Context: an optimization exercise on an open-source flow, tuned for small area. The choices shown serve that exercise and are no tape-out recipe.
At most, simulation tests tie the RTL to the original design; equivalence was not proved.
Not every run is shown, and edits may drop behaviour that the tests do not exercise.
No functional check of the RTL was part of runs 2 to 4.
Power is estimated from default activity; no workload was simulated.

### The metal 1 layer, run 1

Drawn at 1 px/micron. Supply wires on this layer in gray.
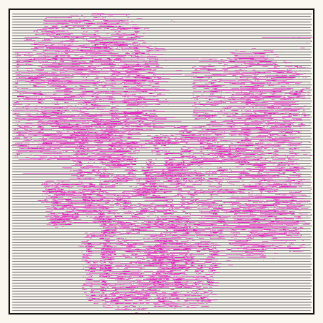
### Zoomed window, run 1

Region (56, 56) to (96, 96) microns. Cells in gray, sequential cells in the stronger gray; small squares are vias.
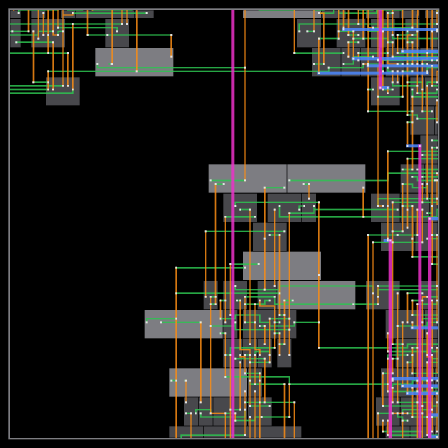
### The worst timing path, run 1

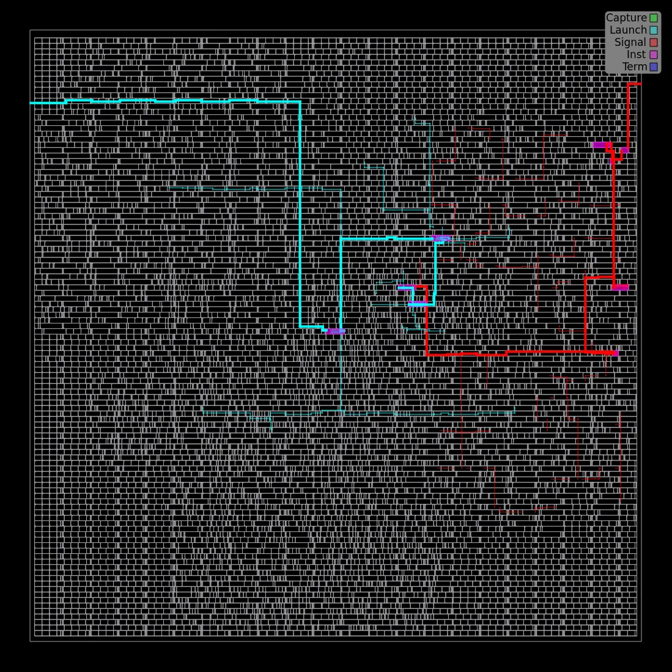
==> flow/design.v <==
`timescale 1ns / 1ps
module uart_fifo #(
	parameter DATA_WIDTH = 8,
	parameter DATA_DEPTH = 8
)
(
	input wire aclk,
	input wire aresetn,
	input wire [DATA_WIDTH-1:0]s_axis_tdata,
	input wire s_axis_tvalid,
	output wire s_axis_tready,
	output wire [DATA_WIDTH-1:0]m_axis_tdata,
	output wire m_axis_tvalid,
	input wire m_axis_tready,
	output wire almost_empty,
	output wire almost_full
);
function integer clogb2;
    input [31:0]value;
    begin
        value = value - 1;
        for (clogb2 = 0; value > 0; clogb2 = clogb2 + 1) begin
            value = value >> 1;
        end
    end
endfunction
localparam RWIDTH = clogb2(DATA_DEPTH);
localparam CWIDTH = RWIDTH+1;
reg [DATA_WIDTH-1:0]data[DATA_DEPTH-1:0];
reg [RWIDTH-1:0]head;
reg [RWIDTH-1:0]tail;
reg [CWIDTH-1:0]count;
reg tready;
reg [DATA_WIDTH-1:0]tdata;
reg tvalid;
reg aempty;
reg afull;
wire wr_valid;
wire rd_valid;
integer i;
assign s_axis_tready = tready;
assign m_axis_tdata = tdata;
assign m_axis_tvalid = tvalid;
assign wr_valid = s_axis_tvalid & s_axis_tready;
assign rd_valid = m_axis_tvalid & m_axis_tready;
assign almost_empty = aempty;
assign almost_full = afull; 
always @(posedge aclk) begin
	if (aresetn == 1'b0) begin
		for (i = 0; i < DATA_DEPTH-1; i = i + 1) begin
			data[i] <= 0;
		end
		head <= 0;
		tail <= 0;
		count <= 0;
	end else begin
		case ({wr_valid,rd_valid})
		2'b00: begin
			head <= head;
			tail <= tail;
			count <= count;
		end
		2'b01: begin
			head <= head;
			tail <= tail + 1;
			count <= count - 1;
		end
		2'b10: begin
			data[head] <= s_axis_tdata;
			head <= head + 1;
			tail <= tail;
			count <= count + 1;
		end
		2'b11: begin
			data[head] <= s_axis_tdata;
			head <= head + 1;
			tail <= tail + 1;
			count <= count;
		end
		endcase
	end
end
always @(*) begin
	if (aresetn == 1'b0) begin
		tready <= 1'b0;
		tdata <= 0;
		tvalid <= 1'b0;
	end else begin
		tready <= (count < DATA_DEPTH) ? 1'b1 : 1'b0;
		tdata <= data[tail];
		tvalid <= (count > 0) ? 1'b1 : 1'b0;
	end
end
always @(*) begin
	if (aresetn == 1'b0) begin
		aempty <= 1'b0;
		afull <= 1'b0;
	end else begin
		aempty <= (count <= 1) ? 1'b1 : 1'b0;
		afull <= (count >= (DATA_DEPTH - 1)) ? 1'b1 : 1'b0;
	end
end
endmodule
`timescale 1ns / 1ps
module uart_prescaler
(
	input wire clk,
	input wire rst,
	input wire en,
	input wire [15:0]div,
	output wire stb,
	output wire half
);
reg [15:0]cnt;
reg stb_out;
reg half_out;
assign stb = stb_out;
assign half = half_out;
always @(posedge clk) begin
	if (rst == 1'b1) begin
		cnt <= 0;
	end else begin
		if (en == 1'b1) begin
			if (cnt == (div - 1)) begin
				cnt <= 0;
			end else begin
				cnt <= cnt + 1;
			end 
		end else begin
			cnt <= 0;
		end
	end
end
always @(*) begin
	if (rst == 1'b1) begin
		stb_out <= 1'b0;
	end else begin
		stb_out <= (cnt == (div - 1)) ? 1'b1 : 1'b0;
	end
end
always @(*) begin
	if (rst == 1'b1) begin
		half_out <= 1'b0;
	end else begin
		half_out <= (cnt == ({1'b0,div[15:1]} - 1)) ? 1'b1 : 1'b0;
	end
end
endmodule
`timescale 1ns / 1ps
module uart_rx #(
	parameter BAUD_PRESCALER = 12,	
	parameter PARITY = 0,
	parameter BYTE_SIZE = 8,
	parameter STOP_BITS = 0,
	parameter FIFO_DEPTH = 16
)
(
	input wire aclk,
	input wire aresetn,
	input wire [23:0]s_axis_config_tdata,
	input wire s_axis_config_tvalid,
	output wire s_axis_config_tready,
	output wire [15:0]m_axis_tdata,
	output wire [0:0]m_axis_tuser,
	output wire m_axis_tvalid,
	input wire m_axis_tready,
	input wire rxd,
	output wire rtsn
);
localparam STATE_IDLE = 0;
localparam STATE_START = 1;
localparam STATE_BYTE = 2;
localparam STATE_PAR = 3;
localparam STATE_STOP = 4;
localparam STATE_END = 5;
localparam PARITY_NONE = 3'd0;
localparam PARITY_EVEN = 3'd1;
localparam PARITY_ODD = 3'd2;
localparam PARITY_MARK = 3'd3;
localparam PARITY_SPACE = 3'd4;
localparam STOP_BITS_ONE = 1'd0;
localparam STOP_BITS_TWO = 1'd1;
reg [3:0]state;
reg [15:0]prescaler;
reg [2:0]parity;
reg [3:0]byte_size;
reg [0:0]stop_bits;
reg pre_en;
wire pre_stb;
wire pre_half;
reg [15:0]s_data;
reg s_valid;
wire s_ready;
reg [15:0]rx_data;
reg rx_par;
reg rx_par_rcv;
reg [7:0]byte_cnt;
reg [15:0]bit_cnt;
reg bit_rec;
reg parity_error;
wire afull;
(* IOB = "TRUE" *) reg rxd_in;
(* IOB = "TRUE" *) reg rtsn_out;
wire rx_fall;
wire rx_rise;
assign s_axis_config_tready = (state == STATE_IDLE) ? 1'b1 : 1'b0;
assign rtsn = rtsn_out;
always @(posedge aclk) begin
	if (aresetn == 1'b0) begin
		prescaler <= BAUD_PRESCALER;
		parity <= PARITY;
		byte_size <= BYTE_SIZE;
		stop_bits <= STOP_BITS;
	end else begin
		if ((s_axis_config_tvalid == 1'b1) && (s_axis_config_tready == 1'b1)) begin
			prescaler <= s_axis_config_tdata[15:0];
			parity <= s_axis_config_tdata[18:16];
			byte_size <= s_axis_config_tdata[22:19];
			stop_bits <= s_axis_config_tdata[23];
		end
	end
end
always @(posedge aclk) begin
	if (aresetn == 1'b0) begin
		rxd_in <= 1'b0;
		rtsn_out <= 1'b1;
	end else begin
		rxd_in <= rxd;
		rtsn_out <= (afull) ? 1'b1 : 1'b0;
	end
end
always @(posedge aclk) begin
	if (aresetn == 1'b0) begin
		bit_cnt <= 0;
	end else begin
		if (state != STATE_IDLE) begin
			if (pre_stb == 1'b1) begin
				bit_cnt <= 0;
			end else begin
				bit_cnt <= bit_cnt + rxd_in;
			end
		end else begin
			bit_cnt <= 0;
		end
	end
end
always @(*) begin
	if (aresetn == 1'b0) begin
		bit_rec <= 1'b0;
	end else begin
		bit_rec <= (bit_cnt >= {1'b0,prescaler[15:1]}) ? 1'b1 : 1'b0;
	end
end
always @(posedge aclk) begin
	if (aresetn == 1'b0) begin
		pre_en <= 1'b0;
		s_data <= 0;
		s_valid <= 1'b0;
		rx_data <= 0;
		byte_cnt <= 0;
		rx_par_rcv <= 1'b0;
		state <= STATE_IDLE;
	end else begin
		case (state)
		STATE_IDLE: begin
			if (rx_fall == 1'b1) begin
				pre_en <= 1'b1;
				state <= STATE_START;
			end else begin
				pre_en <= 1'b0;
			end
		end
		STATE_START: begin
			if (pre_stb == 1'b1) begin
				if (bit_rec == 1'b0) begin
					byte_cnt <= 0;
					rx_data <= 0;
					state <= STATE_BYTE;
				end else begin
					state <= STATE_IDLE;
				end
			end
		end
		STATE_BYTE: begin
			if (pre_stb == 1'b1) begin
				rx_data[byte_cnt] <= bit_rec;
				if (byte_cnt == (byte_size - 1)) begin
					if (parity == PARITY_NONE) begin
						state <= STATE_STOP;
					end else begin
						state <= STATE_PAR;
					end
				end else begin
					byte_cnt <= byte_cnt + 1;
				end
			end
		end
		STATE_PAR: begin
			if (pre_stb == 1'b1) begin
				rx_par_rcv <= bit_rec;
				state <= STATE_STOP;
			end
		end
		STATE_STOP: begin
			if (pre_half == 1'b1) begin
				state <= STATE_END;
			end
		end
		STATE_END: begin
			if (s_valid == 1'b0) begin
				s_valid <= 1'b1;
				s_data <= rx_data;
				if (rx_par != rx_par_rcv) begin
					parity_error <= 1'b1;
				end else begin
					parity_error <= 1'b0;
				end
			end else begin
				s_valid <= 1'b0;
				if (s_ready == 1'b1) begin
				end else begin
				end
				state <= STATE_IDLE;
			end
			pre_en <= 1'b0;
		end
		endcase
	end
end
always @(posedge aclk) begin
	if (aresetn == 1'b0) begin
		rx_par <= 1'b0;
	end else begin
		case (state)
		STATE_BYTE: begin
			if (pre_stb == 1'b1) begin
				case (parity)
				PARITY_EVEN: rx_par <= rx_par + bit_rec;
				PARITY_ODD: rx_par <= rx_par + bit_rec;
				default: rx_par <= rx_par;
				endcase
			end
		end
		STATE_PAR: begin
			rx_par <= rx_par;
		end
		STATE_STOP: begin
			rx_par <= rx_par;
		end
		default: begin
			case (parity)
			PARITY_EVEN: rx_par <= 1'b0;
			PARITY_ODD: rx_par <= 1'b1;
			PARITY_MARK: rx_par <= 1'b1;
			PARITY_SPACE: rx_par <= 1'b0;
			endcase
		end
		endcase
	end
end
uart_fifo #(
	.DATA_WIDTH(16+1),
	.DATA_DEPTH(FIFO_DEPTH)
) fifo_sync_inst (
	.aclk(aclk),
	.aresetn(aresetn),
	.s_axis_tdata({parity_error,s_data}),
	.s_axis_tvalid(s_valid),
	.s_axis_tready(s_ready),
	.m_axis_tdata({m_axis_tuser,m_axis_tdata}),
	.m_axis_tvalid(m_axis_tvalid),
	.m_axis_tready(m_axis_tready),
	.almost_full(afull)
);
uart_prescaler prescaler_inst (
	.clk(aclk),
	.rst(~aresetn),
	.en(pre_en),
	.div(prescaler),	
	.stb(pre_stb),
	.half(pre_half)
);
edge_detect #(
	.ZERO_DELAY("TRUE")
) edge_detect_inst (
	.clk(aclk),
	.sig(rxd_in),
	.fall(rx_fall),
	.rise(rx_rise)
);
endmodule
module edge_detect #(
	parameter ZERO_DELAY = "FALSE"
)
(
	input wire clk,
	input wire sig,
	output wire fall,
	output wire rise
);
reg [1:0]sig_ff;
reg fall_out;
reg rise_out;
assign fall = fall_out;
assign rise = rise_out;
always @(posedge clk) begin
	sig_ff[0] <= sig;
	sig_ff[1] <= sig_ff[0];
end
generate if (ZERO_DELAY == "FALSE") begin
	always @(posedge clk) begin
		if (sig_ff[0] & ~sig_ff[1]) begin
			rise_out <= 1'b1;
		end else begin
			rise_out <= 1'b0;
		end
		if (~sig_ff[0] & sig_ff[1]) begin
			fall_out <= 1'b1;
		end else begin
			fall_out <= 1'b0;
		end
	end
end else begin
	always @(sig, sig_ff[0]) begin
		rise_out <= sig & ~sig_ff[0];
		fall_out <= ~sig & sig_ff[0];
	end
end endgenerate
endmodule
`timescale 1ns / 1ps
module uart_tx #(
	parameter BAUD_PRESCALER = 12,
	parameter PARITY = 0,
	parameter BYTE_SIZE = 8,
	parameter STOP_BITS = 0,
	parameter FIFO_DEPTH = 16
)
(
	input wire aclk,
	input wire aresetn,
	input wire [23:0]s_axis_config_tdata,
	input wire s_axis_config_tvalid,
	output wire s_axis_config_tready,
	input wire [15:0]s_axis_tdata,
	input wire s_axis_tvalid,
	output wire s_axis_tready,
	output wire txd,
	input wire ctsn 
);
localparam PARITY_NONE = 3'd0;
localparam PARITY_EVEN = 3'd1;
localparam PARITY_ODD = 3'd2;
localparam PARITY_MARK = 3'd3;
localparam PARITY_SPACE = 3'd4;
localparam STOP_BITS_ONE = 1'd0;
localparam STOP_BITS_TWO = 1'd1;
localparam STATE_IDLE = 0;
localparam STATE_START = 1;
localparam STATE_BYTE = 2;
localparam STATE_PAR = 3;
localparam STATE_STOP = 4;
localparam STATE_END = 5;
reg [3:0]state;
reg [15:0]prescaler;
reg [2:0]parity;
reg [3:0]byte_size;
reg [0:0]stop_bits;
wire [15:0]m_data;
wire m_valid;
reg m_ready;
reg [15:0]counter;
reg pre_en;
wire pre_stb;
reg [15:0]tx_data;
reg tx_par;
(* IOB = "TRUE" *) reg txd_out;
assign txd = txd_out;
assign s_axis_config_tready = (state == STATE_IDLE) ? 1'b1 : 1'b0;
always @(posedge aclk) begin
	if (aresetn == 1'b0) begin
		prescaler <= BAUD_PRESCALER;
		parity <= PARITY;
		byte_size <= BYTE_SIZE;
		stop_bits <= STOP_BITS;
	end else begin
		if ((s_axis_config_tvalid == 1'b1) && (s_axis_config_tready == 1'b1)) begin
			prescaler <= s_axis_config_tdata[15:0];
			parity <= s_axis_config_tdata[18:16];
			byte_size <= s_axis_config_tdata[22:19];
			stop_bits <= s_axis_config_tdata[23];
		end
	end
end
always @(posedge aclk) begin
	if (aresetn <= 1'b0) begin
		txd_out <= 1'b0;
	end else begin
		case (state)
		STATE_IDLE: begin
			txd_out <= 1'b1;
		end
		STATE_START: begin
			txd_out <= 1'b0;
		end
		STATE_BYTE: begin
			txd_out <= tx_data[0];
		end
		STATE_PAR: begin
			txd_out <= tx_par;
		end
		STATE_STOP: begin
			txd_out <= 1'b1;
		end
		STATE_END: begin
			txd_out <= 1'b1;
		end
		default: begin
			txd_out <= 1'b1;
		end
		endcase
	end
end
always @(posedge aclk) begin
	if (aresetn == 1'b0) begin
		pre_en <= 1'b0;
		m_ready <= 1'b0;
		tx_data <= 0;
		counter <= 0;
		state <= STATE_IDLE;
	end else begin
		case (state)
		STATE_IDLE: begin
			if (m_ready == 1'b0) begin
				if (ctsn == 1'b0) begin
					m_ready <= 1'b1;
				end
			end else begin
				if (m_valid == 1'b1) begin
					m_ready <= 1'b0;
					tx_data <= m_data;
					counter <= 0;
					pre_en <= 1'b1;
					state <= STATE_START;
				end
			end
		end
		STATE_START: begin
			if (pre_stb == 1'b1) begin
				state <= STATE_BYTE;
			end
		end
		STATE_BYTE: begin
			if (pre_stb == 1'b1) begin
				tx_data[14:0] <= tx_data[15:1];
				if (counter == (byte_size - 1)) begin
					counter <= 0;
					if (parity == PARITY_NONE) begin
						state <= STATE_STOP;
					end else begin
						state <= STATE_PAR;
					end
				end else begin
					counter <= counter + 1;
				end
			end
		end
		STATE_PAR: begin
			if (pre_stb == 1'b1) begin
				state <= STATE_STOP;
			end
		end
		STATE_STOP: begin
			if (pre_stb == 1'b1) begin
				case (stop_bits)
				STOP_BITS_ONE: begin
					state <= STATE_END;
				end
				STOP_BITS_TWO: begin
					if (counter == 1) begin
						counter <= 0;
						state <= STATE_END;
					end else begin
						counter <= counter + 1;
					end
				end
				endcase
			end
		end
		STATE_END: begin
			if (m_ready == 1'b0) begin
				pre_en <= 1'b0;
				m_ready <= 1'b1;
			end else begin
				m_ready <= 1'b0;
				if (m_valid == 1'b1) begin
					tx_data <= m_data;
					pre_en <= 1'b1;
					state <= STATE_START;
				end else begin
					state <= STATE_IDLE;
				end
			end
		end
		default: begin
			state <= STATE_IDLE;
		end		
		endcase
	end
end
always @(posedge aclk) begin
	if (aresetn == 1'b0) begin
		tx_par <= 1'b0;
	end else begin
		case (state)
		STATE_BYTE: begin
			if (pre_stb == 1'b1) begin
				case (parity)
				PARITY_EVEN: tx_par <= tx_par + tx_data[0];
				PARITY_ODD: tx_par <= tx_par + tx_data[0];
				default: tx_par <= tx_par;
				endcase
			end
		end
		STATE_PAR: begin
			tx_par <= tx_par;
		end
		default: begin
			case (parity)
			PARITY_EVEN: tx_par <= 1'b0;
			PARITY_ODD: tx_par <= 1'b1;
			PARITY_MARK: tx_par <= 1'b1;
			PARITY_SPACE: tx_par <= 1'b0;
			endcase
		end
		endcase
	end
end
uart_fifo #(
	.DATA_WIDTH(16),
	.DATA_DEPTH(FIFO_DEPTH)
) fifo_sync_inst (
	.aclk(aclk),
	.aresetn(aresetn),
	.s_axis_tdata(s_axis_tdata),
	.s_axis_tvalid(s_axis_tvalid),
	.s_axis_tready(s_axis_tready),
	.m_axis_tdata(m_data),
	.m_axis_tvalid(m_valid),
	.m_axis_tready(m_ready)
);
uart_prescaler prescaler_inst (
	.clk(aclk),
	.rst(~aresetn),
	.en(pre_en),
	.div(prescaler),	
	.stb(pre_stb)
);
endmodule
`timescale 1ns / 1ps
module axis_uart_v1_0 #(
	parameter integer BAUD_PRESCALER = 10,	 
	parameter integer PARITY = 0, 			 
	parameter integer BYTE_SIZE = 8, 		 
	parameter integer STOP_BITS = 0, 		 
	parameter integer FIFO_DEPTH = 16,		 
	parameter integer FLOW_CONTROL = 1,		 
	parameter integer DYNAMIC_CONFIG = 1	 
)
(
	input wire aclk,
	input wire aresetn,
	input wire [23:0]s_axis_config_tdata,	 
	input wire s_axis_config_tvalid,
	output wire s_axis_config_tready,
	input wire [15:0]s_axis_tdata,
	input wire s_axis_tvalid,
	output wire s_axis_tready,
	output wire [15:0]m_axis_tdata,
	output wire m_axis_tuser,				 
	output wire m_axis_tvalid,
	input wire m_axis_tready,
	output wire tx,
	input wire rx,
	output wire rts,						 
	input wire cts							 
);
wire s_axis_config_tx_tready;
wire s_axis_config_rx_tready;
assign s_axis_config_tready = (DYNAMIC_CONFIG) ? s_axis_config_tx_tready & s_axis_config_rx_tready : 1'b0;
uart_tx #(
	.BAUD_PRESCALER(BAUD_PRESCALER),
	.PARITY(PARITY),
	.BYTE_SIZE(BYTE_SIZE),
	.STOP_BITS(STOP_BITS),
	.FIFO_DEPTH(FIFO_DEPTH)
) uart_tx_inst (
	.aclk(aclk),
	.aresetn(aresetn),
	.s_axis_config_tdata(s_axis_config_tdata),
	.s_axis_config_tvalid((DYNAMIC_CONFIG) ? (s_axis_config_tvalid & s_axis_config_rx_tready) : 1'b0),
	.s_axis_config_tready(s_axis_config_tx_tready),
	.s_axis_tdata(s_axis_tdata),
	.s_axis_tvalid(s_axis_tvalid),
	.s_axis_tready(s_axis_tready),
	.txd(tx),
	.ctsn(FLOW_CONTROL ? cts : 1'b0)
);
uart_rx #(
	.BAUD_PRESCALER(BAUD_PRESCALER),
	.PARITY(PARITY),
	.BYTE_SIZE(BYTE_SIZE),
	.STOP_BITS(STOP_BITS),
	.FIFO_DEPTH(FIFO_DEPTH)
) uart_rx_inst (
	.aclk(aclk),
	.aresetn(aresetn),
	.s_axis_config_tdata(s_axis_config_tdata),
	.s_axis_config_tvalid((DYNAMIC_CONFIG) ? (s_axis_config_tvalid & s_axis_config_tx_tready) : 1'b0),
	.s_axis_config_tready(s_axis_config_rx_tready),
	.m_axis_tdata(m_axis_tdata),
	.m_axis_tuser(m_axis_tuser),
	.m_axis_tvalid(m_axis_tvalid),
	.m_axis_tready(m_axis_tready),
	.rxd(rx),
	.rtsn(rts)
);
endmodule
==> flow/run.sh <==
#!/bin/bash
# synth_recipe.tcl (not shown) runs the flow's synth.tcl, then flattens the netlist and writes it again
# the make line also repeats each setting of config.mk as NAME=value (left out here)
make -C /OpenROAD-flow-scripts/flow DESIGN_CONFIG=/design/flow/config.mk WORK_HOME=/design/flow/orfs CLKGATE_MAP_FILE= SYNTH_SCRIPT=/design/flow/synth_recipe.tcl finish
==> flow/config.mk <==
export PLATFORM = sky130hd
export DESIGN_NAME = axis_uart_v1_0
export DESIGN_NICKNAME = axis_uart_v1_0
export VERILOG_FILES = /design/flow/design.v
export SDC_FILE = /design/flow/constraint.sdc
export NUM_CORES = 4
export LEC_CHECK = 0
export CAP_MARGIN = 20
export CORE_MARGIN = 2
export CORE_UTILIZATION = 40
export SLEW_MARGIN = 20
==> flow/constraint.sdc <==
create_clock -name core_clock -period 8.0 [get_ports {aclk}]
set_input_delay 1.6000 -clock core_clock [delete_from_list [all_inputs] [get_ports {aclk}]]
set_output_delay 1.6000 -clock core_clock [all_outputs]
set_load 0.01 [all_outputs]
==> impl_metrics.env, run 1 <==
export IMPL_ys_types=76
export IMPL_slowest_delay_ns=1.00
export IMPL_fin_area_sq_um=40480
export IMPL_min_from="uart_rx_inst.rxd_in$_SDFF_PN0_"
export IMPL_synthSimpleGateAreaFrac_pct=17.92
export IMPL_fin_cells=4173
export IMPL_path_max_fanout=43
export IMPL_syn_area_per_cell_sq_um=12.26
export IMPL_hpwl_microns=58010
export IMPL_pwr_share_comb_pct=15.5
export IMPL_grt_max_degree=70
export IMPL_coreArea_sq_um=88510
export IMPL_preCtsSetupSlack_ns=2.279
export IMPL_ys_seq_area_share_pct=56.59
export IMPL_ys_top_cells_by_area="edfxtp_1 (44%), dfxtp_1 (12%), mux4_2 (10%)"
export IMPL_multi_input_area_share_pct=35.95
export IMPL_async_reset_ff_share_pct=0
export IMPL_cts_resized=0
export IMPL_powerClk_w=0.00389
export IMPL_via_per_inst=5.420
export IMPL_critPathLaunchType="register"
export IMPL_drt_initial_drc_count=1826
export IMPL_drv_slew=0
export IMPL_multi_input_area_sq_um=14550
export IMPL_cts_hold_buf=0
export IMPL_taps=1165
export IMPL_synth_top_area_cell="edfxtp_1"
export IMPL_ant_nets=0
export IMPL_setup_viol=0
export IMPL_crit_chain="buf_4 > mux4_2 > mux4_2 > and2_1 > clkdlybuf4s50_1"
export IMPL_r2r_start="uart_rx_inst.prescaler[0]$_SDFFE_PN0P_"
export IMPL_syn_to_final_growth_pct=13.12
export IMPL_timing_rr_end="uart_rx_inst.prescaler_inst.cnt[0]$_SDFF_PP0_"
export IMPL_synth_top_area_share_pct=44.39
export IMPL_antennaDiodeCount=1
export IMPL_synth_flop_cell="edfxtp_1"
export IMPL_slew_headroom_pct=28.63
export IMPL_layout_core_utilization_pct=45.73
export IMPL_nMultiInputCombCells=1912
export IMPL_clkbuf_count=117
export IMPL_grt_use_total_pct=19.17
export IMPL_path_clk_slew_ns=0.06
export IMPL_die_y_microns=303.1
export IMPL_synth_top_family_by_area="simple AND/OR/NAND/NOR gates"
export IMPL_wl_per_cell_microns=21.02
export IMPL_grt_pass1_vias=22800
export IMPL_end_kind="output port"
export IMPL_crit_arrival_ns=4.02
export IMPL_seqPwrFrac_pct=45.6
export IMPL_grt_overflow=0
export IMPL_reg2reg_setup_slack_ns=3.73
export IMPL_synth_compound_area_share_pct=6.377
export IMPL_sh_seq_area_pct=50.05
export IMPL_cpMaxStageDelayCell="dfxtp_4"
export IMPL_p_leak_nw=14.21
export IMPL_p_int_w=0.007357
export IMPL_drive_above_1_share_pct=13.47
export IMPL_die_area_sq_um=91870
export IMPL_cts_max_path_buffers=3
export IMPL_skew_ns=0.03465
export IMPL_min_period_ns=5.616
export IMPL_cts_root_buffer="clkbuf_16"
export IMPL_p_comb_w=0.00155
export IMPL_critPathBufInv=2
export IMPL_dp_cells=4015
export IMPL_globalplace_congestion=0.8554
export IMPL_place_area_sq_um=37630
export IMPL_synth_edf_count=529
export IMPL_grt_pass1_wl_microns=135100
export IMPL_whs_ns=0.4431
export IMPL_cts_made_buffers=83
export IMPL_die_x_microns=303.1
export IMPL_htree_num_levels=3
export IMPL_post_route_period_util_pct=70.20
export IMPL_outcome="complete, no violations"
export IMPL_biggestCellCategory="flip-flops and latches"
export IMPL_rr_worst_depth=11
export IMPL_portBuffers=68
export IMPL_seq_cell_count=747
export IMPL_power_share_clock_pct=38.9
export IMPL_finalHoldViolCount=0
export IMPL_nonClkBufAreaFrac_pct=2.844
export IMPL_clock_sinks=747
export IMPL_rsz0062_at_grt="false"
export IMPL_seqCellArea_sq_um=20260
export IMPL_dr_total_vias=22620
export IMPL_hold_end="uart_rx_inst.edge_detect_inst.sig_ff[0]$_DFF_P_"
export IMPL_io_pins=69
export IMPL_cts_setup_buffers=0
export IMPL_maxCapViolations=0
export IMPL_cpMostUsedCell="mux4_2"
export IMPL_cts_tree="yes"
export IMPL_top_power_group="sequential cells"
export IMPL_netSwitchingPower_w=0.002632
export IMPL_worstHoldPathType="reg2reg"
export IMPL_max_freq_ghz=0.1781
export IMPL_worstHoldPathCells=0
export IMPL_drc_errors=0
export IMPL_syn_area_sq_um=35790
export IMPL_seq_power_w=0.00455
export IMPL_clk_insertion_delay_late_ns=0.66
export IMPL_power_density_nw_per_um2=246.8
export IMPL_synthAdderAreaFrac_pct=2.000
export IMPL_worst_ir_drop_vdd_v=0.0001879
export IMPL_fin_nets=3039
export IMPL_synth_xor_area_share_pct=3.231
export IMPL_critPathKind="reg2out"
export IMPL_layout_common_cells="edfxtp_1 (529), and2_1 (527), dfxtp_1 (213), nand2_1 (205), nor2_1 (200)"
export IMPL_initial_core_util_pct=40.43
export IMPL_first_pass_iters=5
export IMPL_antenna_found_initial=7
export IMPL_nNonClkBuffers=131
export IMPL_clk_share_pct=6.973
export IMPL_critPathRequiredTime_ns=6.40
export IMPL_yosys_register_bits=747
export IMPL_yosysWarnings=16
export IMPL_finalPower_w=0.009989
export IMPL_rows=109
export IMPL_synth_mux_area_share_pct=11.06
export IMPL_inverters=61
export IMPL_synth_cells=2920
export IMPL_worst_slew_pin_transition_ns=1.071
export IMPL_swShare_pct=26.35
export IMPL_nFillCells=7825
export IMPL_syn_nets=3023
export IMPL_final_common_cell="edfxtp_1"
export IMPL_critPathTopFamily="buffers and inverters"
-- 'The metal 1 layer' (at the start) --
The layer carries 38.1 mm of wire. 2933 nets have wire on it. The wires run mostly horizontal. The longest straight run is 122 microns.
Post-Route WL: 87710 microns
met1 GRT Util: 25.58%

-- 'Zoomed window' (at the start) --
Key: M3 = blue; M4 = magenta; M2 = orange; M1 = green
59 logic cells have their middle in the window. Netlist names of flops here include uart_tx_inst.prescaler_inst.cnt (6), uart_tx_inst.counter (1). Most frequent: nor2_1 (9), dfxtp_1 (7), xor2_1 (6). Sequential cells in the window: 7.

-- 'The worst timing path' (at the start) --
fin worst setup slack: 2.384 ns
post-route setup TNS: 0 ns

## run 1: per-layer routing
| layer | GRT usage [%] | up-vias | part of all wire [%] |
|---|---|---|---|
| li1 | - | 10600 | - |
| met1 | 25.58 | 11300 | 43 |
| met2 | 32.41 | 577 | 49 |
| met3 | 3.127 | 142 | 4.9 |
| met4 | 5.278 | 4 | 2.5 |
| met5 | 0 | - | 0.031 |
## run 1: flip-flops by register name, indices dropped and copies added, names as in the netlist, 5 cells and up, named ones only
name,flops
uart_tx_inst.prescaler_inst.cnt,16
uart_tx_inst.prescaler,16
uart_tx_inst.counter,16
uart_tx_inst.fifo_sync_inst.count,5
uart_rx_inst.prescaler,16
uart_tx_inst.tx_data,16
uart_tx_inst.fifo_sync_inst.data,256
uart_rx_inst.bit_cnt,16
uart_rx_inst.rx_data,16
uart_rx_inst.byte_cnt,8
uart_rx_inst.fifo_sync_inst.count,5
uart_rx_inst.prescaler_inst.cnt,16
uart_rx_inst.s_data,16
uart_rx_inst.fifo_sync_inst.data,272
## run 1: how the worst max path moves through the flow
stage,slack [ns],cells past startpoint,endpoint
3_3_place_gp,2.56,10,uart_tx_inst.fifo_sync_inst.data[2][3]$_SDFFCE_PN0P_
5_1_grt,2.06,5,m_axis_tdata[9]
2_1_floorplan,3.41,11,uart_tx_inst.fifo_sync_inst.data[4][0]$_SDFFCE_PN0P_
6_report,2.38,5,m_axis_tdata[13]
3_5_place_dp,2.28,10,uart_tx_inst.fifo_sync_inst.data[2][5]$_SDFFCE_PN0P_
4_1_cts,2.21,5,m_axis_tdata[9]
## run 1: synthesized netlist by cell type (13+ instances only)
| cell | n |
|---|---|
| mux4_2 | 165 |
| o31ai_1 | 13 |
| nand2b_1 | 28 |
| xnor2_1 | 69 |
| nand4_1 | 16 |
| buf_1 | 21 |
| clkbuf_1 | 163 |
| a21oi_1 | 118 |
| nand2_1 | 205 |
| edfxtp_1 | 529 |
| and2_1 | 527 |
| o21ai_0 | 71 |
| and3_1 | 19 |
| nand3_1 | 52 |
| nor3_1 | 37 |
| ha_1 | 54 |
| o32ai_1 | 13 |
| nor4_1 | 23 |
| mux2i_1 | 23 |
| nor2_1 | 205 |
| dfxtp_1 | 218 |
| a211oi_1 | 25 |
| xor2_1 | 63 |
| buf_2 | 14 |
| inv_1 | 61 |
### The routed nets, run 1

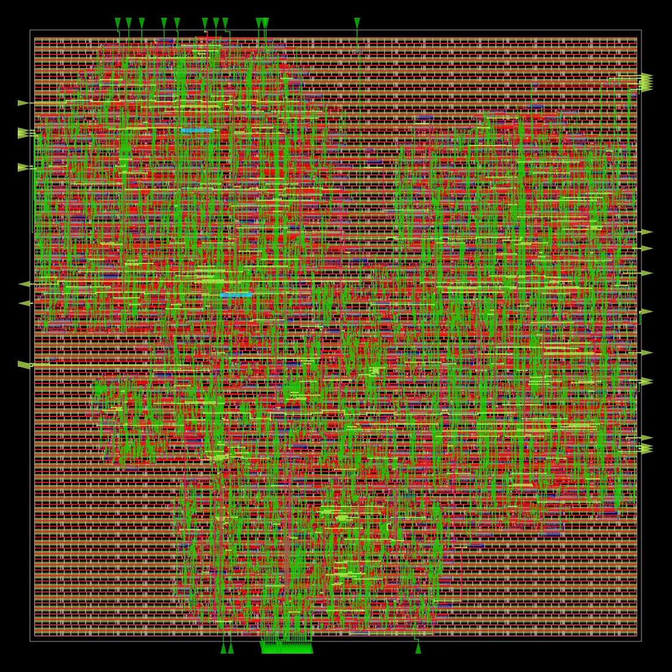

==> run 2: a larger rewrite; changed files in full <==
==> flow/design.v <==
`timescale 1ns / 1ps
module axis_uart_v1_0 #(
	parameter integer BAUD_PRESCALER = 10,
	parameter integer PARITY = 0,
	parameter integer BYTE_SIZE = 8,
	parameter integer STOP_BITS = 0,
	parameter integer FIFO_DEPTH = 16,
	parameter integer FLOW_CONTROL = 1,
	parameter integer DYNAMIC_CONFIG = 1
)
(
	input wire aclk,
	input wire aresetn,
	input wire [23:0]s_axis_config_tdata,
	input wire s_axis_config_tvalid,
	output wire s_axis_config_tready,
	input wire [15:0]s_axis_tdata,
	input wire s_axis_tvalid,
	output wire s_axis_tready,
	output wire [15:0]m_axis_tdata,
	output wire m_axis_tuser,
	output wire m_axis_tvalid,
	input wire m_axis_tready,
	output wire tx,
	input wire rx,
	output wire rts,
	input wire cts
);
localparam S_IDLE  = 3'd0;
localparam S_START = 3'd1;
localparam S_BYTE  = 3'd2;
localparam S_PAR   = 3'd3;
localparam S_STOP  = 3'd4;
localparam S_END   = 3'd5;
localparam S_END2  = 3'd6;	 
reg [15:0]prescaler;
reg [2:0]parity;
reg [3:0]byte_size;
reg stop_bits;
reg [2:0]tx_state;
reg [2:0]rx_state;
wire tx_idle = (tx_state == S_IDLE);
wire rx_idle = (rx_state == S_IDLE);
assign s_axis_config_tready = tx_idle & rx_idle;
always @(posedge aclk) begin
	if (!aresetn) begin
		prescaler <= BAUD_PRESCALER;
		parity <= PARITY;
		byte_size <= BYTE_SIZE;
		stop_bits <= STOP_BITS;
	end else if (s_axis_config_tvalid & tx_idle & rx_idle) begin
		prescaler <= s_axis_config_tdata[15:0];
		parity <= s_axis_config_tdata[18:16];
		byte_size <= s_axis_config_tdata[22:19];
		stop_bits <= s_axis_config_tdata[23];
	end
end
wire par_none = (parity == 3'd0);
wire par_calc = (parity == 3'd1) | (parity == 3'd2);	 
wire par_init1 = (parity == 3'd2) | (parity == 3'd3);	 
wire par_init0 = (parity == 3'd1) | (parity == 3'd4);	 
reg [16*15-1:0]tf_mem;
reg [4:0]tf_cnt;
reg tx_m_ready;
wire tf_valid = |tf_cnt;
wire tf_wr = s_axis_tvalid & ~tf_cnt[4];
wire tf_rd = tf_valid & tx_m_ready;
reg [14:0]tf_dout;
integer k;
always @(*) begin
	tf_dout = 15'd0;
	for (k = 0; k < 16; k = k + 1)
		tf_dout = tf_dout | (tf_mem[k*15 +: 15] & {15{tf_cnt == k + 1}});
end
assign s_axis_tready = ~tf_cnt[4];
always @(posedge aclk) begin
	tf_mem <= (tf_mem & {240{~tf_wr}}) | ({tf_mem[15*15-1:0], s_axis_tdata[14:0]} & {240{tf_wr}});
end
always @(posedge aclk) begin
	if (!aresetn)
		tf_cnt <= 5'd0;
	else
		tf_cnt <= tf_cnt + {4'd0, tf_wr} - {4'd0, tf_rd};
end
reg [15:0]tx_pcnt;
wire [15:0]tx_pcnt_inc = tx_pcnt + 16'd1;
wire tx_stb = (tx_pcnt_inc == prescaler);
wire tx_pre_en = ~tx_idle & ~((tx_state == S_END) & tx_m_ready);
always @(posedge aclk) begin
	if (!aresetn | ~tx_pre_en | tx_stb)
		tx_pcnt <= 16'd0;
	else
		tx_pcnt <= tx_pcnt_inc;
end
reg [14:0]tx_data;
reg [3:0]tx_cnt;
reg tx_par;
reg txd_out;
wire [3:0]tx_cnt_inc = tx_cnt + 4'd1;
wire tx_bit = tx_data[tx_cnt];
assign tx = txd_out;
always @(posedge aclk) begin
	if (!aresetn) begin
		tx_m_ready <= 1'b0;
		tx_cnt <= 4'd0;
		tx_state <= S_IDLE;
	end else begin
		case (tx_state)
		S_IDLE: begin
			if (!tx_m_ready) begin
				if (!cts)
					tx_m_ready <= 1'b1;
			end else if (tf_valid) begin
				tx_m_ready <= 1'b0;
				tx_state <= S_START;
			end
		end
		S_START: begin
			if (tx_stb)
				tx_state <= S_BYTE;
		end
		S_BYTE: begin
			if (tx_stb) begin
				if (tx_cnt_inc == byte_size) begin
					tx_cnt <= 4'd0;
					tx_state <= par_none ? S_STOP : S_PAR;
				end else begin
					tx_cnt <= tx_cnt_inc;
				end
			end
		end
		S_PAR: begin
			if (tx_stb)
				tx_state <= S_STOP;
		end
		S_STOP: begin
			if (tx_stb) begin
				if (!stop_bits) begin
					tx_state <= S_END;
				end else if (tx_cnt[0]) begin
					tx_cnt <= 4'd0;
					tx_state <= S_END;
				end else begin
					tx_cnt <= 4'd1;
				end
			end
		end
		default: begin	 
			if (!tx_m_ready) begin
				tx_m_ready <= 1'b1;
			end else begin
				tx_m_ready <= 1'b0;
				tx_state <= tf_valid ? S_START : S_IDLE;
			end
		end
		endcase
	end
end
always @(posedge aclk) begin
	if (tf_rd)
		tx_data <= tf_dout;
end
always @(posedge aclk) begin
	if (!aresetn) begin
		txd_out <= 1'b0;
	end else begin
		case (tx_state)
		S_START: txd_out <= 1'b0;
		S_BYTE:  txd_out <= tx_bit;
		S_PAR:   txd_out <= tx_par;
		default: txd_out <= 1'b1;
		endcase
	end
end
always @(posedge aclk) begin
	if (tx_state == S_BYTE) begin
		if (tx_stb & par_calc)
			tx_par <= tx_par ^ tx_bit;
	end else if (tx_state != S_PAR) begin
		if (par_init1)
			tx_par <= 1'b1;
		else if (par_init0)
			tx_par <= 1'b0;
	end
end
reg rxd_in;
reg rxd_d;
reg rtsn_out;
wire rx_fall = ~rxd_in & rxd_d;
reg [16*16-1:0]rf_mem;
reg [4:0]rf_cnt;
wire rf_valid = |rf_cnt;
wire rf_wr = (rx_state == S_END2) & ~rf_cnt[4];
wire rf_rd = rf_valid & m_axis_tready;
reg [15:0]rf_dout;
always @(*) begin
	rf_dout = 16'd0;
	for (k = 0; k < 16; k = k + 1)
		rf_dout = rf_dout | (rf_mem[k*16 +: 16] & {16{rf_cnt == k + 1}});
end
assign m_axis_tvalid = rf_valid;
assign m_axis_tdata = {1'b0, rf_dout[14:0]};
assign m_axis_tuser = rf_dout[15];
assign rts = rtsn_out;
reg [14:0]rx_data;
reg rx_par;
reg rx_par_rcv;
always @(posedge aclk) begin
	rf_mem <= (rf_mem & {256{~rf_wr}}) | ({rf_mem[15*16-1:0], rx_par ^ rx_par_rcv, rx_data} & {256{rf_wr}});
end
always @(posedge aclk) begin
	if (!aresetn)
		rf_cnt <= 5'd0;
	else
		rf_cnt <= rf_cnt + {4'd0, rf_wr} - {4'd0, rf_rd};
end
always @(posedge aclk) begin
	if (!aresetn) begin
		rxd_in <= 1'b0;
		rtsn_out <= 1'b1;
	end else begin
		rxd_in <= rx;
		rtsn_out <= (rf_cnt >= 5'd15);
	end
	rxd_d <= rxd_in;
end
reg rx_pre_en;
reg [15:0]rx_pcnt;
wire [15:0]rx_pcnt_inc = rx_pcnt + 16'd1;
wire rx_stb = (rx_pcnt_inc == prescaler);
wire rx_half = (rx_pcnt_inc == {1'b0, prescaler[15:1]});
always @(posedge aclk) begin
	if (!aresetn | ~rx_pre_en | rx_stb)
		rx_pcnt <= 16'd0;
	else
		rx_pcnt <= rx_pcnt_inc;
end
reg [15:0]bit_cnt;
wire bit_rec = (bit_cnt >= {1'b0, prescaler[15:1]});
always @(posedge aclk) begin
	if (!aresetn | rx_idle | rx_stb)
		bit_cnt <= 16'd0;
	else
		bit_cnt <= bit_cnt + {15'd0, rxd_in};
end
reg [3:0]rx_cnt;
wire [3:0]rx_cnt_inc = rx_cnt + 4'd1;
always @(posedge aclk) begin
	if (!aresetn) begin
		rx_pre_en <= 1'b0;
		rx_par_rcv <= 1'b0;
		rx_state <= S_IDLE;
	end else begin
		case (rx_state)
		S_IDLE: begin
			rx_pre_en <= rx_fall;
			if (rx_fall)
				rx_state <= S_START;
		end
		S_START: begin
			if (rx_stb)
				rx_state <= bit_rec ? S_IDLE : S_BYTE;
		end
		S_BYTE: begin
			if (rx_stb & (rx_cnt_inc == byte_size))
				rx_state <= par_none ? S_STOP : S_PAR;
		end
		S_PAR: begin
			if (rx_stb) begin
				rx_par_rcv <= bit_rec;
				rx_state <= S_STOP;
			end
		end
		S_STOP: begin
			if (rx_half)
				rx_state <= S_END;
		end
		S_END: begin
			rx_pre_en <= 1'b0;
			rx_state <= S_END2;
		end
		default: begin	 
			rx_pre_en <= 1'b0;
			rx_state <= S_IDLE;
		end
		endcase
	end
end
always @(posedge aclk) begin
	if (rx_state == S_START) begin
		rx_cnt <= 4'd0;
	end else if ((rx_state == S_BYTE) & rx_stb) begin
		rx_cnt <= rx_cnt_inc;
	end
end
integer i;
always @(posedge aclk) begin
	if ((rx_state == S_START) & rx_stb) begin
		rx_data <= 15'd0;
	end else if ((rx_state == S_BYTE) & rx_stb) begin
		for (i = 0; i < 15; i = i + 1)
			if (rx_cnt == i)
				rx_data[i] <= bit_rec;
	end
end
always @(posedge aclk) begin
	if (!aresetn) begin
		rx_par <= 1'b0;
	end else begin
		case (rx_state)
		S_BYTE: begin
			if (rx_stb & par_calc)
				rx_par <= rx_par ^ bit_rec;
		end
		S_PAR, S_STOP, S_END, S_END2: ;
		default: begin
			if (par_init1)
				rx_par <= 1'b1;
			else if (par_init0)
				rx_par <= 1'b0;
		end
		endcase
	end
end
endmodule
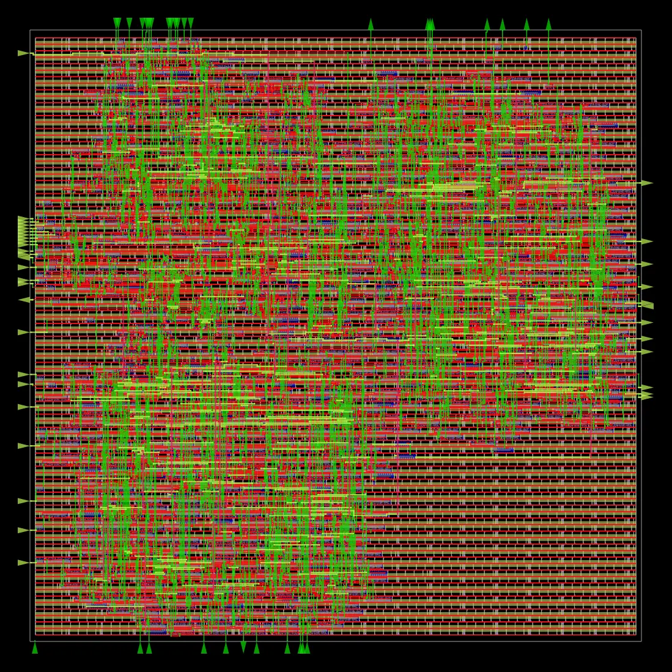
*The routed nets, run 2*
met3 WL: 4653 microns
routed vias: 15770
met1 WL: 26500 microns
Post-Route WL: 60040 microns
highest routed layer: met4

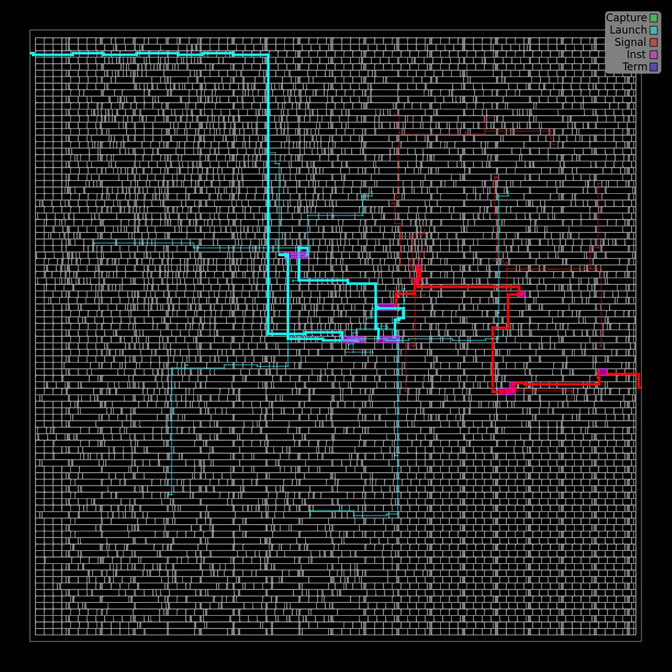
*The worst timing path, run 2*
fin worst setup slack: 2.840 ns
Core Util, Final: 46.47%
Final Critical Period: 5.160 ns

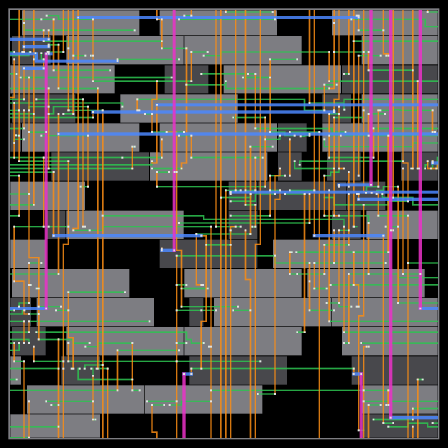
*Zoomed window, run 2*
Region (44, 44) to (84, 84) microns. Cells in gray, sequential cells in the stronger gray; small squares are vias.
Key: M4 = magenta; M3 = blue; M1 = green; M2 = orange
Netlist names of flops here include tx_data (7). 56 logic cells have their middle in the window. Sequential cells in the window: 31. Most frequent: edfxtp_1 (31), a22oi_1 (7), clkbuf_16 (5).

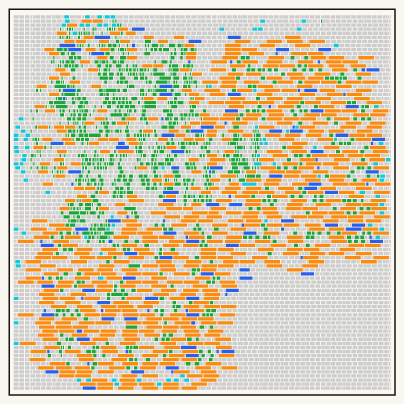
*Cell classes on the final placement, run 2*
Drawn at 1.5 px/micron. Fill, decap, tap and diode cells in gray.
Key: remaining logic cells = green [cells 1053, share of their area 26%]; clock drivers and dummy loads = blue [cells 123, share of their area 7.7%]; remaining buffers and delay cells = cyan [cells 91, share of their area 3.1%]; registers = orange [cells 631, share of their area 63%]
Rows: 92
fraction of area in registers: 60.69%

==> run 2 against run 1 <==
  * Sequential share of layout area grew 11 points
  * Final cell count shrank 34%
  * Synthesized area shrank 29%
  * Synthesized cell count decreased by 39%
  * Largest power group unchanged
  * Setup slack better by 0.46 ns
  * Clock skew is 0.010 ns lower
  * Critical path depth rose by 2
  * Count of clock-buffer cells in the layout fell by 32
  * Non-clock buffer count is 40 lower
==> impl_metrics.env, run 2 <==
export IMPL_outcome="complete, no violations"
export IMPL_taps=846
export IMPL_cts_tree="yes"
export IMPL_worst_slew_pin_transition_ns=1.137
export IMPL_coreArea_sq_um=62970
export IMPL_grt_pass1_vias=15530
export IMPL_critPathKind="reg2out"
export IMPL_critPathRequiredTime_ns=6.40
export IMPL_worst_ir_drop_vdd_v=0.0001735
export IMPL_reg2reg_setup_slack_ns=3.89
export IMPL_synth_top_area_cell="edfxtp_1"
export IMPL_finalHoldViolCount=0
export IMPL_die_y_microns=256.2
export IMPL_worstHoldPathType="reg2reg"
export IMPL_globalplace_congestion=0.8758
export IMPL_syn_area_per_cell_sq_um=14.29
export IMPL_fin_cells=2744
export IMPL_layout_common_cells="edfxtp_1 (512), dfxtp_1 (119), nand2_1 (116), nor2_1 (101), a22oi_1 (73)"
export IMPL_r2r_start="rx_pcnt[0]$_SDFF_PP0_"
export IMPL_die_area_sq_um=65650
export IMPL_seqCellArea_sq_um=17760
export IMPL_crit_arrival_ns=3.56
export IMPL_multi_input_area_share_pct=24.41
export IMPL_ys_types=72
export IMPL_grt_use_total_pct=18.07
export IMPL_p_leak_nw=9.516
export IMPL_clkbuf_count=85
export IMPL_synth_edf_count=512
export IMPL_drc_errors=0
export IMPL_nFillCells=5527
export IMPL_cpMaxStageDelayCell="nor2_1"
export IMPL_syn_to_final_growth_pct=14.99
export IMPL_slew_headroom_pct=24.13
export IMPL_synth_top_area_share_pct=60.42
export IMPL_drive_above_1_share_pct=8.114
export IMPL_fin_nets=1936
export IMPL_worstHoldPathCells=0
export IMPL_final_common_cell="edfxtp_1"
export IMPL_antenna_found_initial=1
export IMPL_yosysMostFrequentCell="edfxtp_1"
export IMPL_antennaDiodeCount=0
export IMPL_grt_overflow=0
export IMPL_hpwl_microns=35530
export IMPL_swShare_pct=28.19
export IMPL_syn_area_sq_um=25450
export IMPL_power_share_clock_pct=34.1
export IMPL_whs_ns=0.4293
export IMPL_crit_chain="nand2_1 > nor2_1 > buf_4 > a22o_1 > a221oi_1 > nand4_1 > clkdlybuf4s50_1"
export IMPL_cts_resized=0
export IMPL_wl_per_cell_microns=21.88
export IMPL_portBuffers=66
export IMPL_clk_share_pct=7.462
export IMPL_yosysWarnings=1
export IMPL_clk_insertion_delay_late_ns=0.61
export IMPL_post_route_period_util_pct=64.50
export IMPL_slowest_delay_ns=0.85
export IMPL_inverters=59
export IMPL_io_pins=69
export IMPL_setup_tns_ns=0
export IMPL_p_int_w=0.006514
export IMPL_dp_cells=2619
export IMPL_ys_top_cells_by_area="edfxtp_1 (60%), dfxtp_1 (9.4%), a221oi_1 (2.3%)"
export IMPL_cts_setup_buffers=0
export IMPL_nonClkBufAreaFrac_pct=3.019
export IMPL_multi_input_area_sq_um=7142
export IMPL_ys_seq_area_share_pct=69.78
export IMPL_drt_initial_drc_count=1751
export IMPL_rsz0062_at_grt="false"
export IMPL_grt_pass1_wl_microns=92660
export IMPL_seq_cell_count=631
export IMPL_ant_nets=0
export IMPL_initial_core_util_pct=40.41
export IMPL_critPathLaunchType="register"
export IMPL_netSwitchingPower_w=0.002557
export IMPL_yosys_register_bits=631
export IMPL_maxCapViolations=0
export IMPL_pwr_share_comb_pct=18.8
export IMPL_yosys_top_cells_count="edfxtp_1 (512), dfxtp_1 (119), nand2_1 (116)"
export IMPL_max_freq_ghz=0.1938
export IMPL_syn_nets=1872
export IMPL_cts_made_buffers=68
export IMPL_setup_viol=0
export IMPL_first_pass_iters=8
export IMPL_nMultiInputCombCells=994
export IMPL_power_density_nw_per_um2=310.0
export IMPL_synth_flop_cell="edfxtp_1"
export IMPL_cts_hold_buf=0
export IMPL_nNonClkBuffers=91
export IMPL_clock_sinks=631
export IMPL_path_clk_slew_ns=0.06
export IMPL_min_from="rx_data[13]$_SDFFE_PP0P_"
export IMPL_htree_num_levels=3
export IMPL_timing_rr_end="rx_data[7]$_SDFFE_PP0P_"
export IMPL_drv_slew=0
export IMPL_path_max_fanout=9
export IMPL_skew_ns=0.02445
export IMPL_end_kind="output port"
export IMPL_die_x_microns=256.2
export IMPL_cts_max_path_buffers=3
export IMPL_rr_worst_depth=9
export IMPL_seqPwrFrac_pct=47.0
export IMPL_synth_cells=1781
export IMPL_via_per_inst=5.745
export IMPL_async_reset_ff_share_pct=0
export IMPL_biggestCellCategory="flip-flops and latches"
export IMPL_grt_max_degree=161
export IMPL_cts_root_buffer="clkbuf_16"
## run 2: kinds of logic after synthesis
logic type / share of synthesized area [%]
DFF: 69.78
and+or+nand+nor: 8.934
other: 0.01474
muxes: 0.5556
adders and majority gates: 2.222
buffers and inverters: 2.463
AOI/OAI and AO/OA: 11.82
xor gates and xnor gates: 4.209
## run 2: power groups by stage
stage / logic (W) / clock network (W) / registers (W)
2_1_floorplan: 0.00110 / 0 / 0.00422
3_3_place_gp: 0.00168 / 0 / 0.00431
3_5_place_dp: 0.00170 / 0 / 0.00432
4_1_cts: 0.00171 / 0.00318 / 0.00426
5_1_grt: 0.00188 / 0.00331 / 0.00430
6_report: 0.00171 / 0.00310 / 0.00427
## run 2: worst max-delay path, delay by kind of cell, from the launching register on
kind	cells	cell delay, ns
flops	1	0.57
compound gates	2	0.19
buf+inv	2	0.95
simple gates	3	1.25
## run 2: worst max-delay path by stage
stage,slack (ns),endpoint,cells after the start,startpoint
finish,2.84,m_axis_tdata[2],7,rf_cnt[0]$_SDFF_PN0_
global route,2.67,m_axis_tdata[2],7,rf_cnt[0]$_SDFF_PN0_
global placement,3.43,m_axis_tuser,6,rf_cnt[1]$_SDFF_PN0_
CTS,2.81,m_axis_tdata[3],7,rf_cnt[0]$_SDFF_PN0_
floorplan,1.10,register,2,s_axis_tvalid
detailed placement,3.46,m_axis_tdata[2],7,rf_cnt[0]$_SDFF_PN0_
## run 2: metrics by stage
stage / power [W] / cell area [sq um] / utilization, % / setup slack [ns]
2_1_floorplan: 0.005326 / 25450 / - / 1.096
3_3_place_gp: 0.005987 / 27030 / 42.92 / 3.433
3_5_place_dp: 0.006025 / 27030 / 42.92 / 3.464
4_1_cts: 0.009157 / 29210 / 46.39 / 2.806
5_1_grt: 0.009493 / 29260 / 46.47 / 2.675
6_report: 0.009071 / 29260 / 46.47 / 2.840
## run 2: routing by layer
| layer | GRT usage [%] | vias up | part of all wire (%) |
|---|---|---|---|
| met5 | 0 | - | 0 |
| met2 | 27.94 | 647 | 46 |
| li1 | - | 7129 | - |
| met1 | 25.51 | 7895 | 44 |
| met3 | 3.677 | 94 | 7.7 |
| met4 | 6.043 | 0 | 2.2 |
### Ports around the boundary, run 2

Drawn at 2 px/micron. Pins as bars across the die edge, other pins in gray.
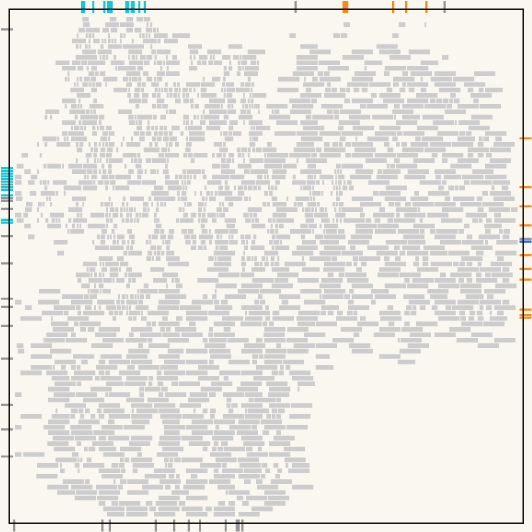

## Run 3: what changed since run 2
==> flow/flow/run.sh (new file) <==
#!/bin/bash
# Standard ORFS layout with two changes: port buffers use the smallest buffer,
# and clock tree synthesis uses no dummy loads and smaller clusters.
set -euo pipefail
export BUFFER_PORTS_ARGS="-buffer_cell sky130_fd_sc_hd__buf_1"
export CTS_ARGS="-sink_clustering_enable -repair_clock_nets -dont_use_dummy_load -buf_list sky130_fd_sc_hd__clkbuf_16 -sink_clustering_size 30 -sink_clustering_max_diameter 60"
bash standard.sh > standard_flow.log 2>&1
==> flow/standard.sh (new file) <==
#!/bin/bash
# synth_recipe.tcl (not shown) runs the flow's synth.tcl, then flattens the netlist and writes it again
# the make line also repeats each setting of config.mk as NAME=value (left out here)
make -C /OpenROAD-flow-scripts/flow DESIGN_CONFIG=/design/flow/config.mk WORK_HOME=/design/flow/orfs CLKGATE_MAP_FILE= SYNTH_SCRIPT=/design/flow/synth_recipe.tcl "${@:-finish}"
--- a/flow/config.mk
+++ b/flow/config.mk
@@ -8,4 +8,4 @@
 export CAP_MARGIN = 20
 export CORE_MARGIN = 2
-export CORE_UTILIZATION = 40
+export CORE_UTILIZATION = 60
 export SLEW_MARGIN = 20
removed: flow/run.sh
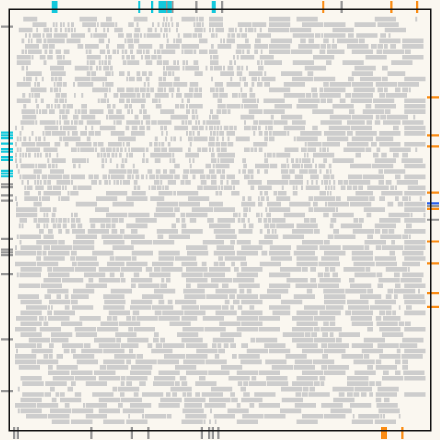
*Ports around the boundary, run 3*
Drawn at 2 px/micron. Pins as bars across the die edge, other pins in gray.
Key: s_axis_config_tdata = cyan [pins 24, direction input, edge 13 north, 11 west]; m_axis_tdata = orange [pins 16, direction output, edge 9 east, 4 south, 3 north]; m_axis_tready = blue [pins 1, direction input, edge east]
All pins by edge: 23 west, 21 north, 13 south, 12 east.

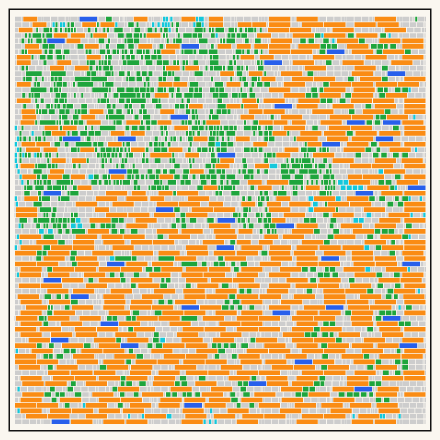
*Cell classes on the final placement, run 3*
Drawn at 2 px/micron. Fill, decap, tap and diode cells in gray.
Key: registers = orange [cells 631, share of their area 67%]; clock-net drivers = blue [cells 41, share of their area 3.9%]; remaining logic cells = green [cells 1053, share of their area 28%]; remaining buffers and delay cells = cyan [cells 94, share of their area 1.7%]

==> run 3 against run 2 <==
  * Clock power shrank 38%
  * Power shrank 15%
  * Largest cell class unchanged
  * Still clean
  * First-iteration DRC count shrank 4.2%
  * Die area shrank 33%
  * Critical path depth grew 2
  * Combinational power shrank 9.9%
==> impl_metrics.env, run 3 <==
export IMPL_outcome="complete, no violations"
export IMPL_hpwl_microns=35460
export IMPL_via_per_inst=6.606
export IMPL_nFillCells=3025
export IMPL_globalplace_congestion=0.8789
export IMPL_grt_overflow=0
export IMPL_multi_input_area_sq_um=7138
export IMPL_yosys_top_cells_count="edfxtp_1 (512), dfxtp_1 (119), nand2_1 (116)"
export IMPL_coreArea_sq_um=41950
export IMPL_synth_top_area_share_pct=60.42
export IMPL_portBuffers=66
export IMPL_setup_tns_ns=0
export IMPL_cts_setup_buffers=0
export IMPL_rsz0062_at_grt="false"
export IMPL_seqCellArea_sq_um=17760
export IMPL_final_common_cell="edfxtp_1"
export IMPL_die_y_microns=209.9
export IMPL_ys_types=72
export IMPL_critPathKind="reg2out"
export IMPL_end_kind="output port"
export IMPL_syn_nets=1872
export IMPL_yosysWarnings=1
export IMPL_ant_nets=0
export IMPL_worstHoldPathType="reg2reg"
export IMPL_cts_hold_buf=0
export IMPL_first_pass_iters=5
export IMPL_wl_per_cell_microns=24.23
export IMPL_cts_made_buffers=41
export IMPL_startpoint="rf_cnt[2]$_SDFF_PN0_"
export IMPL_setup_viol=0
export IMPL_synth_edf_count=512
export IMPL_synth_flop_cell="edfxtp_1"
export IMPL_min_from="rx_data[4]$_SDFFE_PP0P_"
export IMPL_async_reset_ff_share_pct=0
export IMPL_die_x_microns=209.9
export IMPL_io_pins=69
export IMPL_cts_resized=0
export IMPL_rows=75
export IMPL_max_freq_ghz=0.2159
export IMPL_critPathLaunchType="register"
export IMPL_post_route_period_util_pct=57.89
export IMPL_drc_errors=0
export IMPL_cts_root_buffer="clkbuf_16"
export IMPL_drt_initial_drc_count=1678
export IMPL_ys_top_cells_by_area="edfxtp_1 (60%), dfxtp_1 (9.4%), a221oi_1 (2.3%)"
export IMPL_htree_num_levels=2
export IMPL_skew_ns=0.05383
export IMPL_power_density_nw_per_um2=282.5
export IMPL_crit_arrival_ns=3.03
export IMPL_grt_use_total_pct=25.85
export IMPL_drive_above_1_share_pct=5.717
export IMPL_worst_ir_drop_vdd_v=0.0002572
export IMPL_grt_pass1_vias=14920
export IMPL_yosysMostFrequentCell="edfxtp_1"
export IMPL_die_area_sq_um=44070
export IMPL_synth_top_area_cell="edfxtp_1"
export IMPL_critPathRequiredTime_ns=6.40
export IMPL_fin_nets=1912
export IMPL_path_clk_slew_ns=0.09
export IMPL_cts_max_path_buffers=3
export IMPL_yosys_register_bits=631
export IMPL_clock_sinks=631
export IMPL_syn_to_final_growth_pct=7.257
export IMPL_grt_max_degree=162
export IMPL_antenna_found_initial=0
export IMPL_layout_common_cells="edfxtp_1 (512), dfxtp_1 (119), nand2_1 (116), nor2_1 (100), a22oi_1 (73)"
export IMPL_cts_tree="yes"
export IMPL_grt_pass1_wl_microns=87010
export IMPL_path_max_fanout=9
export IMPL_syn_area_sq_um=25450
export IMPL_synth_cells=1781
export IMPL_antennaDiodeCount=0
export IMPL_clk_insertion_delay_late_ns=0.59
export IMPL_maxCapViolations=0
export IMPL_p_leak_nw=8.790
export IMPL_dp_cells=2317
export IMPL_worst_slew_pin_transition_ns=1.149
export IMPL_drv_slew=0
export IMPL_ys_seq_area_share_pct=69.78
export IMPL_initial_core_util_pct=60.67
export IMPL_syn_area_per_cell_sq_um=14.29
export IMPL_slew_headroom_pct=23.31
export IMPL_r2r_start="rx_pcnt[0]$_SDFF_PP0_"
export IMPL_finalHoldViolCount=0
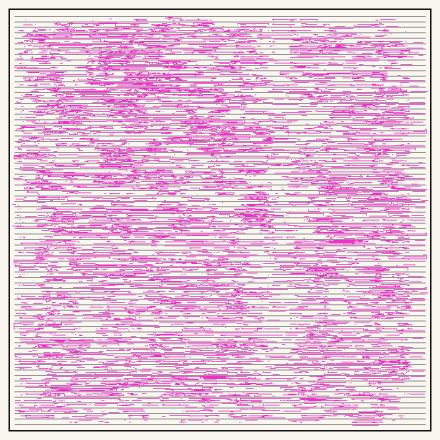
*The metal 1 layer, run 3*
Drawn at 2 px/micron. Supply wires on this layer in gray.
The layer carries 25.1 mm of wire. The layer holds 44% of the routed length. The wires run mostly horizontal. The longest straight run is 70.4 microns.
met1 GRT Util: 37.86%
routed vias: 15580
Post-Route WL: 57140 microns

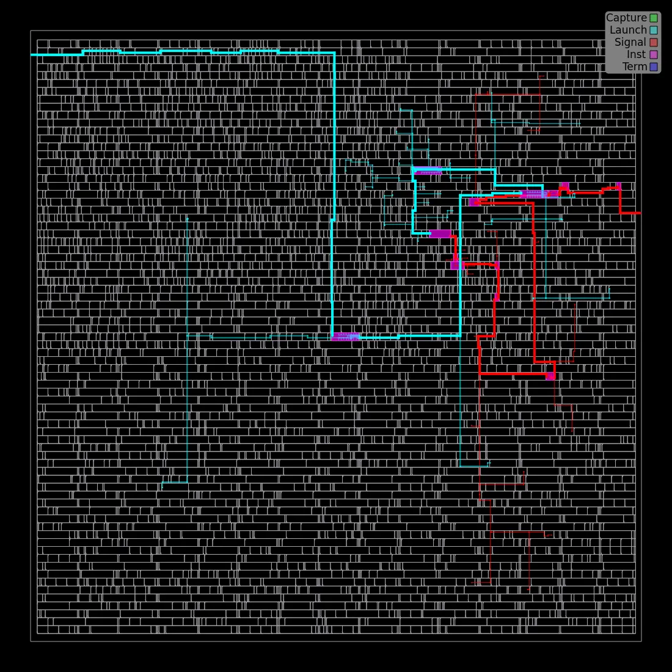
*The worst timing path, run 3*
Non-Filler Instances: 2358
Core Util, Final: 65.07%
fin worst setup slack: 3.369 ns
Final Critical Period: 4.631 ns

[run 3: final cells by class]
| type | instances | area share, % |
|---|---|---|
| flip-flops and latches | 631 | 65.06 |
| multi-input cells | 994 | 26.15 |
| clock buffers | 41 | 3.759 |
| well taps | 539 | 2.471 |
| repair buffers | 94 | 1.692 |
| inverters | 59 | 0.8664 |
[run 3: cell families after synthesis]
group                    synth area share [%]
multiplexers                           0.5556
AND/OR/NAND/NOR                         8.934
AO/OA/AOI/OAI                           11.82
adder cells (fa/ha/maj)                 2.222
XOR/XNOR                                4.209
flip-flops                              69.78
buffers and inverters                   2.463
other                                 0.01474
[run 3: worst max-delay path: stages (launching register included)]
cell and delay, ns:
dfxtp_1 0.35, inv_1 0.11, ha_1 0.21, nand2_1 0.11, nor2_1 0.74, buf_4 0.35, a22o_1 0.19, a221oi_1 0.06
nand4_1 0.16, buf_1 0.17
[run 3: per-layer routing]
layer	part of all wire [%]	GRT usage (%)
met5	0	0
met4	2.3	8.144
met3	7.1	3.159
met2	47	41.09
met1	44	37.86
[run 3: worst paths after layout]
check / end / slack (ns) / cells past startpoint
setup / recovery: m_axis_tdata[12] / 3.37 / 9
hold / removal: register / 0.41 / 0
setup reg to reg: rx_data[4]$_SDFFE_PP0P_ / 3.99 / 9
hold reg to reg: register / 0.41 / 0
[run 3: through the flow]
stage / util (%) / setup WS (ns) / instance area [sq um] / total power [W] / hold slack, ns
2_1_floorplan: - / 1.096 / 25450 / 0.005326 / 0.3650
3_3_place_gp: 62.61 / 3.991 / 26260 / 0.005824 / 0.4167
3_5_place_dp: 62.61 / 3.949 / 26260 / 0.005861 / 0.4133
4_1_cts: 65.06 / 3.316 / 27290 / 0.007753 / 0.4213
5_1_grt: 65.07 / 3.190 / 27290 / 0.008048 / 0.4248
6_report: 65.07 / 3.369 / 27290 / 0.007710 / 0.4133
[run 3: power by group]
part	leakage (nW)	total (W)	switching [W]	internal, W
logic	2.62	0.00154	0.000960	0.000580
clock network	0.505	0.00191	0.00100	0.000909
registers	5.66	0.00426	0.000271	0.00399
total	8.79	0.00771	0.00223	0.00548
### The routed nets, run 3

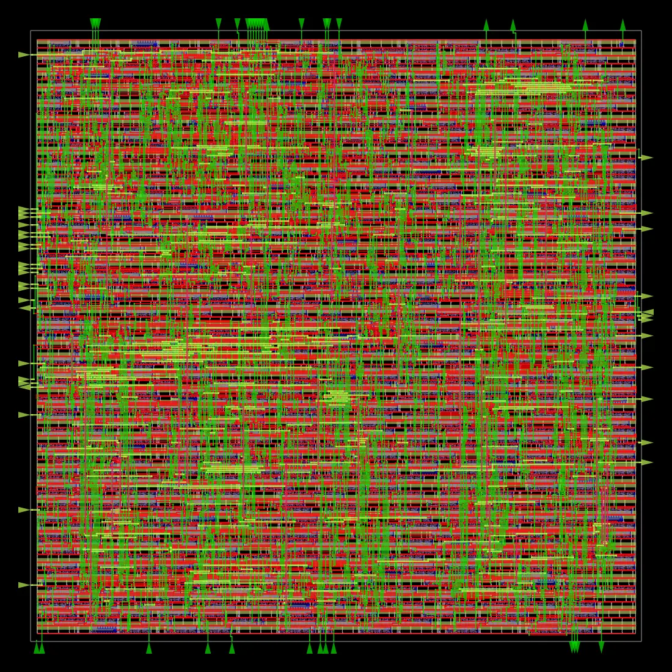

## Run 4: what changed since run 3
==> flow/flow/run.sh (replaced) <==
#!/bin/bash
# Standard ORFS layout with two changes: port buffers use the smallest buffer,
# and clock tree synthesis uses no dummy loads and smaller clusters.
set -euo pipefail
export BUFFER_PORTS_ARGS="-buffer_cell sky130_fd_sc_hd__buf_1"
export CTS_ARGS="-sink_clustering_enable -repair_clock_nets -dont_use_dummy_load -buf_list sky130_fd_sc_hd__clkbuf_8 -sink_clustering_size 16 -sink_clustering_max_diameter 50"
bash standard.sh > standard_flow.log 2>&1
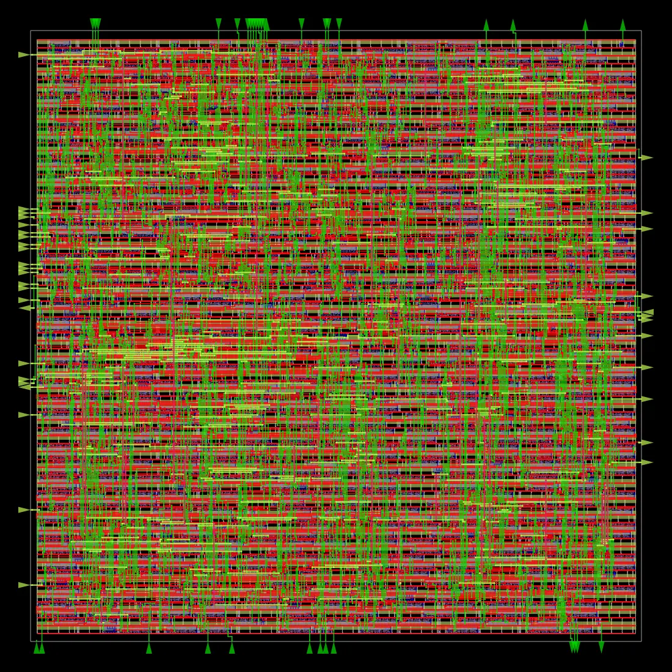
*The routed nets, run 4*
met1 WL: 25280 microns
DR WL met2: 26600 microns
drt wl/cell: 24.19 microns

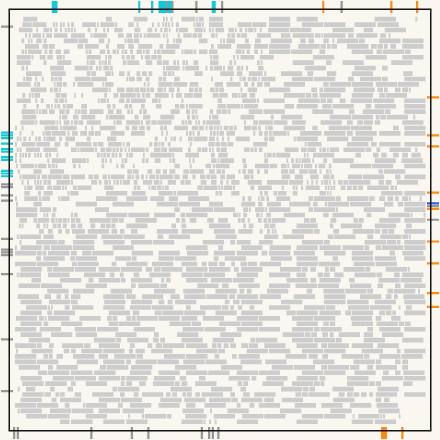
*Ports around the boundary, run 4*
Drawn at 2 px/micron. Pins as bars across the die edge, other pins in gray.
Key: m_axis_tdata = orange [pins 16, direction output, edge 9 east, 4 south, 3 north]; m_axis_tready = blue [pins 1, direction input, edge east]; s_axis_config_tdata = cyan [pins 24, direction input, edge 13 north, 11 west]
DIE WIDTH: 209.9 microns
PortBufs: 66
die extent in y: 209.9 microns

==> run 4 against run 3 <==
  * Still clean
  * Clock power shrank 19%
  * Routed wire length increased by 0.27%
  * Register-to-register slack better by 0.02 ns
  * Combinational power about the same
  * Critical path type unchanged
  * Largest cell class unchanged
  * Largest power group unchanged
==> impl_metrics.env, run 4 <==
export IMPL_synth_flop_cell="edfxtp_1"
export IMPL_grt_overflow=0
export IMPL_r2r_start="rx_pcnt[0]$_SDFF_PP0_"
export IMPL_post_route_period_util_pct=59.60
export IMPL_critPathKind="reg2out"
export IMPL_cts_setup_buffers=0
export IMPL_ys_top_cells_by_area="edfxtp_1 (60%), dfxtp_1 (9.4%), a221oi_1 (2.3%)"
export IMPL_drv_slew=0
export IMPL_yosys_top_cells_count="edfxtp_1 (512), dfxtp_1 (119), nand2_1 (116)"
export IMPL_cts_hold_buf=0
export IMPL_grt_max_degree=162
export IMPL_cts_max_path_buffers=3
export IMPL_end_kind="output port"
export IMPL_grt_pass1_vias=15030
export IMPL_wl_microns=57300
export IMPL_syn_nets=1872
export IMPL_path_clk_slew_ns=0.10
export IMPL_startpoint="rf_cnt[1]$_SDFF_PN0_"
export IMPL_drc_errors=0
export IMPL_crit_arrival_ns=3.17
export IMPL_power_density_nw_per_um2=272.4
export IMPL_cts_root_buffer="clkbuf_8"
export IMPL_via_per_inst=6.562
export IMPL_antennaDiodeCount=0
export IMPL_cts_tree="yes"
export IMPL_synth_top_area_cell="edfxtp_1"
export IMPL_ys_seq_area_share_pct=69.78
export IMPL_io_pins=69
export IMPL_drt_initial_drc_count=1741
export IMPL_worst_slew_pin_transition_ns=1.147
export IMPL_clk_insertion_delay_late_ns=0.66
export IMPL_drive_above_1_share_pct=6.284
export IMPL_slew_headroom_pct=23.27
export IMPL_multi_input_area_sq_um=7138
export IMPL_die_area_sq_um=44070
export IMPL_first_pass_iters=6
export IMPL_grt_pass1_wl_microns=87420
export IMPL_htree_num_levels=2
export IMPL_max_freq_ghz=0.2097
export IMPL_worst_ir_drop_vdd_v=0.0002588
export IMPL_yosys_register_bits=631
export IMPL_final_common_cell="edfxtp_1"
export IMPL_antenna_found_initial=0
export IMPL_path_max_fanout=10
export IMPL_critPathRequiredTime_ns=6.40
export IMPL_cts_made_buffers=52
export IMPL_synth_cells=1781
export IMPL_finalPower_w=0.007351
export IMPL_outcome="complete, no violations"
export IMPL_grt_use_total_pct=25.98
export IMPL_globalplace_congestion=0.8789
export IMPL_skew_ns=0.07389
export IMPL_ant_nets=0
export IMPL_finalHoldViolCount=0
export IMPL_cts_resized=0
export IMPL_hpwl_microns=35460
export IMPL_p_leak_nw=8.659
export IMPL_worstHoldPathType="reg2reg"
export IMPL_syn_area_sq_um=25450
export IMPL_preCtsSetupSlack_ns=3.949
export IMPL_yosysMostFrequentCell="edfxtp_1"
export IMPL_initial_core_util_pct=60.67
export IMPL_setup_tns_ns=0
export IMPL_async_reset_ff_share_pct=0
export IMPL_syn_area_per_cell_sq_um=14.29
export IMPL_setup_viol=0
export IMPL_rsz0062_at_grt="false"
export IMPL_dr_total_vias=15550
export IMPL_dp_cells=2317
export IMPL_synth_top_area_share_pct=60.42
export IMPL_nFillCells=3068
export IMPL_critPathLaunchType="register"
export IMPL_ys_types=72
export IMPL_synth_edf_count=512
export IMPL_clock_sinks=631
export IMPL_fin_nets=1923
export IMPL_maxCapViolations=0
export IMPL_yosysWarnings=1
export IMPL_layout_common_cells="edfxtp_1 (512), dfxtp_1 (119), nand2_1 (116), nor2_1 (100), a22oi_1 (73)"
export IMPL_syn_to_final_growth_pct=6.038
export IMPL_seqCellArea_sq_um=17760
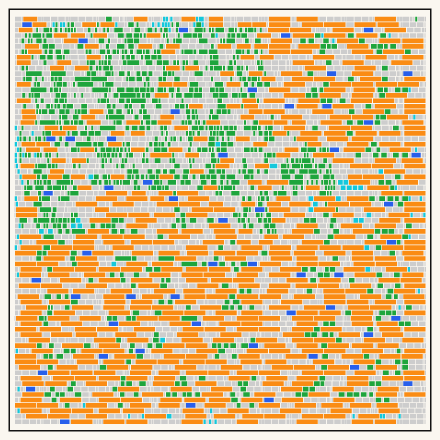
*Cell classes on the final placement, run 4*
Drawn at 2 px/micron. Fill, decap, tap and diode cells in gray.
Key: remaining logic cells = green [cells 1053, share of their area 28%]; remaining buffers and delay cells = cyan [cells 94, share of their area 1.8%]; registers = orange [cells 631, share of their area 67%]; clock-net drivers = blue [cells 52, share of their area 2.7%]
fraction of area in registers: 65.81%
Core ar.: 41950 sq um
Final Cell Area: 26980 sq um
Rows: 75
Core Util, Final: 64.33%

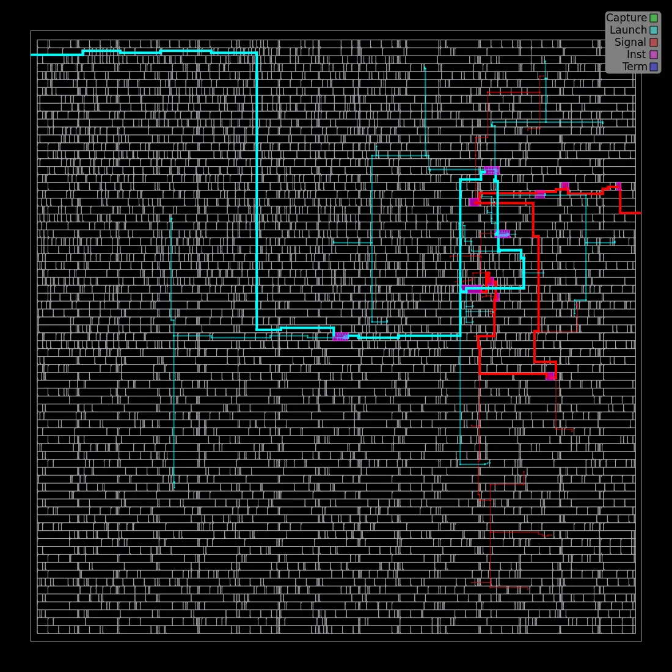
*The worst timing path, run 4*
Final Critical Period: 4.768 ns
fin worst setup slack: 3.232 ns
Non-Filler Instances: 2369

==> run 4: cell types whose count changed in the layout (fill, tap and decap cells not counted), sizes merged <==
cell / previous run / this run
clkbuf: 41 / 52
==> run 4: final cells by class <==
cell class,count,share of cell area (%)
Timing Repair Buffer,94,1.711
Multi-Input combinational cell,994,26.45
Tap cell,539,2.499
Inverter,59,0.8764
Clock buffer,52,2.652
Sequential cell,631,65.81
==> run 4: cell families (layout without fill, tap and decap cells) <==
logic type	Yosys count	after routing	synth area share (%)
flops	631	631	69.78
compound gates	392	392	11.82
xor+xnor	105	105	4.209
simple gates	443	443	8.934
other cells	1	1	0.01474
buf+inv	156	205	2.463
mux	9	9	0.5556
fa+ha+maj	44	44	2.222
==> run 4: worst paths after layout <==
kind | slack (ns) | to | depth (start not counted)
min reg2reg | 0.41 | register | 0
min | 0.41 | register | 0
max | 3.23 | m_axis_tdata[12] | 7
max reg2reg | 4.01 | rx_data[4]$_SDFFE_PP0P_ | 9
==> run 4: through the flow <==
step	hold slack, ns	instance area (sq um)
final	0.4058	26980
after global routing	0.4079	26980
after CTS	0.4017	26980
after detailed placement	0.4133	26260
after global placement	0.4167	26260
after floorplan	0.3650	25450
==> run 4: critical path, cell delays in order, from the launching register on <==
cell and delay [ns]:
dfxtp_1 0.61, nand2b_1 0.18, nor2_1 0.76, buf_4 0.35, a22o_1 0.19, a221oi_1 0.06
nand4_1 0.17, buf_1 0.17
==> run 4: metal layers <==
layer	vias up	track usage (%)	part of all wire (%)
li1	7045	-	-
met1	7767	37.89	44
met2	631	41.24	46
met3	102	3.486	7.1
met4	0	8.095	2.4
met5	-	0	0
==> run 4: power by group <==
group,internal (W),switching (W),total [W],leakage [nW]
sequential,0.00398,0.000271,0.00426,5.66
clock,0.000580,0.000973,0.00155,0.374
combinational,0.000580,0.000962,0.00154,2.62
### Zoomed window, run 4

Region (32, 32) to (72, 72) microns. Cells in gray, sequential cells in the stronger gray; small squares are vias.
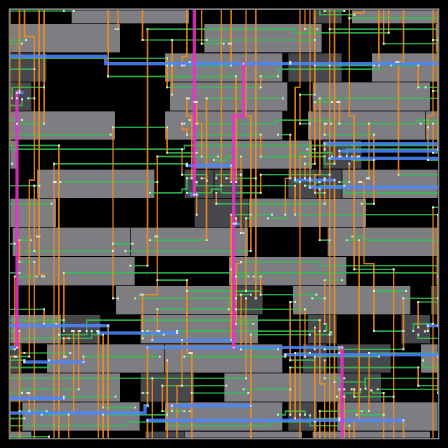

## Run 5: what changed since run 4
--- a/flow/design.v
+++ b/flow/design.v
@@ -27,4 +27,5 @@
 	input wire cts
 );
+genvar gi;
 localparam S_IDLE  = 3'd0;
 localparam S_START = 3'd1;
@@ -77,12 +78,26 @@
 	tf_mem <= (tf_mem & {240{~tf_wr}}) | ({tf_mem[15*15-1:0], s_axis_tdata[14:0]} & {240{tf_wr}});
 end
+wire [5:0]tf_up, tf_dn;
+wire [4:0]tf_t;
+assign tf_up[0] = tf_wr & ~tf_rd;
+assign tf_dn[0] = tf_rd & ~tf_wr;
+generate for (gi = 0; gi < 5; gi = gi + 1) begin : g_tfcnt
+	assign tf_up[gi+1] = tf_up[gi] & tf_cnt[gi];
+	assign tf_dn[gi+1] = tf_dn[gi] & ~tf_cnt[gi];
+	assign tf_t[gi] = tf_up[gi] | tf_dn[gi];
+end endgenerate
 always @(posedge aclk) begin
 	if (!aresetn)
 		tf_cnt <= 5'd0;
 	else
-		tf_cnt <= tf_cnt + {4'd0, tf_wr} - {4'd0, tf_rd};
+		tf_cnt <= tf_cnt ^ tf_t;
 end
 reg [15:0]tx_pcnt;
-wire [15:0]tx_pcnt_inc = tx_pcnt + 16'd1;
+wire [16:0]tx_c;
+assign tx_c[0] = 1'b1;
+generate for (gi = 0; gi < 16; gi = gi + 1) begin : g_txinc
+	assign tx_c[gi+1] = tx_c[gi] & tx_pcnt[gi];
+end endgenerate
+wire [15:0]tx_pcnt_inc = tx_pcnt ^ tx_c[15:0];
 wire tx_stb = (tx_pcnt_inc == prescaler);
 wire tx_pre_en = ~tx_idle & ~((tx_state == S_END) & tx_m_ready);
@@ -209,9 +224,18 @@
 	rf_mem <= (rf_mem & {256{~rf_wr}}) | ({rf_mem[15*16-1:0], rx_par ^ rx_par_rcv, rx_data} & {256{rf_wr}});
 end
+wire [5:0]rf_up, rf_dn;
+wire [4:0]rf_t;
+assign rf_up[0] = rf_wr & ~rf_rd;
+assign rf_dn[0] = rf_rd & ~rf_wr;
+generate for (gi = 0; gi < 5; gi = gi + 1) begin : g_rfcnt
+	assign rf_up[gi+1] = rf_up[gi] & rf_cnt[gi];
+	assign rf_dn[gi+1] = rf_dn[gi] & ~rf_cnt[gi];
+	assign rf_t[gi] = rf_up[gi] | rf_dn[gi];
+end endgenerate
 always @(posedge aclk) begin
 	if (!aresetn)
 		rf_cnt <= 5'd0;
 	else
-		rf_cnt <= rf_cnt + {4'd0, rf_wr} - {4'd0, rf_rd};
+		rf_cnt <= rf_cnt ^ rf_t;
 end
 always @(posedge aclk) begin
@@ -227,7 +251,14 @@
 reg rx_pre_en;
 reg [15:0]rx_pcnt;
-wire [15:0]rx_pcnt_inc = rx_pcnt + 16'd1;
-wire rx_stb = (rx_pcnt_inc == prescaler);
-wire rx_half = (rx_pcnt_inc == {1'b0, prescaler[15:1]});
+wire rx_step2 = (rx_state == S_STOP);
+wire [16:0]rx_c;
+assign rx_c[0] = 1'b1;
+assign rx_c[1] = rx_step2 | rx_pcnt[0];
+generate for (gi = 1; gi < 16; gi = gi + 1) begin : g_rxinc
+	assign rx_c[gi+1] = rx_c[gi] & rx_pcnt[gi];
+end endgenerate
+wire [15:0]rx_pcnt_inc = {rx_pcnt[15:1] ^ rx_c[15:1], rx_pcnt[0] ^ ~rx_step2};
+wire rx_half = (rx_pcnt_inc[15:1] == prescaler[15:1]);
+wire rx_stb = rx_half & (rx_pcnt_inc[0] == prescaler[0]);
 always @(posedge aclk) begin
 	if (!aresetn | ~rx_pre_en | rx_stb)
@@ -237,10 +268,21 @@
 end
 reg [15:0]bit_cnt;
-wire bit_rec = (bit_cnt >= {1'b0, prescaler[15:1]});
+wire [16:0]bc_c;
+assign bc_c[0] = rxd_in;
+generate for (gi = 0; gi < 16; gi = gi + 1) begin : g_bcinc
+	assign bc_c[gi+1] = bc_c[gi] & bit_cnt[gi];
+end endgenerate
+wire [16:0]bc_g;
+wire [15:0]bc_thr = {1'b0, prescaler[15:1]};
+assign bc_g[0] = 1'b1;
+generate for (gi = 0; gi < 16; gi = gi + 1) begin : g_bcge
+	assign bc_g[gi+1] = (bit_cnt[gi] & ~bc_thr[gi]) | (bit_cnt[gi] & bc_g[gi]) | (~bc_thr[gi] & bc_g[gi]);
+end endgenerate
+wire bit_rec = bc_g[16];
 always @(posedge aclk) begin
 	if (!aresetn | rx_idle | rx_stb)
 		bit_cnt <= 16'd0;
 	else
-		bit_cnt <= bit_cnt + {15'd0, rxd_in};
+		bit_cnt <= bit_cnt ^ bc_c[15:0];
 end
 reg [3:0]rx_cnt;
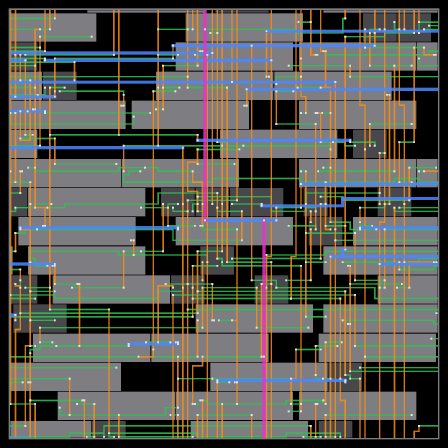
*Zoomed window, run 5*
Region (31, 31) to (71, 71) microns. Cells in gray, sequential cells in the stronger gray; small squares are vias.
Key: M3 = blue; M2 = orange; M1 = green; M4 = magenta
Sequential cells in the window: 33. Netlist names of flops here include tx_data (3). 53 logic cells have their middle in the window. Most frequent: edfxtp_1 (33), a22o_1 (11), a221oi_1 (5).

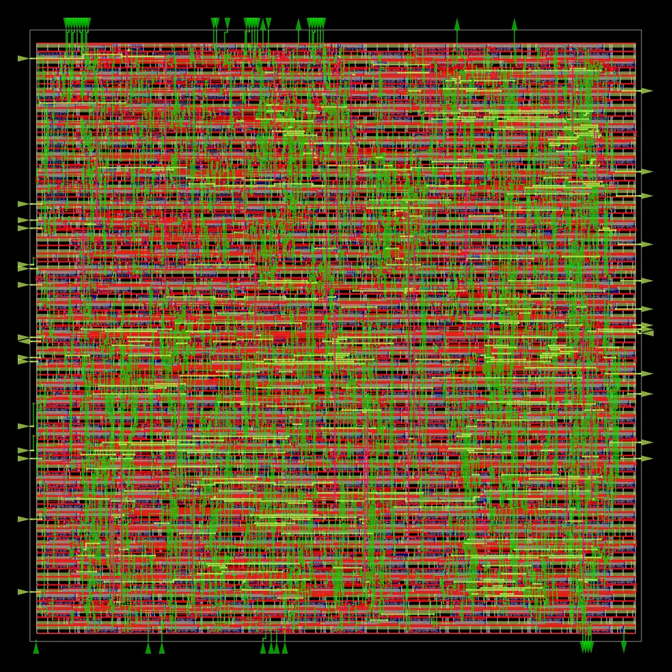
*The routed nets, run 5*
met3 WL: 3809 microns
Post-Route WL: 53060 microns

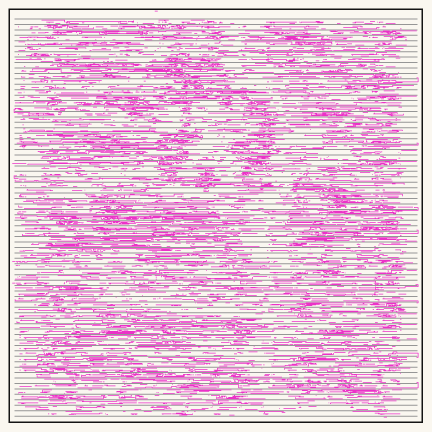
*The metal 1 layer, run 5*
Drawn at 2 px/micron. Supply wires on this layer in gray.
The wires run mostly horizontal. The longest straight run is 49.7 microns.
met1 GRT Util: 36.50%
routed vias: 14400

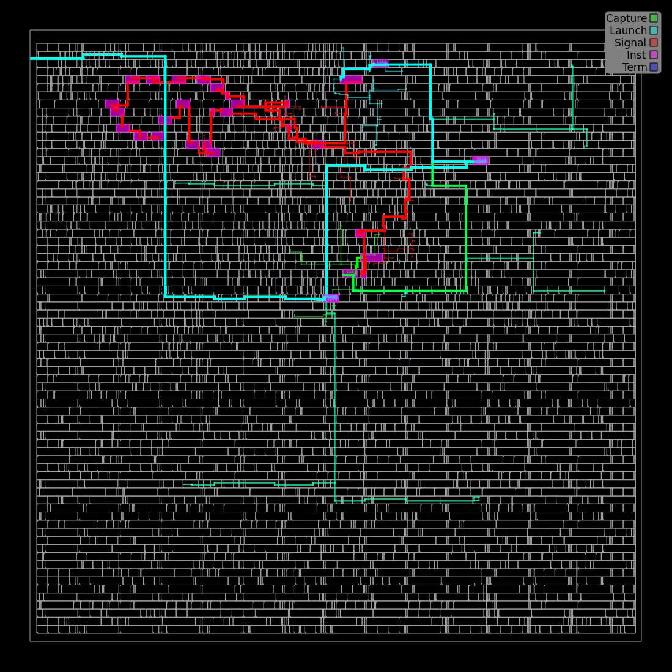
*The worst timing path, run 5*
Final Critical Period: 5.739 ns
Non-Filler Instances: 2203
Core Util, Final: 65.27%
fin worst setup slack: 2.261 ns

==> run 5 against run 4 <==
  * Routed wire length decreased by 7.4%
  * Still clean on timing, DRC and antenna
  * Setup slack got worse by 0.97 ns
  * Critical path depth increased by 17
  * Largest cell class unchanged
  * Synthesized cell count decreased by 9.9%
  * Critical endpoint is now rx_data[7]$_SDFFE_PP0P_
==> impl_metrics.env, run 5 <==
export IMPL_synthSimpleGateAreaFrac_pct=7.989
export IMPL_worstHoldPathType="reg2reg"
export IMPL_end_kind="register"
export IMPL_ys_top_cells_by_area="edfxtp_1 (63%), dfxtp_1 (9.8%), a221oi_1 (4.5%)"
export IMPL_drc_errors=0
export IMPL_synth_top_area_cell="edfxtp_1"
export IMPL_fin_area_sq_um=26110
export IMPL_drive_above_1_share_pct=7.151
export IMPL_antennaDiodeCount=0
export IMPL_ys_seq_area_share_pct=72.68
export IMPL_place_area_sq_um=25390
export IMPL_synth_xor_area_share_pct=2.259
export IMPL_ant_nets=0
export IMPL_slowest_delay_ns=0.65
export IMPL_drt_initial_drc_count=1350
export IMPL_seqPwrFrac_pct=58.3
export IMPL_critPathRequiredTime_ns=8.53
export IMPL_grt_use_total_pct=25.40
export IMPL_crit_chain="nor2_1 > nand2_1 > ha_1 > inv_1 > ha_1 > ha_1 > ha_1 > ha_1 > ha_1 > ha_1 > ha_1 > ha_1 > ha_1 > ha_1 > ha_1 > ha_1 > ha_1 > ha_1 > xnor2_1 > nand2_1 > or3_4 > or4_4 > a2111oi_0 > nor3_1"
export IMPL_portBuffers=66
export IMPL_drv_slew=0
export IMPL_p_leak_nw=8.703
export IMPL_fin_nets=1780
export IMPL_htree_num_levels=2
export IMPL_setup_tns_ns=0
export IMPL_layout_common_cells="edfxtp_1 (512), a221oi_1 (126), a22o_1 (124), dfxtp_1 (119), nand2_1 (92)"
export IMPL_grt_overflow=0
export IMPL_grt_max_degree=109
export IMPL_preCtsSetupSlack_ns=2.299
export IMPL_path_clk_slew_ns=0.09
export IMPL_hpwl_microns=33000
export IMPL_initial_core_util_pct=61.07
export IMPL_cts_max_path_buffers=3
export IMPL_swShare_pct=29.64
export IMPL_cts_made_buffers=52
export IMPL_syn_nets=1705
export IMPL_p_int_w=0.005002
export IMPL_synth_edf_count=512
export IMPL_synth_top_area_share_pct=62.93
export IMPL_worst_slew_pin_transition_ns=1.159
export IMPL_outcome="complete, no violations"
export IMPL_syn_to_final_growth_pct=6.888
export IMPL_synth_top_family_by_area="compound AO/OA/AOI/OAI gates"
export IMPL_synth_compound_area_share_pct=12.15
export IMPL_coreArea_sq_um=40010
export IMPL_path_max_fanout=18
export IMPL_async_reset_ff_share_pct=0
export IMPL_rsz0062_at_grt="false"
export IMPL_cts_hold_buf=0
export IMPL_synthAdderAreaFrac_pct=2.714
export IMPL_worst_ir_drop_vdd_v=0.0001808
export IMPL_yosys_top_cells_count="edfxtp_1 (512), a221oi_1 (126), a22o_1 (124)"
export IMPL_yosysMostFrequentCell="edfxtp_1"
export IMPL_yosysWarnings=1
export IMPL_wl_per_cell_microns=24.08
export IMPL_die_x_microns=205.8
export IMPL_nFillCells=2917
export IMPL_setup_viol=0
export IMPL_cts_resized=0
export IMPL_power_share_clock_pct=21.7
export IMPL_synth_mux_area_share_pct=0.6146
export IMPL_cpMostUsedCell="ha_1"
export IMPL_skew_ns=0.04491
export IMPL_syn_area_sq_um=24430
export IMPL_grt_pass1_wl_microns=81260
export IMPL_rows=73
export IMPL_maxCapViolations=0
export IMPL_critPathLaunchType="register"
export IMPL_clock_sinks=631
export IMPL_clk_insertion_delay_late_ns=0.66
export IMPL_critPathKind="reg2reg"
export IMPL_synth_flop_cell="edfxtp_1"
export IMPL_cts_tree="yes"
export IMPL_crit_arrival_ns=6.27
export IMPL_cts_setup_buffers=0
export IMPL_whs_ns=0.4350
export IMPL_pwr_share_comb_pct=20.0
export IMPL_globalplace_congestion=0.8286
export IMPL_finalHoldViolCount=0
export IMPL_ys_types=61
export IMPL_post_route_period_util_pct=71.73
export IMPL_first_pass_iters=5
export IMPL_die_y_microns=205.8
export IMPL_netSwitchingPower_w=0.002107
export IMPL_antenna_found_initial=1
export IMPL_grt_pass1_vias=13910
export IMPL_cpMaxStageDelayCell="or4_4"
export IMPL_via_per_inst=6.536
export IMPL_synth_cells=1605
export IMPL_max_freq_ghz=0.1743
export IMPL_die_area_sq_um=42350
export IMPL_syn_area_per_cell_sq_um=15.22
export IMPL_final_common_cell="edfxtp_1"
export IMPL_slew_headroom_pct=22.67
export IMPL_cts_root_buffer="clkbuf_8"
export IMPL_power_density_nw_per_um2=272.2
export IMPL_yosys_register_bits=631
export IMPL_io_pins=69
run 5: final timing paths:
check                                start                      end  slack [ns]  cells past startpoint
hold / removal                    register                 register        0.44                      0
setup reg to reg  rx_state[0]$_SDFFE_PN0P_  rx_data[7]$_SDFFE_PP0P_        2.26                     24
setup / recovery  rx_state[0]$_SDFFE_PN0P_  rx_data[7]$_SDFFE_PP0P_        2.26                     24
hold reg to reg                   register                 register        0.44                      0
run 5: cells by family after synthesis:
family	count (synthesis)
other	1
XOR/XNOR	63
adder cells (fa/ha/maj)	53
AO/OA/AOI/OAI	372
AND/OR/NAND/NOR	378
multiplexers	10
buffers and inverters	97
flip-flops	631
run 5: area by class of cell:
type	instances	area, sq um	area share (%)
clock buffer	52	715.7	2.741
multi-input combinational	877	6425	24.60
sequential	631	17760	68.00
inverter	25	108.9	0.4168
tap	525	656.9	2.515
timing repair buffer	93	450.4	1.725
run 5: critical path: cells and delay by family (launching register included):
kind / cells / cell delay (ns)
DFF: 1 / 0.55
adders and majority gates: 15 / 2.81
buffers and inverters: 1 / 0.04
xor gates and xnor gates: 1 / 0.15
AOI/OAI and AO/OA: 1 / 0.50
and+or+nand+nor: 6 / 1.54
run 5: power by group through the flow:
stage,Sequential (W),Combinational (W),Clock (W)
global route,0.00419,0.00156,0.00170
detailed placement,0.00422,0.00142,0
finish,0.00415,0.00142,0.00154
floorplan,0.00411,0.000999,0
CTS,0.00415,0.00142,0.00159
global placement,0.00421,0.00140,0
run 5: through the flow:
| step | cells | power (W) |
|---|---|---|
| floorplan | 1605 | 0.005106 |
| global placement | 2151 | 0.005603 |
| detailed placement | 2151 | 0.005633 |
| CTS | 2203 | 0.007158 |
| global route | 2203 | 0.007446 |
| finish | 2203 | 0.007109 |
run 5: routing by layer:
metal / up-vias / GRT usage (%) / wire length, microns
li1: 6494 / - / -
met1: 7220 / 36.50 / 22940
met2: 594 / 40.55 / 25050
met3: 90 / 4.308 / 3809
met4: 0 / 6.964 / 1262
met5: - / 0 / 0
### Cell classes on the final placement, run 5

Drawn at 2 px/micron. Fill, decap, tap and diode cells in gray.
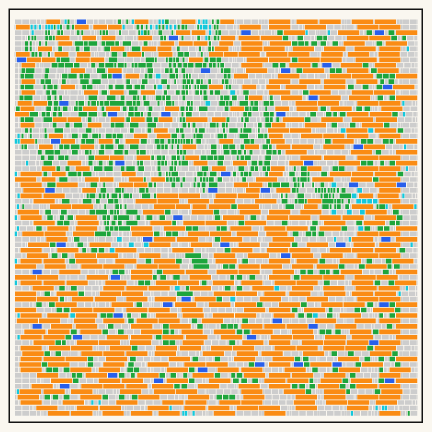

## Run 6: what changed since run 5
--- a/flow/design.v
+++ b/flow/design.v
@@ -1,3 +1,16 @@
 `timescale 1ns / 1ps
+module uart_hold_mux #(
+	parameter W = 1
+)
+(
+	input wire [W-1:0]q,
+	input wire [W-1:0]d,
+	input wire s,
+	input wire sn,
+	output wire [W-1:0]y
+);
+assign y = (q & {W{sn}}) | (d & {W{s}});
+endmodule
+`timescale 1ns / 1ps
 module axis_uart_v1_0 #(
 	parameter integer BAUD_PRESCALER = 10,
@@ -75,6 +88,11 @@
 end
 assign s_axis_tready = ~tf_cnt[4];
+wire [16*15-1:0]tf_mem_nx;
+uart_hold_mux #(.W(16*15)) tf_hold (
+	.q(tf_mem), .d({tf_mem[15*15-1:0], s_axis_tdata[14:0]}),
+	.s(tf_wr), .sn(~tf_wr), .y(tf_mem_nx)
+);
 always @(posedge aclk) begin
-	tf_mem <= (tf_mem & {240{~tf_wr}}) | ({tf_mem[15*15-1:0], s_axis_tdata[14:0]} & {240{tf_wr}});
+	tf_mem <= tf_mem_nx;
 end
 wire [5:0]tf_up, tf_dn;
@@ -221,6 +239,11 @@
 reg rx_par;
 reg rx_par_rcv;
+wire [16*16-1:0]rf_mem_nx;
+uart_hold_mux #(.W(16*16)) rf_hold (
+	.q(rf_mem), .d({rf_mem[15*16-1:0], rx_par ^ rx_par_rcv, rx_data}),
+	.s(rf_wr), .sn(~rf_wr), .y(rf_mem_nx)
+);
 always @(posedge aclk) begin
-	rf_mem <= (rf_mem & {256{~rf_wr}}) | ({rf_mem[15*16-1:0], rx_par ^ rx_par_rcv, rx_data} & {256{rf_wr}});
+	rf_mem <= rf_mem_nx;
 end
 wire [5:0]rf_up, rf_dn;
--- a/flow/config.mk
+++ b/flow/config.mk
@@ -10,2 +10,3 @@
 export CORE_UTILIZATION = 60
 export SLEW_MARGIN = 20
+export SYNTH_HIERARCHICAL = 1
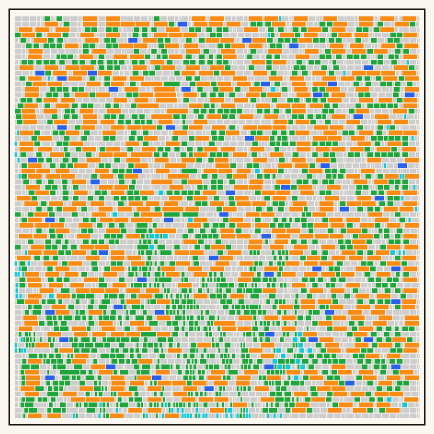
*Cell classes on the final placement, run 6*
Drawn at 2 px/micron. Fill, decap, tap and diode cells in gray.
Key: remaining logic cells = green [cells 1381, share of their area 44%]; clock-net drivers = blue [cells 53, share of their area 2.9%]; registers = orange [cells 631, share of their area 52%]; remaining buffers and delay cells = cyan [cells 93, share of their area 1.8%]
Core ar.: 40740 sq um
Rows: 74
Core Util, Final: 62.34%

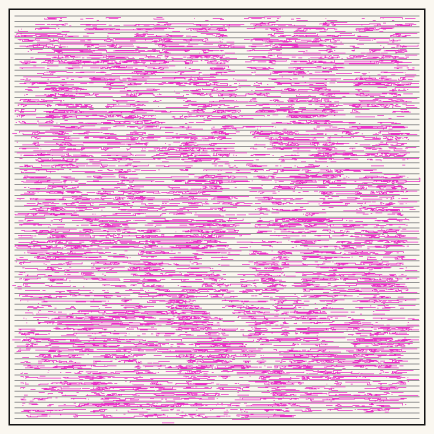
*The metal 1 layer, run 6*
Drawn at 2 px/micron. Supply wires on this layer in gray.
2176 nets have wire on it. The wires run mostly horizontal. The longest straight run is 53.4 microns. The layer carries 26.8 mm of wire. The layer holds 44% of the routed length.

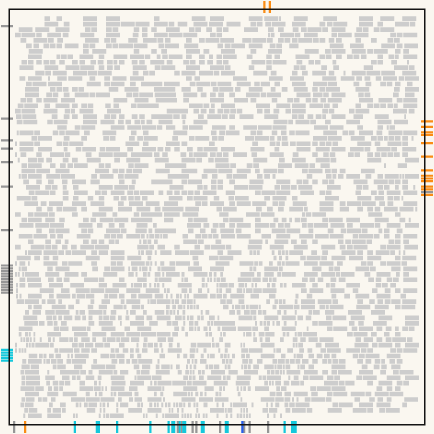
*Ports around the boundary, run 6*
Drawn at 2 px/micron. Pins as bars across the die edge, other pins in gray.
Key: s_axis_config_tdata = cyan [pins 24, direction input, edge 19 south, 5 west]; m_axis_tdata = orange [pins 16, direction output, edge 13 east, 2 north, 1 south]; m_axis_tready = blue [pins 1, direction input, edge south]
All pins by edge: 30 south, 23 west, 14 east, 2 north.

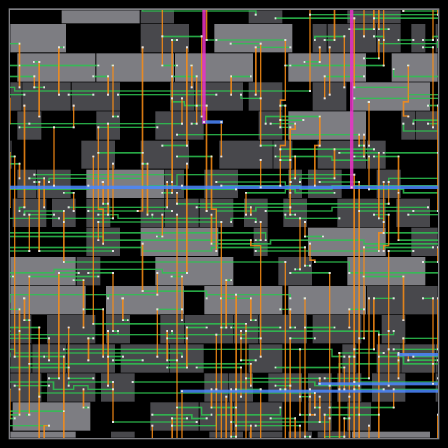
*Zoomed window, run 6*
Region (32, 32) to (72, 72) microns. Cells in gray, sequential cells in the stronger gray; small squares are vias.
Key: M1 = green; M4 = magenta; M3 = blue; M2 = orange
98 logic cells have their middle in the window. Most frequent: xnor2_1 (21), dfxtp_1 (20), ha_1 (19). Sequential cells in the window: 20. Netlist names of flops here include tx_pcnt (10), rx_pcnt (8), tf_cnt (2).

==> run 6 against run 5 <==
  * Largest power group unchanged
  * Final area shrank 2.7%
  * Fmax increased by 1.0%
  * Count of clock-buffer cells in the layout rose by 1
  * Still clean on timing, DRC and antenna
  * Synthesized area rose by 1.2%
  * Synthesized cell count increased by 37%
  * Routed wire length rose by 15%
==> impl_metrics.env, run 6 <==
export IMPL_outcome="complete, no violations"
export IMPL_hpwl_microns=36220
export IMPL_yosys_top_cells_count="dfxtp_1 (615), a22o_1 (610), a221oi_1 (112)"
export IMPL_syn_area_sq_um=24720
export IMPL_yosys_register_bits=631
export IMPL_die_area_sq_um=42840
export IMPL_ant_nets=0
export IMPL_cts_setup_buffers=0
export IMPL_synth_flop_cell="dfxtp_1"
export IMPL_rsz0062_at_grt="false"
export IMPL_final_common_cell="dfxtp_1"
export IMPL_power_density_nw_per_um2=297.4
export IMPL_cts_hold_buf=0
export IMPL_cts_root_buffer="clkbuf_8"
export IMPL_synth_edf_count=16
export IMPL_wl_per_cell_microns=22.58
export IMPL_drt_initial_drc_count=1853
export IMPL_nFillCells=3484
export IMPL_cts_made_buffers=53
export IMPL_syn_area_per_cell_sq_um=11.28
export IMPL_drive_above_1_share_pct=5.422
export IMPL_critPathTopFamily="adder cells"
export IMPL_critPathKind="reg2reg"
export IMPL_cpMaxStageDelayCell="and4_1"
export IMPL_synth_top_area_cell="dfxtp_1"
export IMPL_syn_nets=2291
export IMPL_skew_ns=0.04770
export IMPL_fin_nets=2260
export IMPL_crit_arrival_ns=6.18
export IMPL_io_pins=69
export IMPL_slowest_delay_ns=0.67
export IMPL_cts_tree="yes"
export IMPL_max_freq_ghz=0.1760
export IMPL_grt_pass1_wl_microns=94360
export IMPL_worstHoldPathType="reg2reg"
export IMPL_slew_headroom_pct=15.66
export IMPL_critPathBufInv=1
export IMPL_cts_max_path_buffers=3
export IMPL_globalplace_congestion=0.8525
export IMPL_whs_ns=0.4141
export IMPL_p_leak_nw=9.858
export IMPL_cpMostUsedCell="ha_1"
export IMPL_ys_seq_area_share_pct=51.75
export IMPL_largest_register_ffs=256
export IMPL_path_max_fanout=18
export IMPL_die_y_microns=207.0
export IMPL_htree_num_levels=2
export IMPL_end_kind="register"
export IMPL_antenna_found_initial=0
export IMPL_finalPower_w=0.007553
export IMPL_drv_slew=0
export IMPL_yosysWarnings=7
export IMPL_maxCapViolations=0
export IMPL_ys_top_cells_by_area="dfxtp_1 (50%), a22o_1 (22%), a221oi_1 (4.0%)"
export IMPL_synth_cells=2191
export IMPL_via_per_inst=6.676
export IMPL_clock_sinks=631
export IMPL_top_register="rf_mem"
export IMPL_syn_to_final_growth_pct=2.738
export IMPL_fin_area_sq_um=25400
export IMPL_async_reset_ff_share_pct=0
export IMPL_setup_tns_ns=0
export IMPL_ys_types=68
export IMPL_first_pass_iters=5
export IMPL_layout_common_cells="dfxtp_1 (615), a22o_1 (610), a221oi_1 (112), nand2_1 (85), buf_1 (66)"
export IMPL_timing_final_ws_setup_ns=2.319
export IMPL_post_route_period_util_pct=71.01
export IMPL_setup_viol=0
export IMPL_finalHoldViolCount=0
export IMPL_critPathLaunchType="register"
export IMPL_worst_ir_drop_vdd_v=0.0002254
export IMPL_clk_insertion_delay_late_ns=0.68
export IMPL_portBuffers=66
export IMPL_grt_use_total_pct=27.83
export IMPL_preCtsSetupSlack_ns=2.415
export IMPL_grt_overflow=0
export IMPL_die_x_microns=207.0
export IMPL_initial_core_util_pct=60.68
export IMPL_top_regs="rf_mem: 256 flops, tf_mem: 240 flops"
export IMPL_grt_pass1_vias=16710
export IMPL_yosysMostFrequentCell="dfxtp_1"
export IMPL_min_period_ns=5.681
export IMPL_critPathRequiredTime_ns=8.50
export IMPL_antennaDiodeCount=0
export IMPL_synth_top_area_share_pct=49.80
export IMPL_drc_errors=0
export IMPL_worst_slew_pin_transition_ns=1.264
export IMPL_place_area_sq_um=24660
export IMPL_wl_microns=60750
export IMPL_path_clk_slew_ns=0.08
export IMPL_grt_max_degree=154
export IMPL_cts_resized=0
export IMPL_dr_total_vias=17960
run 6: changes by cell type after synthesis, sizes merged, moves of 9 or more:
cell	delta
a2111oi	-14
a21oi	+20
a221oi	-14
a22o	+486
a22oi	+13
a31oi	-12
and3	+14
buf	+116
clkbuf	-9
dfxtp	+496
edfxtp	-496
nor2	-10
nor3	-20
o21ai	+14
run 6: area by class of cell:
type	instances	area, sq um	share of cell area, %
Sequential cell	631	12790	50.37
Multi-Input combinational cell	1358	10660	41.99
Clock buffer	53	729.5	2.872
Tap cell	532	665.6	2.621
Timing Repair Buffer	93	450.4	1.773
Inverter	23	96.34	0.3793
run 6: final timing paths:
path                                               start                       to  slack (ns)  cells after the start
worst min register to register         rxd_in$_SDFF_PN0_            rxd_d$_DFF_P_        0.41                      0
worst min-delay path                   rxd_in$_SDFF_PN0_            rxd_d$_DFF_P_        0.41                      0
worst max-delay path            rx_state[0]$_SDFFE_PN0P_  rx_data[3]$_SDFFE_PP0P_        2.32                     25
worst max register to register  rx_state[0]$_SDFFE_PN0P_  rx_data[3]$_SDFFE_PP0P_        2.32                     25
run 6: routing by layer:
metal,up-vias,global-route usage [%],wire length [microns]
met4,0,10.08,1851
met2,527,45.92,28730
met5,-,0,0
li1,8440,-,-
met1,8860,37.11,26830
met3,132,4.239,3348
run 6: power by group:
| part | internal [W] | switching [W] |
|---|---|---|
| clock network | 0.000590 | 0.000978 |
| registers | 0.00380 | 0.000598 |
| logic | 0.000712 | 0.000878 |
| total | 0.00510 | 0.00245 |
run 6: logic make-up (layout without fill, tap and decap cells):
kind of cell / Yosys count / in the layout / synth area share [%]
AO/OA/AOI/OAI: 866 / 866 / 29.18
flip-flops: 631 / 631 / 51.75
AND/OR/NAND/NOR: 361 / 361 / 7.774
buffers and inverters: 202 / 169 / 5.598
XOR/XNOR: 64 / 64 / 2.267
adder cells (fa/ha/maj): 54 / 54 / 2.728
multiplexers: 12 / 12 / 0.6884
other: 1 / 1 / 0.01517
run 6: stage by stage:
stage               util (%)  cells
global placement       60.54   2637
CTS                    62.33   2690
finish                 62.34   2690
detailed placement     60.54   2637
floorplan                  -   2191
global route           62.34   2690
### The routed nets, run 6

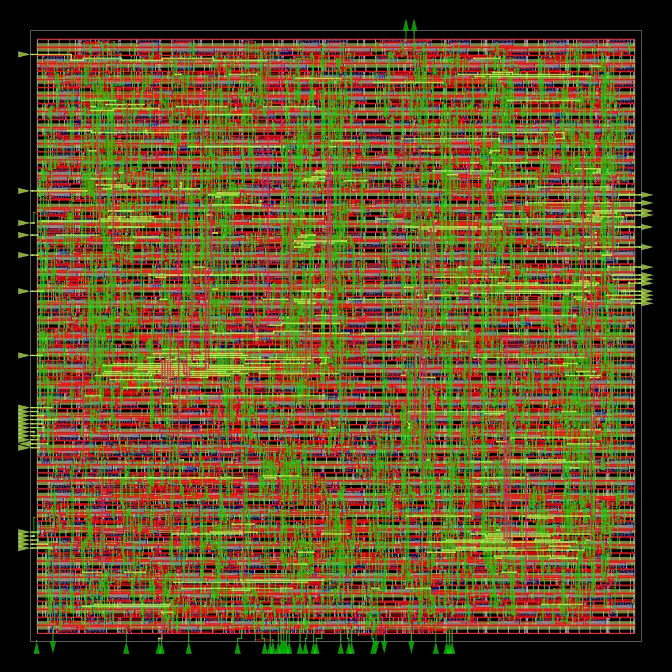

## Run 7: what changed since run 6
==> flow/flow/run.sh (replaced) <==
#!/bin/bash
# Standard ORFS layout (standard.sh) with two changes: port buffers use
# the smallest buffer, and clock tree synthesis uses no dummy loads and small
# clusters of small clock buffers.
set -euo pipefail
export BUFFER_PORTS_ARGS="-buffer_cell sky130_fd_sc_hd__buf_1"
export CTS_ARGS="-sink_clustering_enable -repair_clock_nets -dont_use_dummy_load -buf_list sky130_fd_sc_hd__clkbuf_4 -sink_clustering_size 11 -sink_clustering_max_diameter 45"
bash standard.sh > standard_flow.log 2>&1
--- a/flow/config.mk
+++ b/flow/config.mk
@@ -8,5 +8,6 @@
 export CAP_MARGIN = 20
 export CORE_MARGIN = 2
-export CORE_UTILIZATION = 60
+export CORE_UTILIZATION = 70
+export PLACE_DENSITY = 0.75
 export SLEW_MARGIN = 20
 export SYNTH_HIERARCHICAL = 1
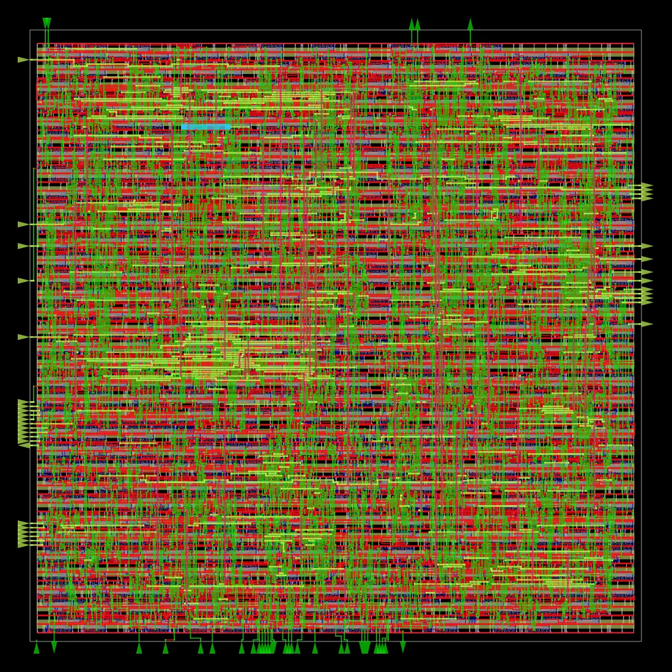
*The routed nets, run 7*
DR WL met2: 27350 microns
drt wl/cell: 22.54 microns
met1 WL: 25490 microns
highest routed layer: met5

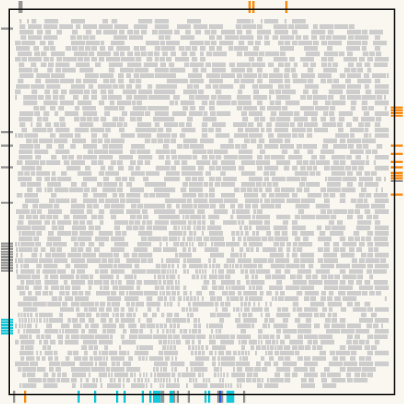
*Ports around the boundary, run 7*
Drawn at 2 px/micron. Pins as bars across the die edge, other pins in gray.
Key: m_axis_tready = blue [pins 1, direction input, edge south]; m_axis_tdata = orange [pins 16, direction output, edge 12 east, 3 north, 1 south]; s_axis_config_tdata = cyan [pins 24, direction input, edge 18 south, 6 west]
All pins by edge: 29 south, 22 west, 13 east, 5 north.

==> run 7 against run 6 <==
  * Combinational power barely moved
  * Flip-flop and latch count did not move
  * Power fell by 2.7%
  * Synthesized cell count did not move
  * Final area fell by 1.2%
  * First-iteration DRC count fell by 7.0%
  * Count of clock-buffer cells in the layout rose by 15
  * Critical endpoint unchanged
  * Non-clock buffer count fell by 1
  * Largest power group unchanged
  * Via count rose by 1.5%
  * Register-to-register slack got worse by 0.07 ns
  * Sequential power barely moved
==> impl_metrics.env, run 7 <==
export IMPL_outcome="complete, no violations"
export IMPL_ant_nets=0
export IMPL_critPathLaunchType="register"
export IMPL_fin_nets=2274
export IMPL_place_area_sq_um=24570
export IMPL_grt_pass1_vias=17160
export IMPL_wl_met3_microns=4302
export IMPL_top_regs="rf_mem: 256 flops, tf_mem: 240 flops"
export IMPL_cts_resized=0
export IMPL_whs_ns=0.4187
export IMPL_r2r_start="rx_state[0]$_SDFFE_PN0P_"
export IMPL_post_route_period_util_pct=71.83
export IMPL_use_met2_pct=50.74
export IMPL_cts_tree="yes"
export IMPL_worst_slew_pin_transition_ns=1.289
export IMPL_cpMostUsedCell="ha_1"
export IMPL_rr_worst_depth=25
export IMPL_drv_slew=0
export IMPL_fin_cells=2628
export IMPL_globalplace_congestion=0.8593
export IMPL_timing_rr_end="rx_data[3]$_SDFFE_PP0P_"
export IMPL_syn_nets=2291
export IMPL_synth_edf_count=16
export IMPL_drc_errors=0
export IMPL_dr_total_vias=18240
export IMPL_portBuffers=66
export IMPL_yosys_top_cells_count="dfxtp_1 (615), a22o_1 (610), a221oi_1 (112)"
export IMPL_nFillCells=2520
export IMPL_skew_ns=0.04928
export IMPL_synth_top_area_share_pct=49.80
export IMPL_power_density_nw_per_um2=292.9
export IMPL_initial_core_util_pct=71.39
export IMPL_path_clk_slew_ns=0.12
export IMPL_worst_ir_drop_vdd_v=0.0002272
export IMPL_slew_headroom_pct=13.80
export IMPL_layout_common_cells="dfxtp_1 (615), a22o_1 (610), a221oi_1 (112), nand2_1 (85), clkbuf_4 (68)"
export IMPL_ys_types=68
export IMPL_use_met1_pct=43.35
export IMPL_rsz0062_at_grt="false"
export IMPL_setup_tns_ns=0
export IMPL_slowest_delay_ns=0.64
export IMPL_yosysMostFrequentCell="dfxtp_1"
export IMPL_cts_root_buffer="clkbuf_4"
export IMPL_rows=68
export IMPL_clk_insertion_delay_late_ns=0.79
export IMPL_htree_num_levels=3
export IMPL_cpMaxStageDelayCell="and4_1"
export IMPL_io_pins=69
export IMPL_fin_area_sq_um=25100
export IMPL_first_pass_iters=5
export IMPL_die_x_microns=191.9
export IMPL_cts_max_path_buffers=3
export IMPL_reg2reg_setup_slack_ns=2.25
export IMPL_crit_arrival_ns=6.44
export IMPL_finalHoldViolCount=0
export IMPL_grt_use_total_pct=31.98
export IMPL_grt_overflow=0
export IMPL_worstHoldPathType="reg2reg"
export IMPL_yosysWarnings=7
export IMPL_path_max_fanout=18
export IMPL_maxCapViolations=0
export IMPL_critPathRequiredTime_ns=8.69
export IMPL_setup_viol=0
export IMPL_ys_top_cells_by_area="dfxtp_1 (50%), a22o_1 (22%), a221oi_1 (4.0%)"
export IMPL_layout_core_utilization_pct=72.49
export IMPL_via_per_inst=6.939
export IMPL_top_register="rf_mem"
export IMPL_preCtsSetupSlack_ns=2.374
export IMPL_min_period_ns=5.747
export IMPL_clock_sinks=631
export IMPL_grt_pass1_wl_microns=93440
export IMPL_synth_flop_cell="dfxtp_1"
export IMPL_timing_final_ws_setup_ns=2.253
export IMPL_hold_end="rxd_d$_DFF_P_"
export IMPL_largest_register_ffs=256
export IMPL_synth_cells=2191
export IMPL_multi_input_area_sq_um=10680
export IMPL_die_y_microns=191.9
export IMPL_final_common_cell="dfxtp_1"
export IMPL_die_area_sq_um=36840
export IMPL_critPathTopFamily="adder cells"
export IMPL_dp_cells=2558
export IMPL_worstHoldPathCells=0
export IMPL_ys_seq_area_share_pct=51.75
export IMPL_hpwl_microns=35620
export IMPL_cts_made_buffers=68
export IMPL_syn_area_sq_um=24720
export IMPL_finalPower_w=0.007352
export IMPL_min_from="rxd_in$_SDFF_PN0_"
export IMPL_syn_to_final_growth_pct=1.544
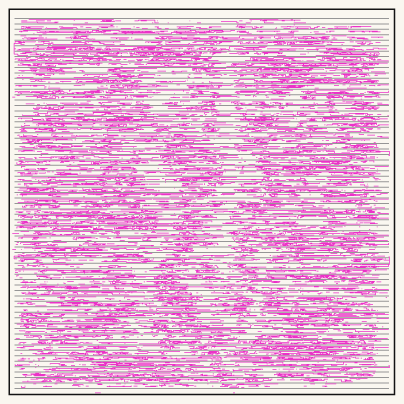
*The metal 1 layer, run 7*
Drawn at 2 px/micron. Supply wires on this layer in gray.
The layer carries 25.5 mm of wire. 2185 nets have wire on it. The wires run mostly horizontal.

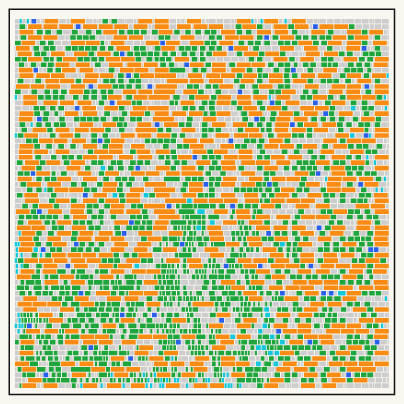
*Cell classes on the final placement, run 7*
Drawn at 2 px/micron. Fill, decap, tap and diode cells in gray.
Key: remaining logic cells = green [cells 1381, share of their area 44%]; remaining buffers and delay cells = cyan [cells 92, share of their area 1.8%]; registers = orange [cells 631, share of their area 52%]; clock-net drivers = blue [cells 68, share of their area 2.1%]

[run 7: cells by family after synthesis]
logic type,share of synthesized area [%]
DFF,51.75
AOI/OAI and AO/OA,29.18
xor gates and xnor gates,2.267
buffers and inverters,5.598
adders and majority gates,2.728
and+or+nand+nor,7.774
muxes,0.6884
other,0.01517
[run 7: worst max path at each step]
stage	end	cells past startpoint	slack, ns	start
6_report	rx_data[3]$_SDFFE_PP0P_	25	2.25	rx_state[0]$_SDFFE_PN0P_
2_1_floorplan	rx_data[3]$_SDFFE_PP0P_	27	3.26	rx_state[2]$_SDFFE_PN0P_
3_5_place_dp	rx_data[3]$_SDFFE_PP0P_	25	2.37	rx_state[0]$_SDFFE_PN0P_
5_1_grt	rx_data[3]$_SDFFE_PP0P_	25	1.83	rx_state[0]$_SDFFE_PN0P_
3_3_place_gp	rx_data[3]$_SDFFE_PP0P_	25	2.56	rx_state[0]$_SDFFE_PN0P_
4_1_cts	rx_data[3]$_SDFFE_PP0P_	25	2.33	rx_state[0]$_SDFFE_PN0P_
[run 7: layout make-up]
| cell class | count | area share, % |
|---|---|---|
| inverters | 23 | 0.3838 |
| multi-input cells | 1358 | 42.55 |
| well taps | 455 | 2.268 |
| repair buffers | 92 | 1.794 |
| clock buffers | 68 | 2.034 |
| diodes | 1 | 0.009969 |
| flip-flops and latches | 631 | 50.96 |
[run 7: worst reg2reg max path, stage by stage (launching register included)]
cell and delay [ns]:
dfxtp_1 0.55, nor2_1 0.19, nand2_1 0.14, ha_1 0.16, inv_1 0.04, ha_1 0.17
ha_1 0.19, ha_1 0.19, ha_1 0.18, ha_1 0.18, ha_1 0.18, ha_1 0.19
ha_1 0.18, ha_1 0.18, ha_1 0.18, ha_1 0.18, ha_1 0.19, ha_1 0.19
ha_1 0.30, xnor2_1 0.20, nand4_1 0.18, nor4_4 0.31, and4_1 0.64, nand2_2 0.16
nand4b_1 0.23, a21oi_1 0.19
[run 7: power by group]
| group | total [W] | leakage, nW | internal, W | switching [W] |
|---|---|---|---|---|
| registers | 0.00440 | 5.16 | 0.00379 | 0.000606 |
| logic | 0.00160 | 4.30 | 0.000712 | 0.000889 |
| clock network | 0.00135 | 0.313 | 0.000394 | 0.000955 |
| total | 0.00735 | 9.78 | 0.00490 | 0.00245 |

[afterwards: timing with drivers on the ports]
In the flow no input, the clock included, has a driving cell. The finished layouts below were timed again as built, in two steps. Step 1: set_driving_cell puts a clkbuf_16 on aclk and a buf_2 on each other input, an assumption about the parent block. Step 2, shift: input delay + t, output delay - t, t = (earliest + latest rising clock arrival at the registers) / 2. This alone moves slack from input paths to output paths. a / b / c = ideal / step 1 / step 2; a / b = the first two.
| run | shift t [ns] | slack for setup (ns) | worst slew at a driven data input, ns |
|---|---|---|---|
| run 1 | 0.703 | 2.384 / 2.318 / 2.684 | 0.12 |
| run 2 | 0.659 | 2.840 / 2.778 / 3.437 | 0.04 |
| run 3 | 0.627 | 3.369 / 3.311 / 3.938 | 0.04 |
| run 4 | 0.680 | 3.232 / 3.178 / 3.859 | 0.04 |
| run 5 | 0.689 | 2.261 / 2.261 / 2.261 | 0.04 |
| run 6 | 0.701 | 2.319 / 2.319 / 2.319 | 0.05 |
| run 7 | 0.822 | 2.253 / 2.253 / 2.253 | 0.04 |
After both steps setup and hold are still met in every run listed.
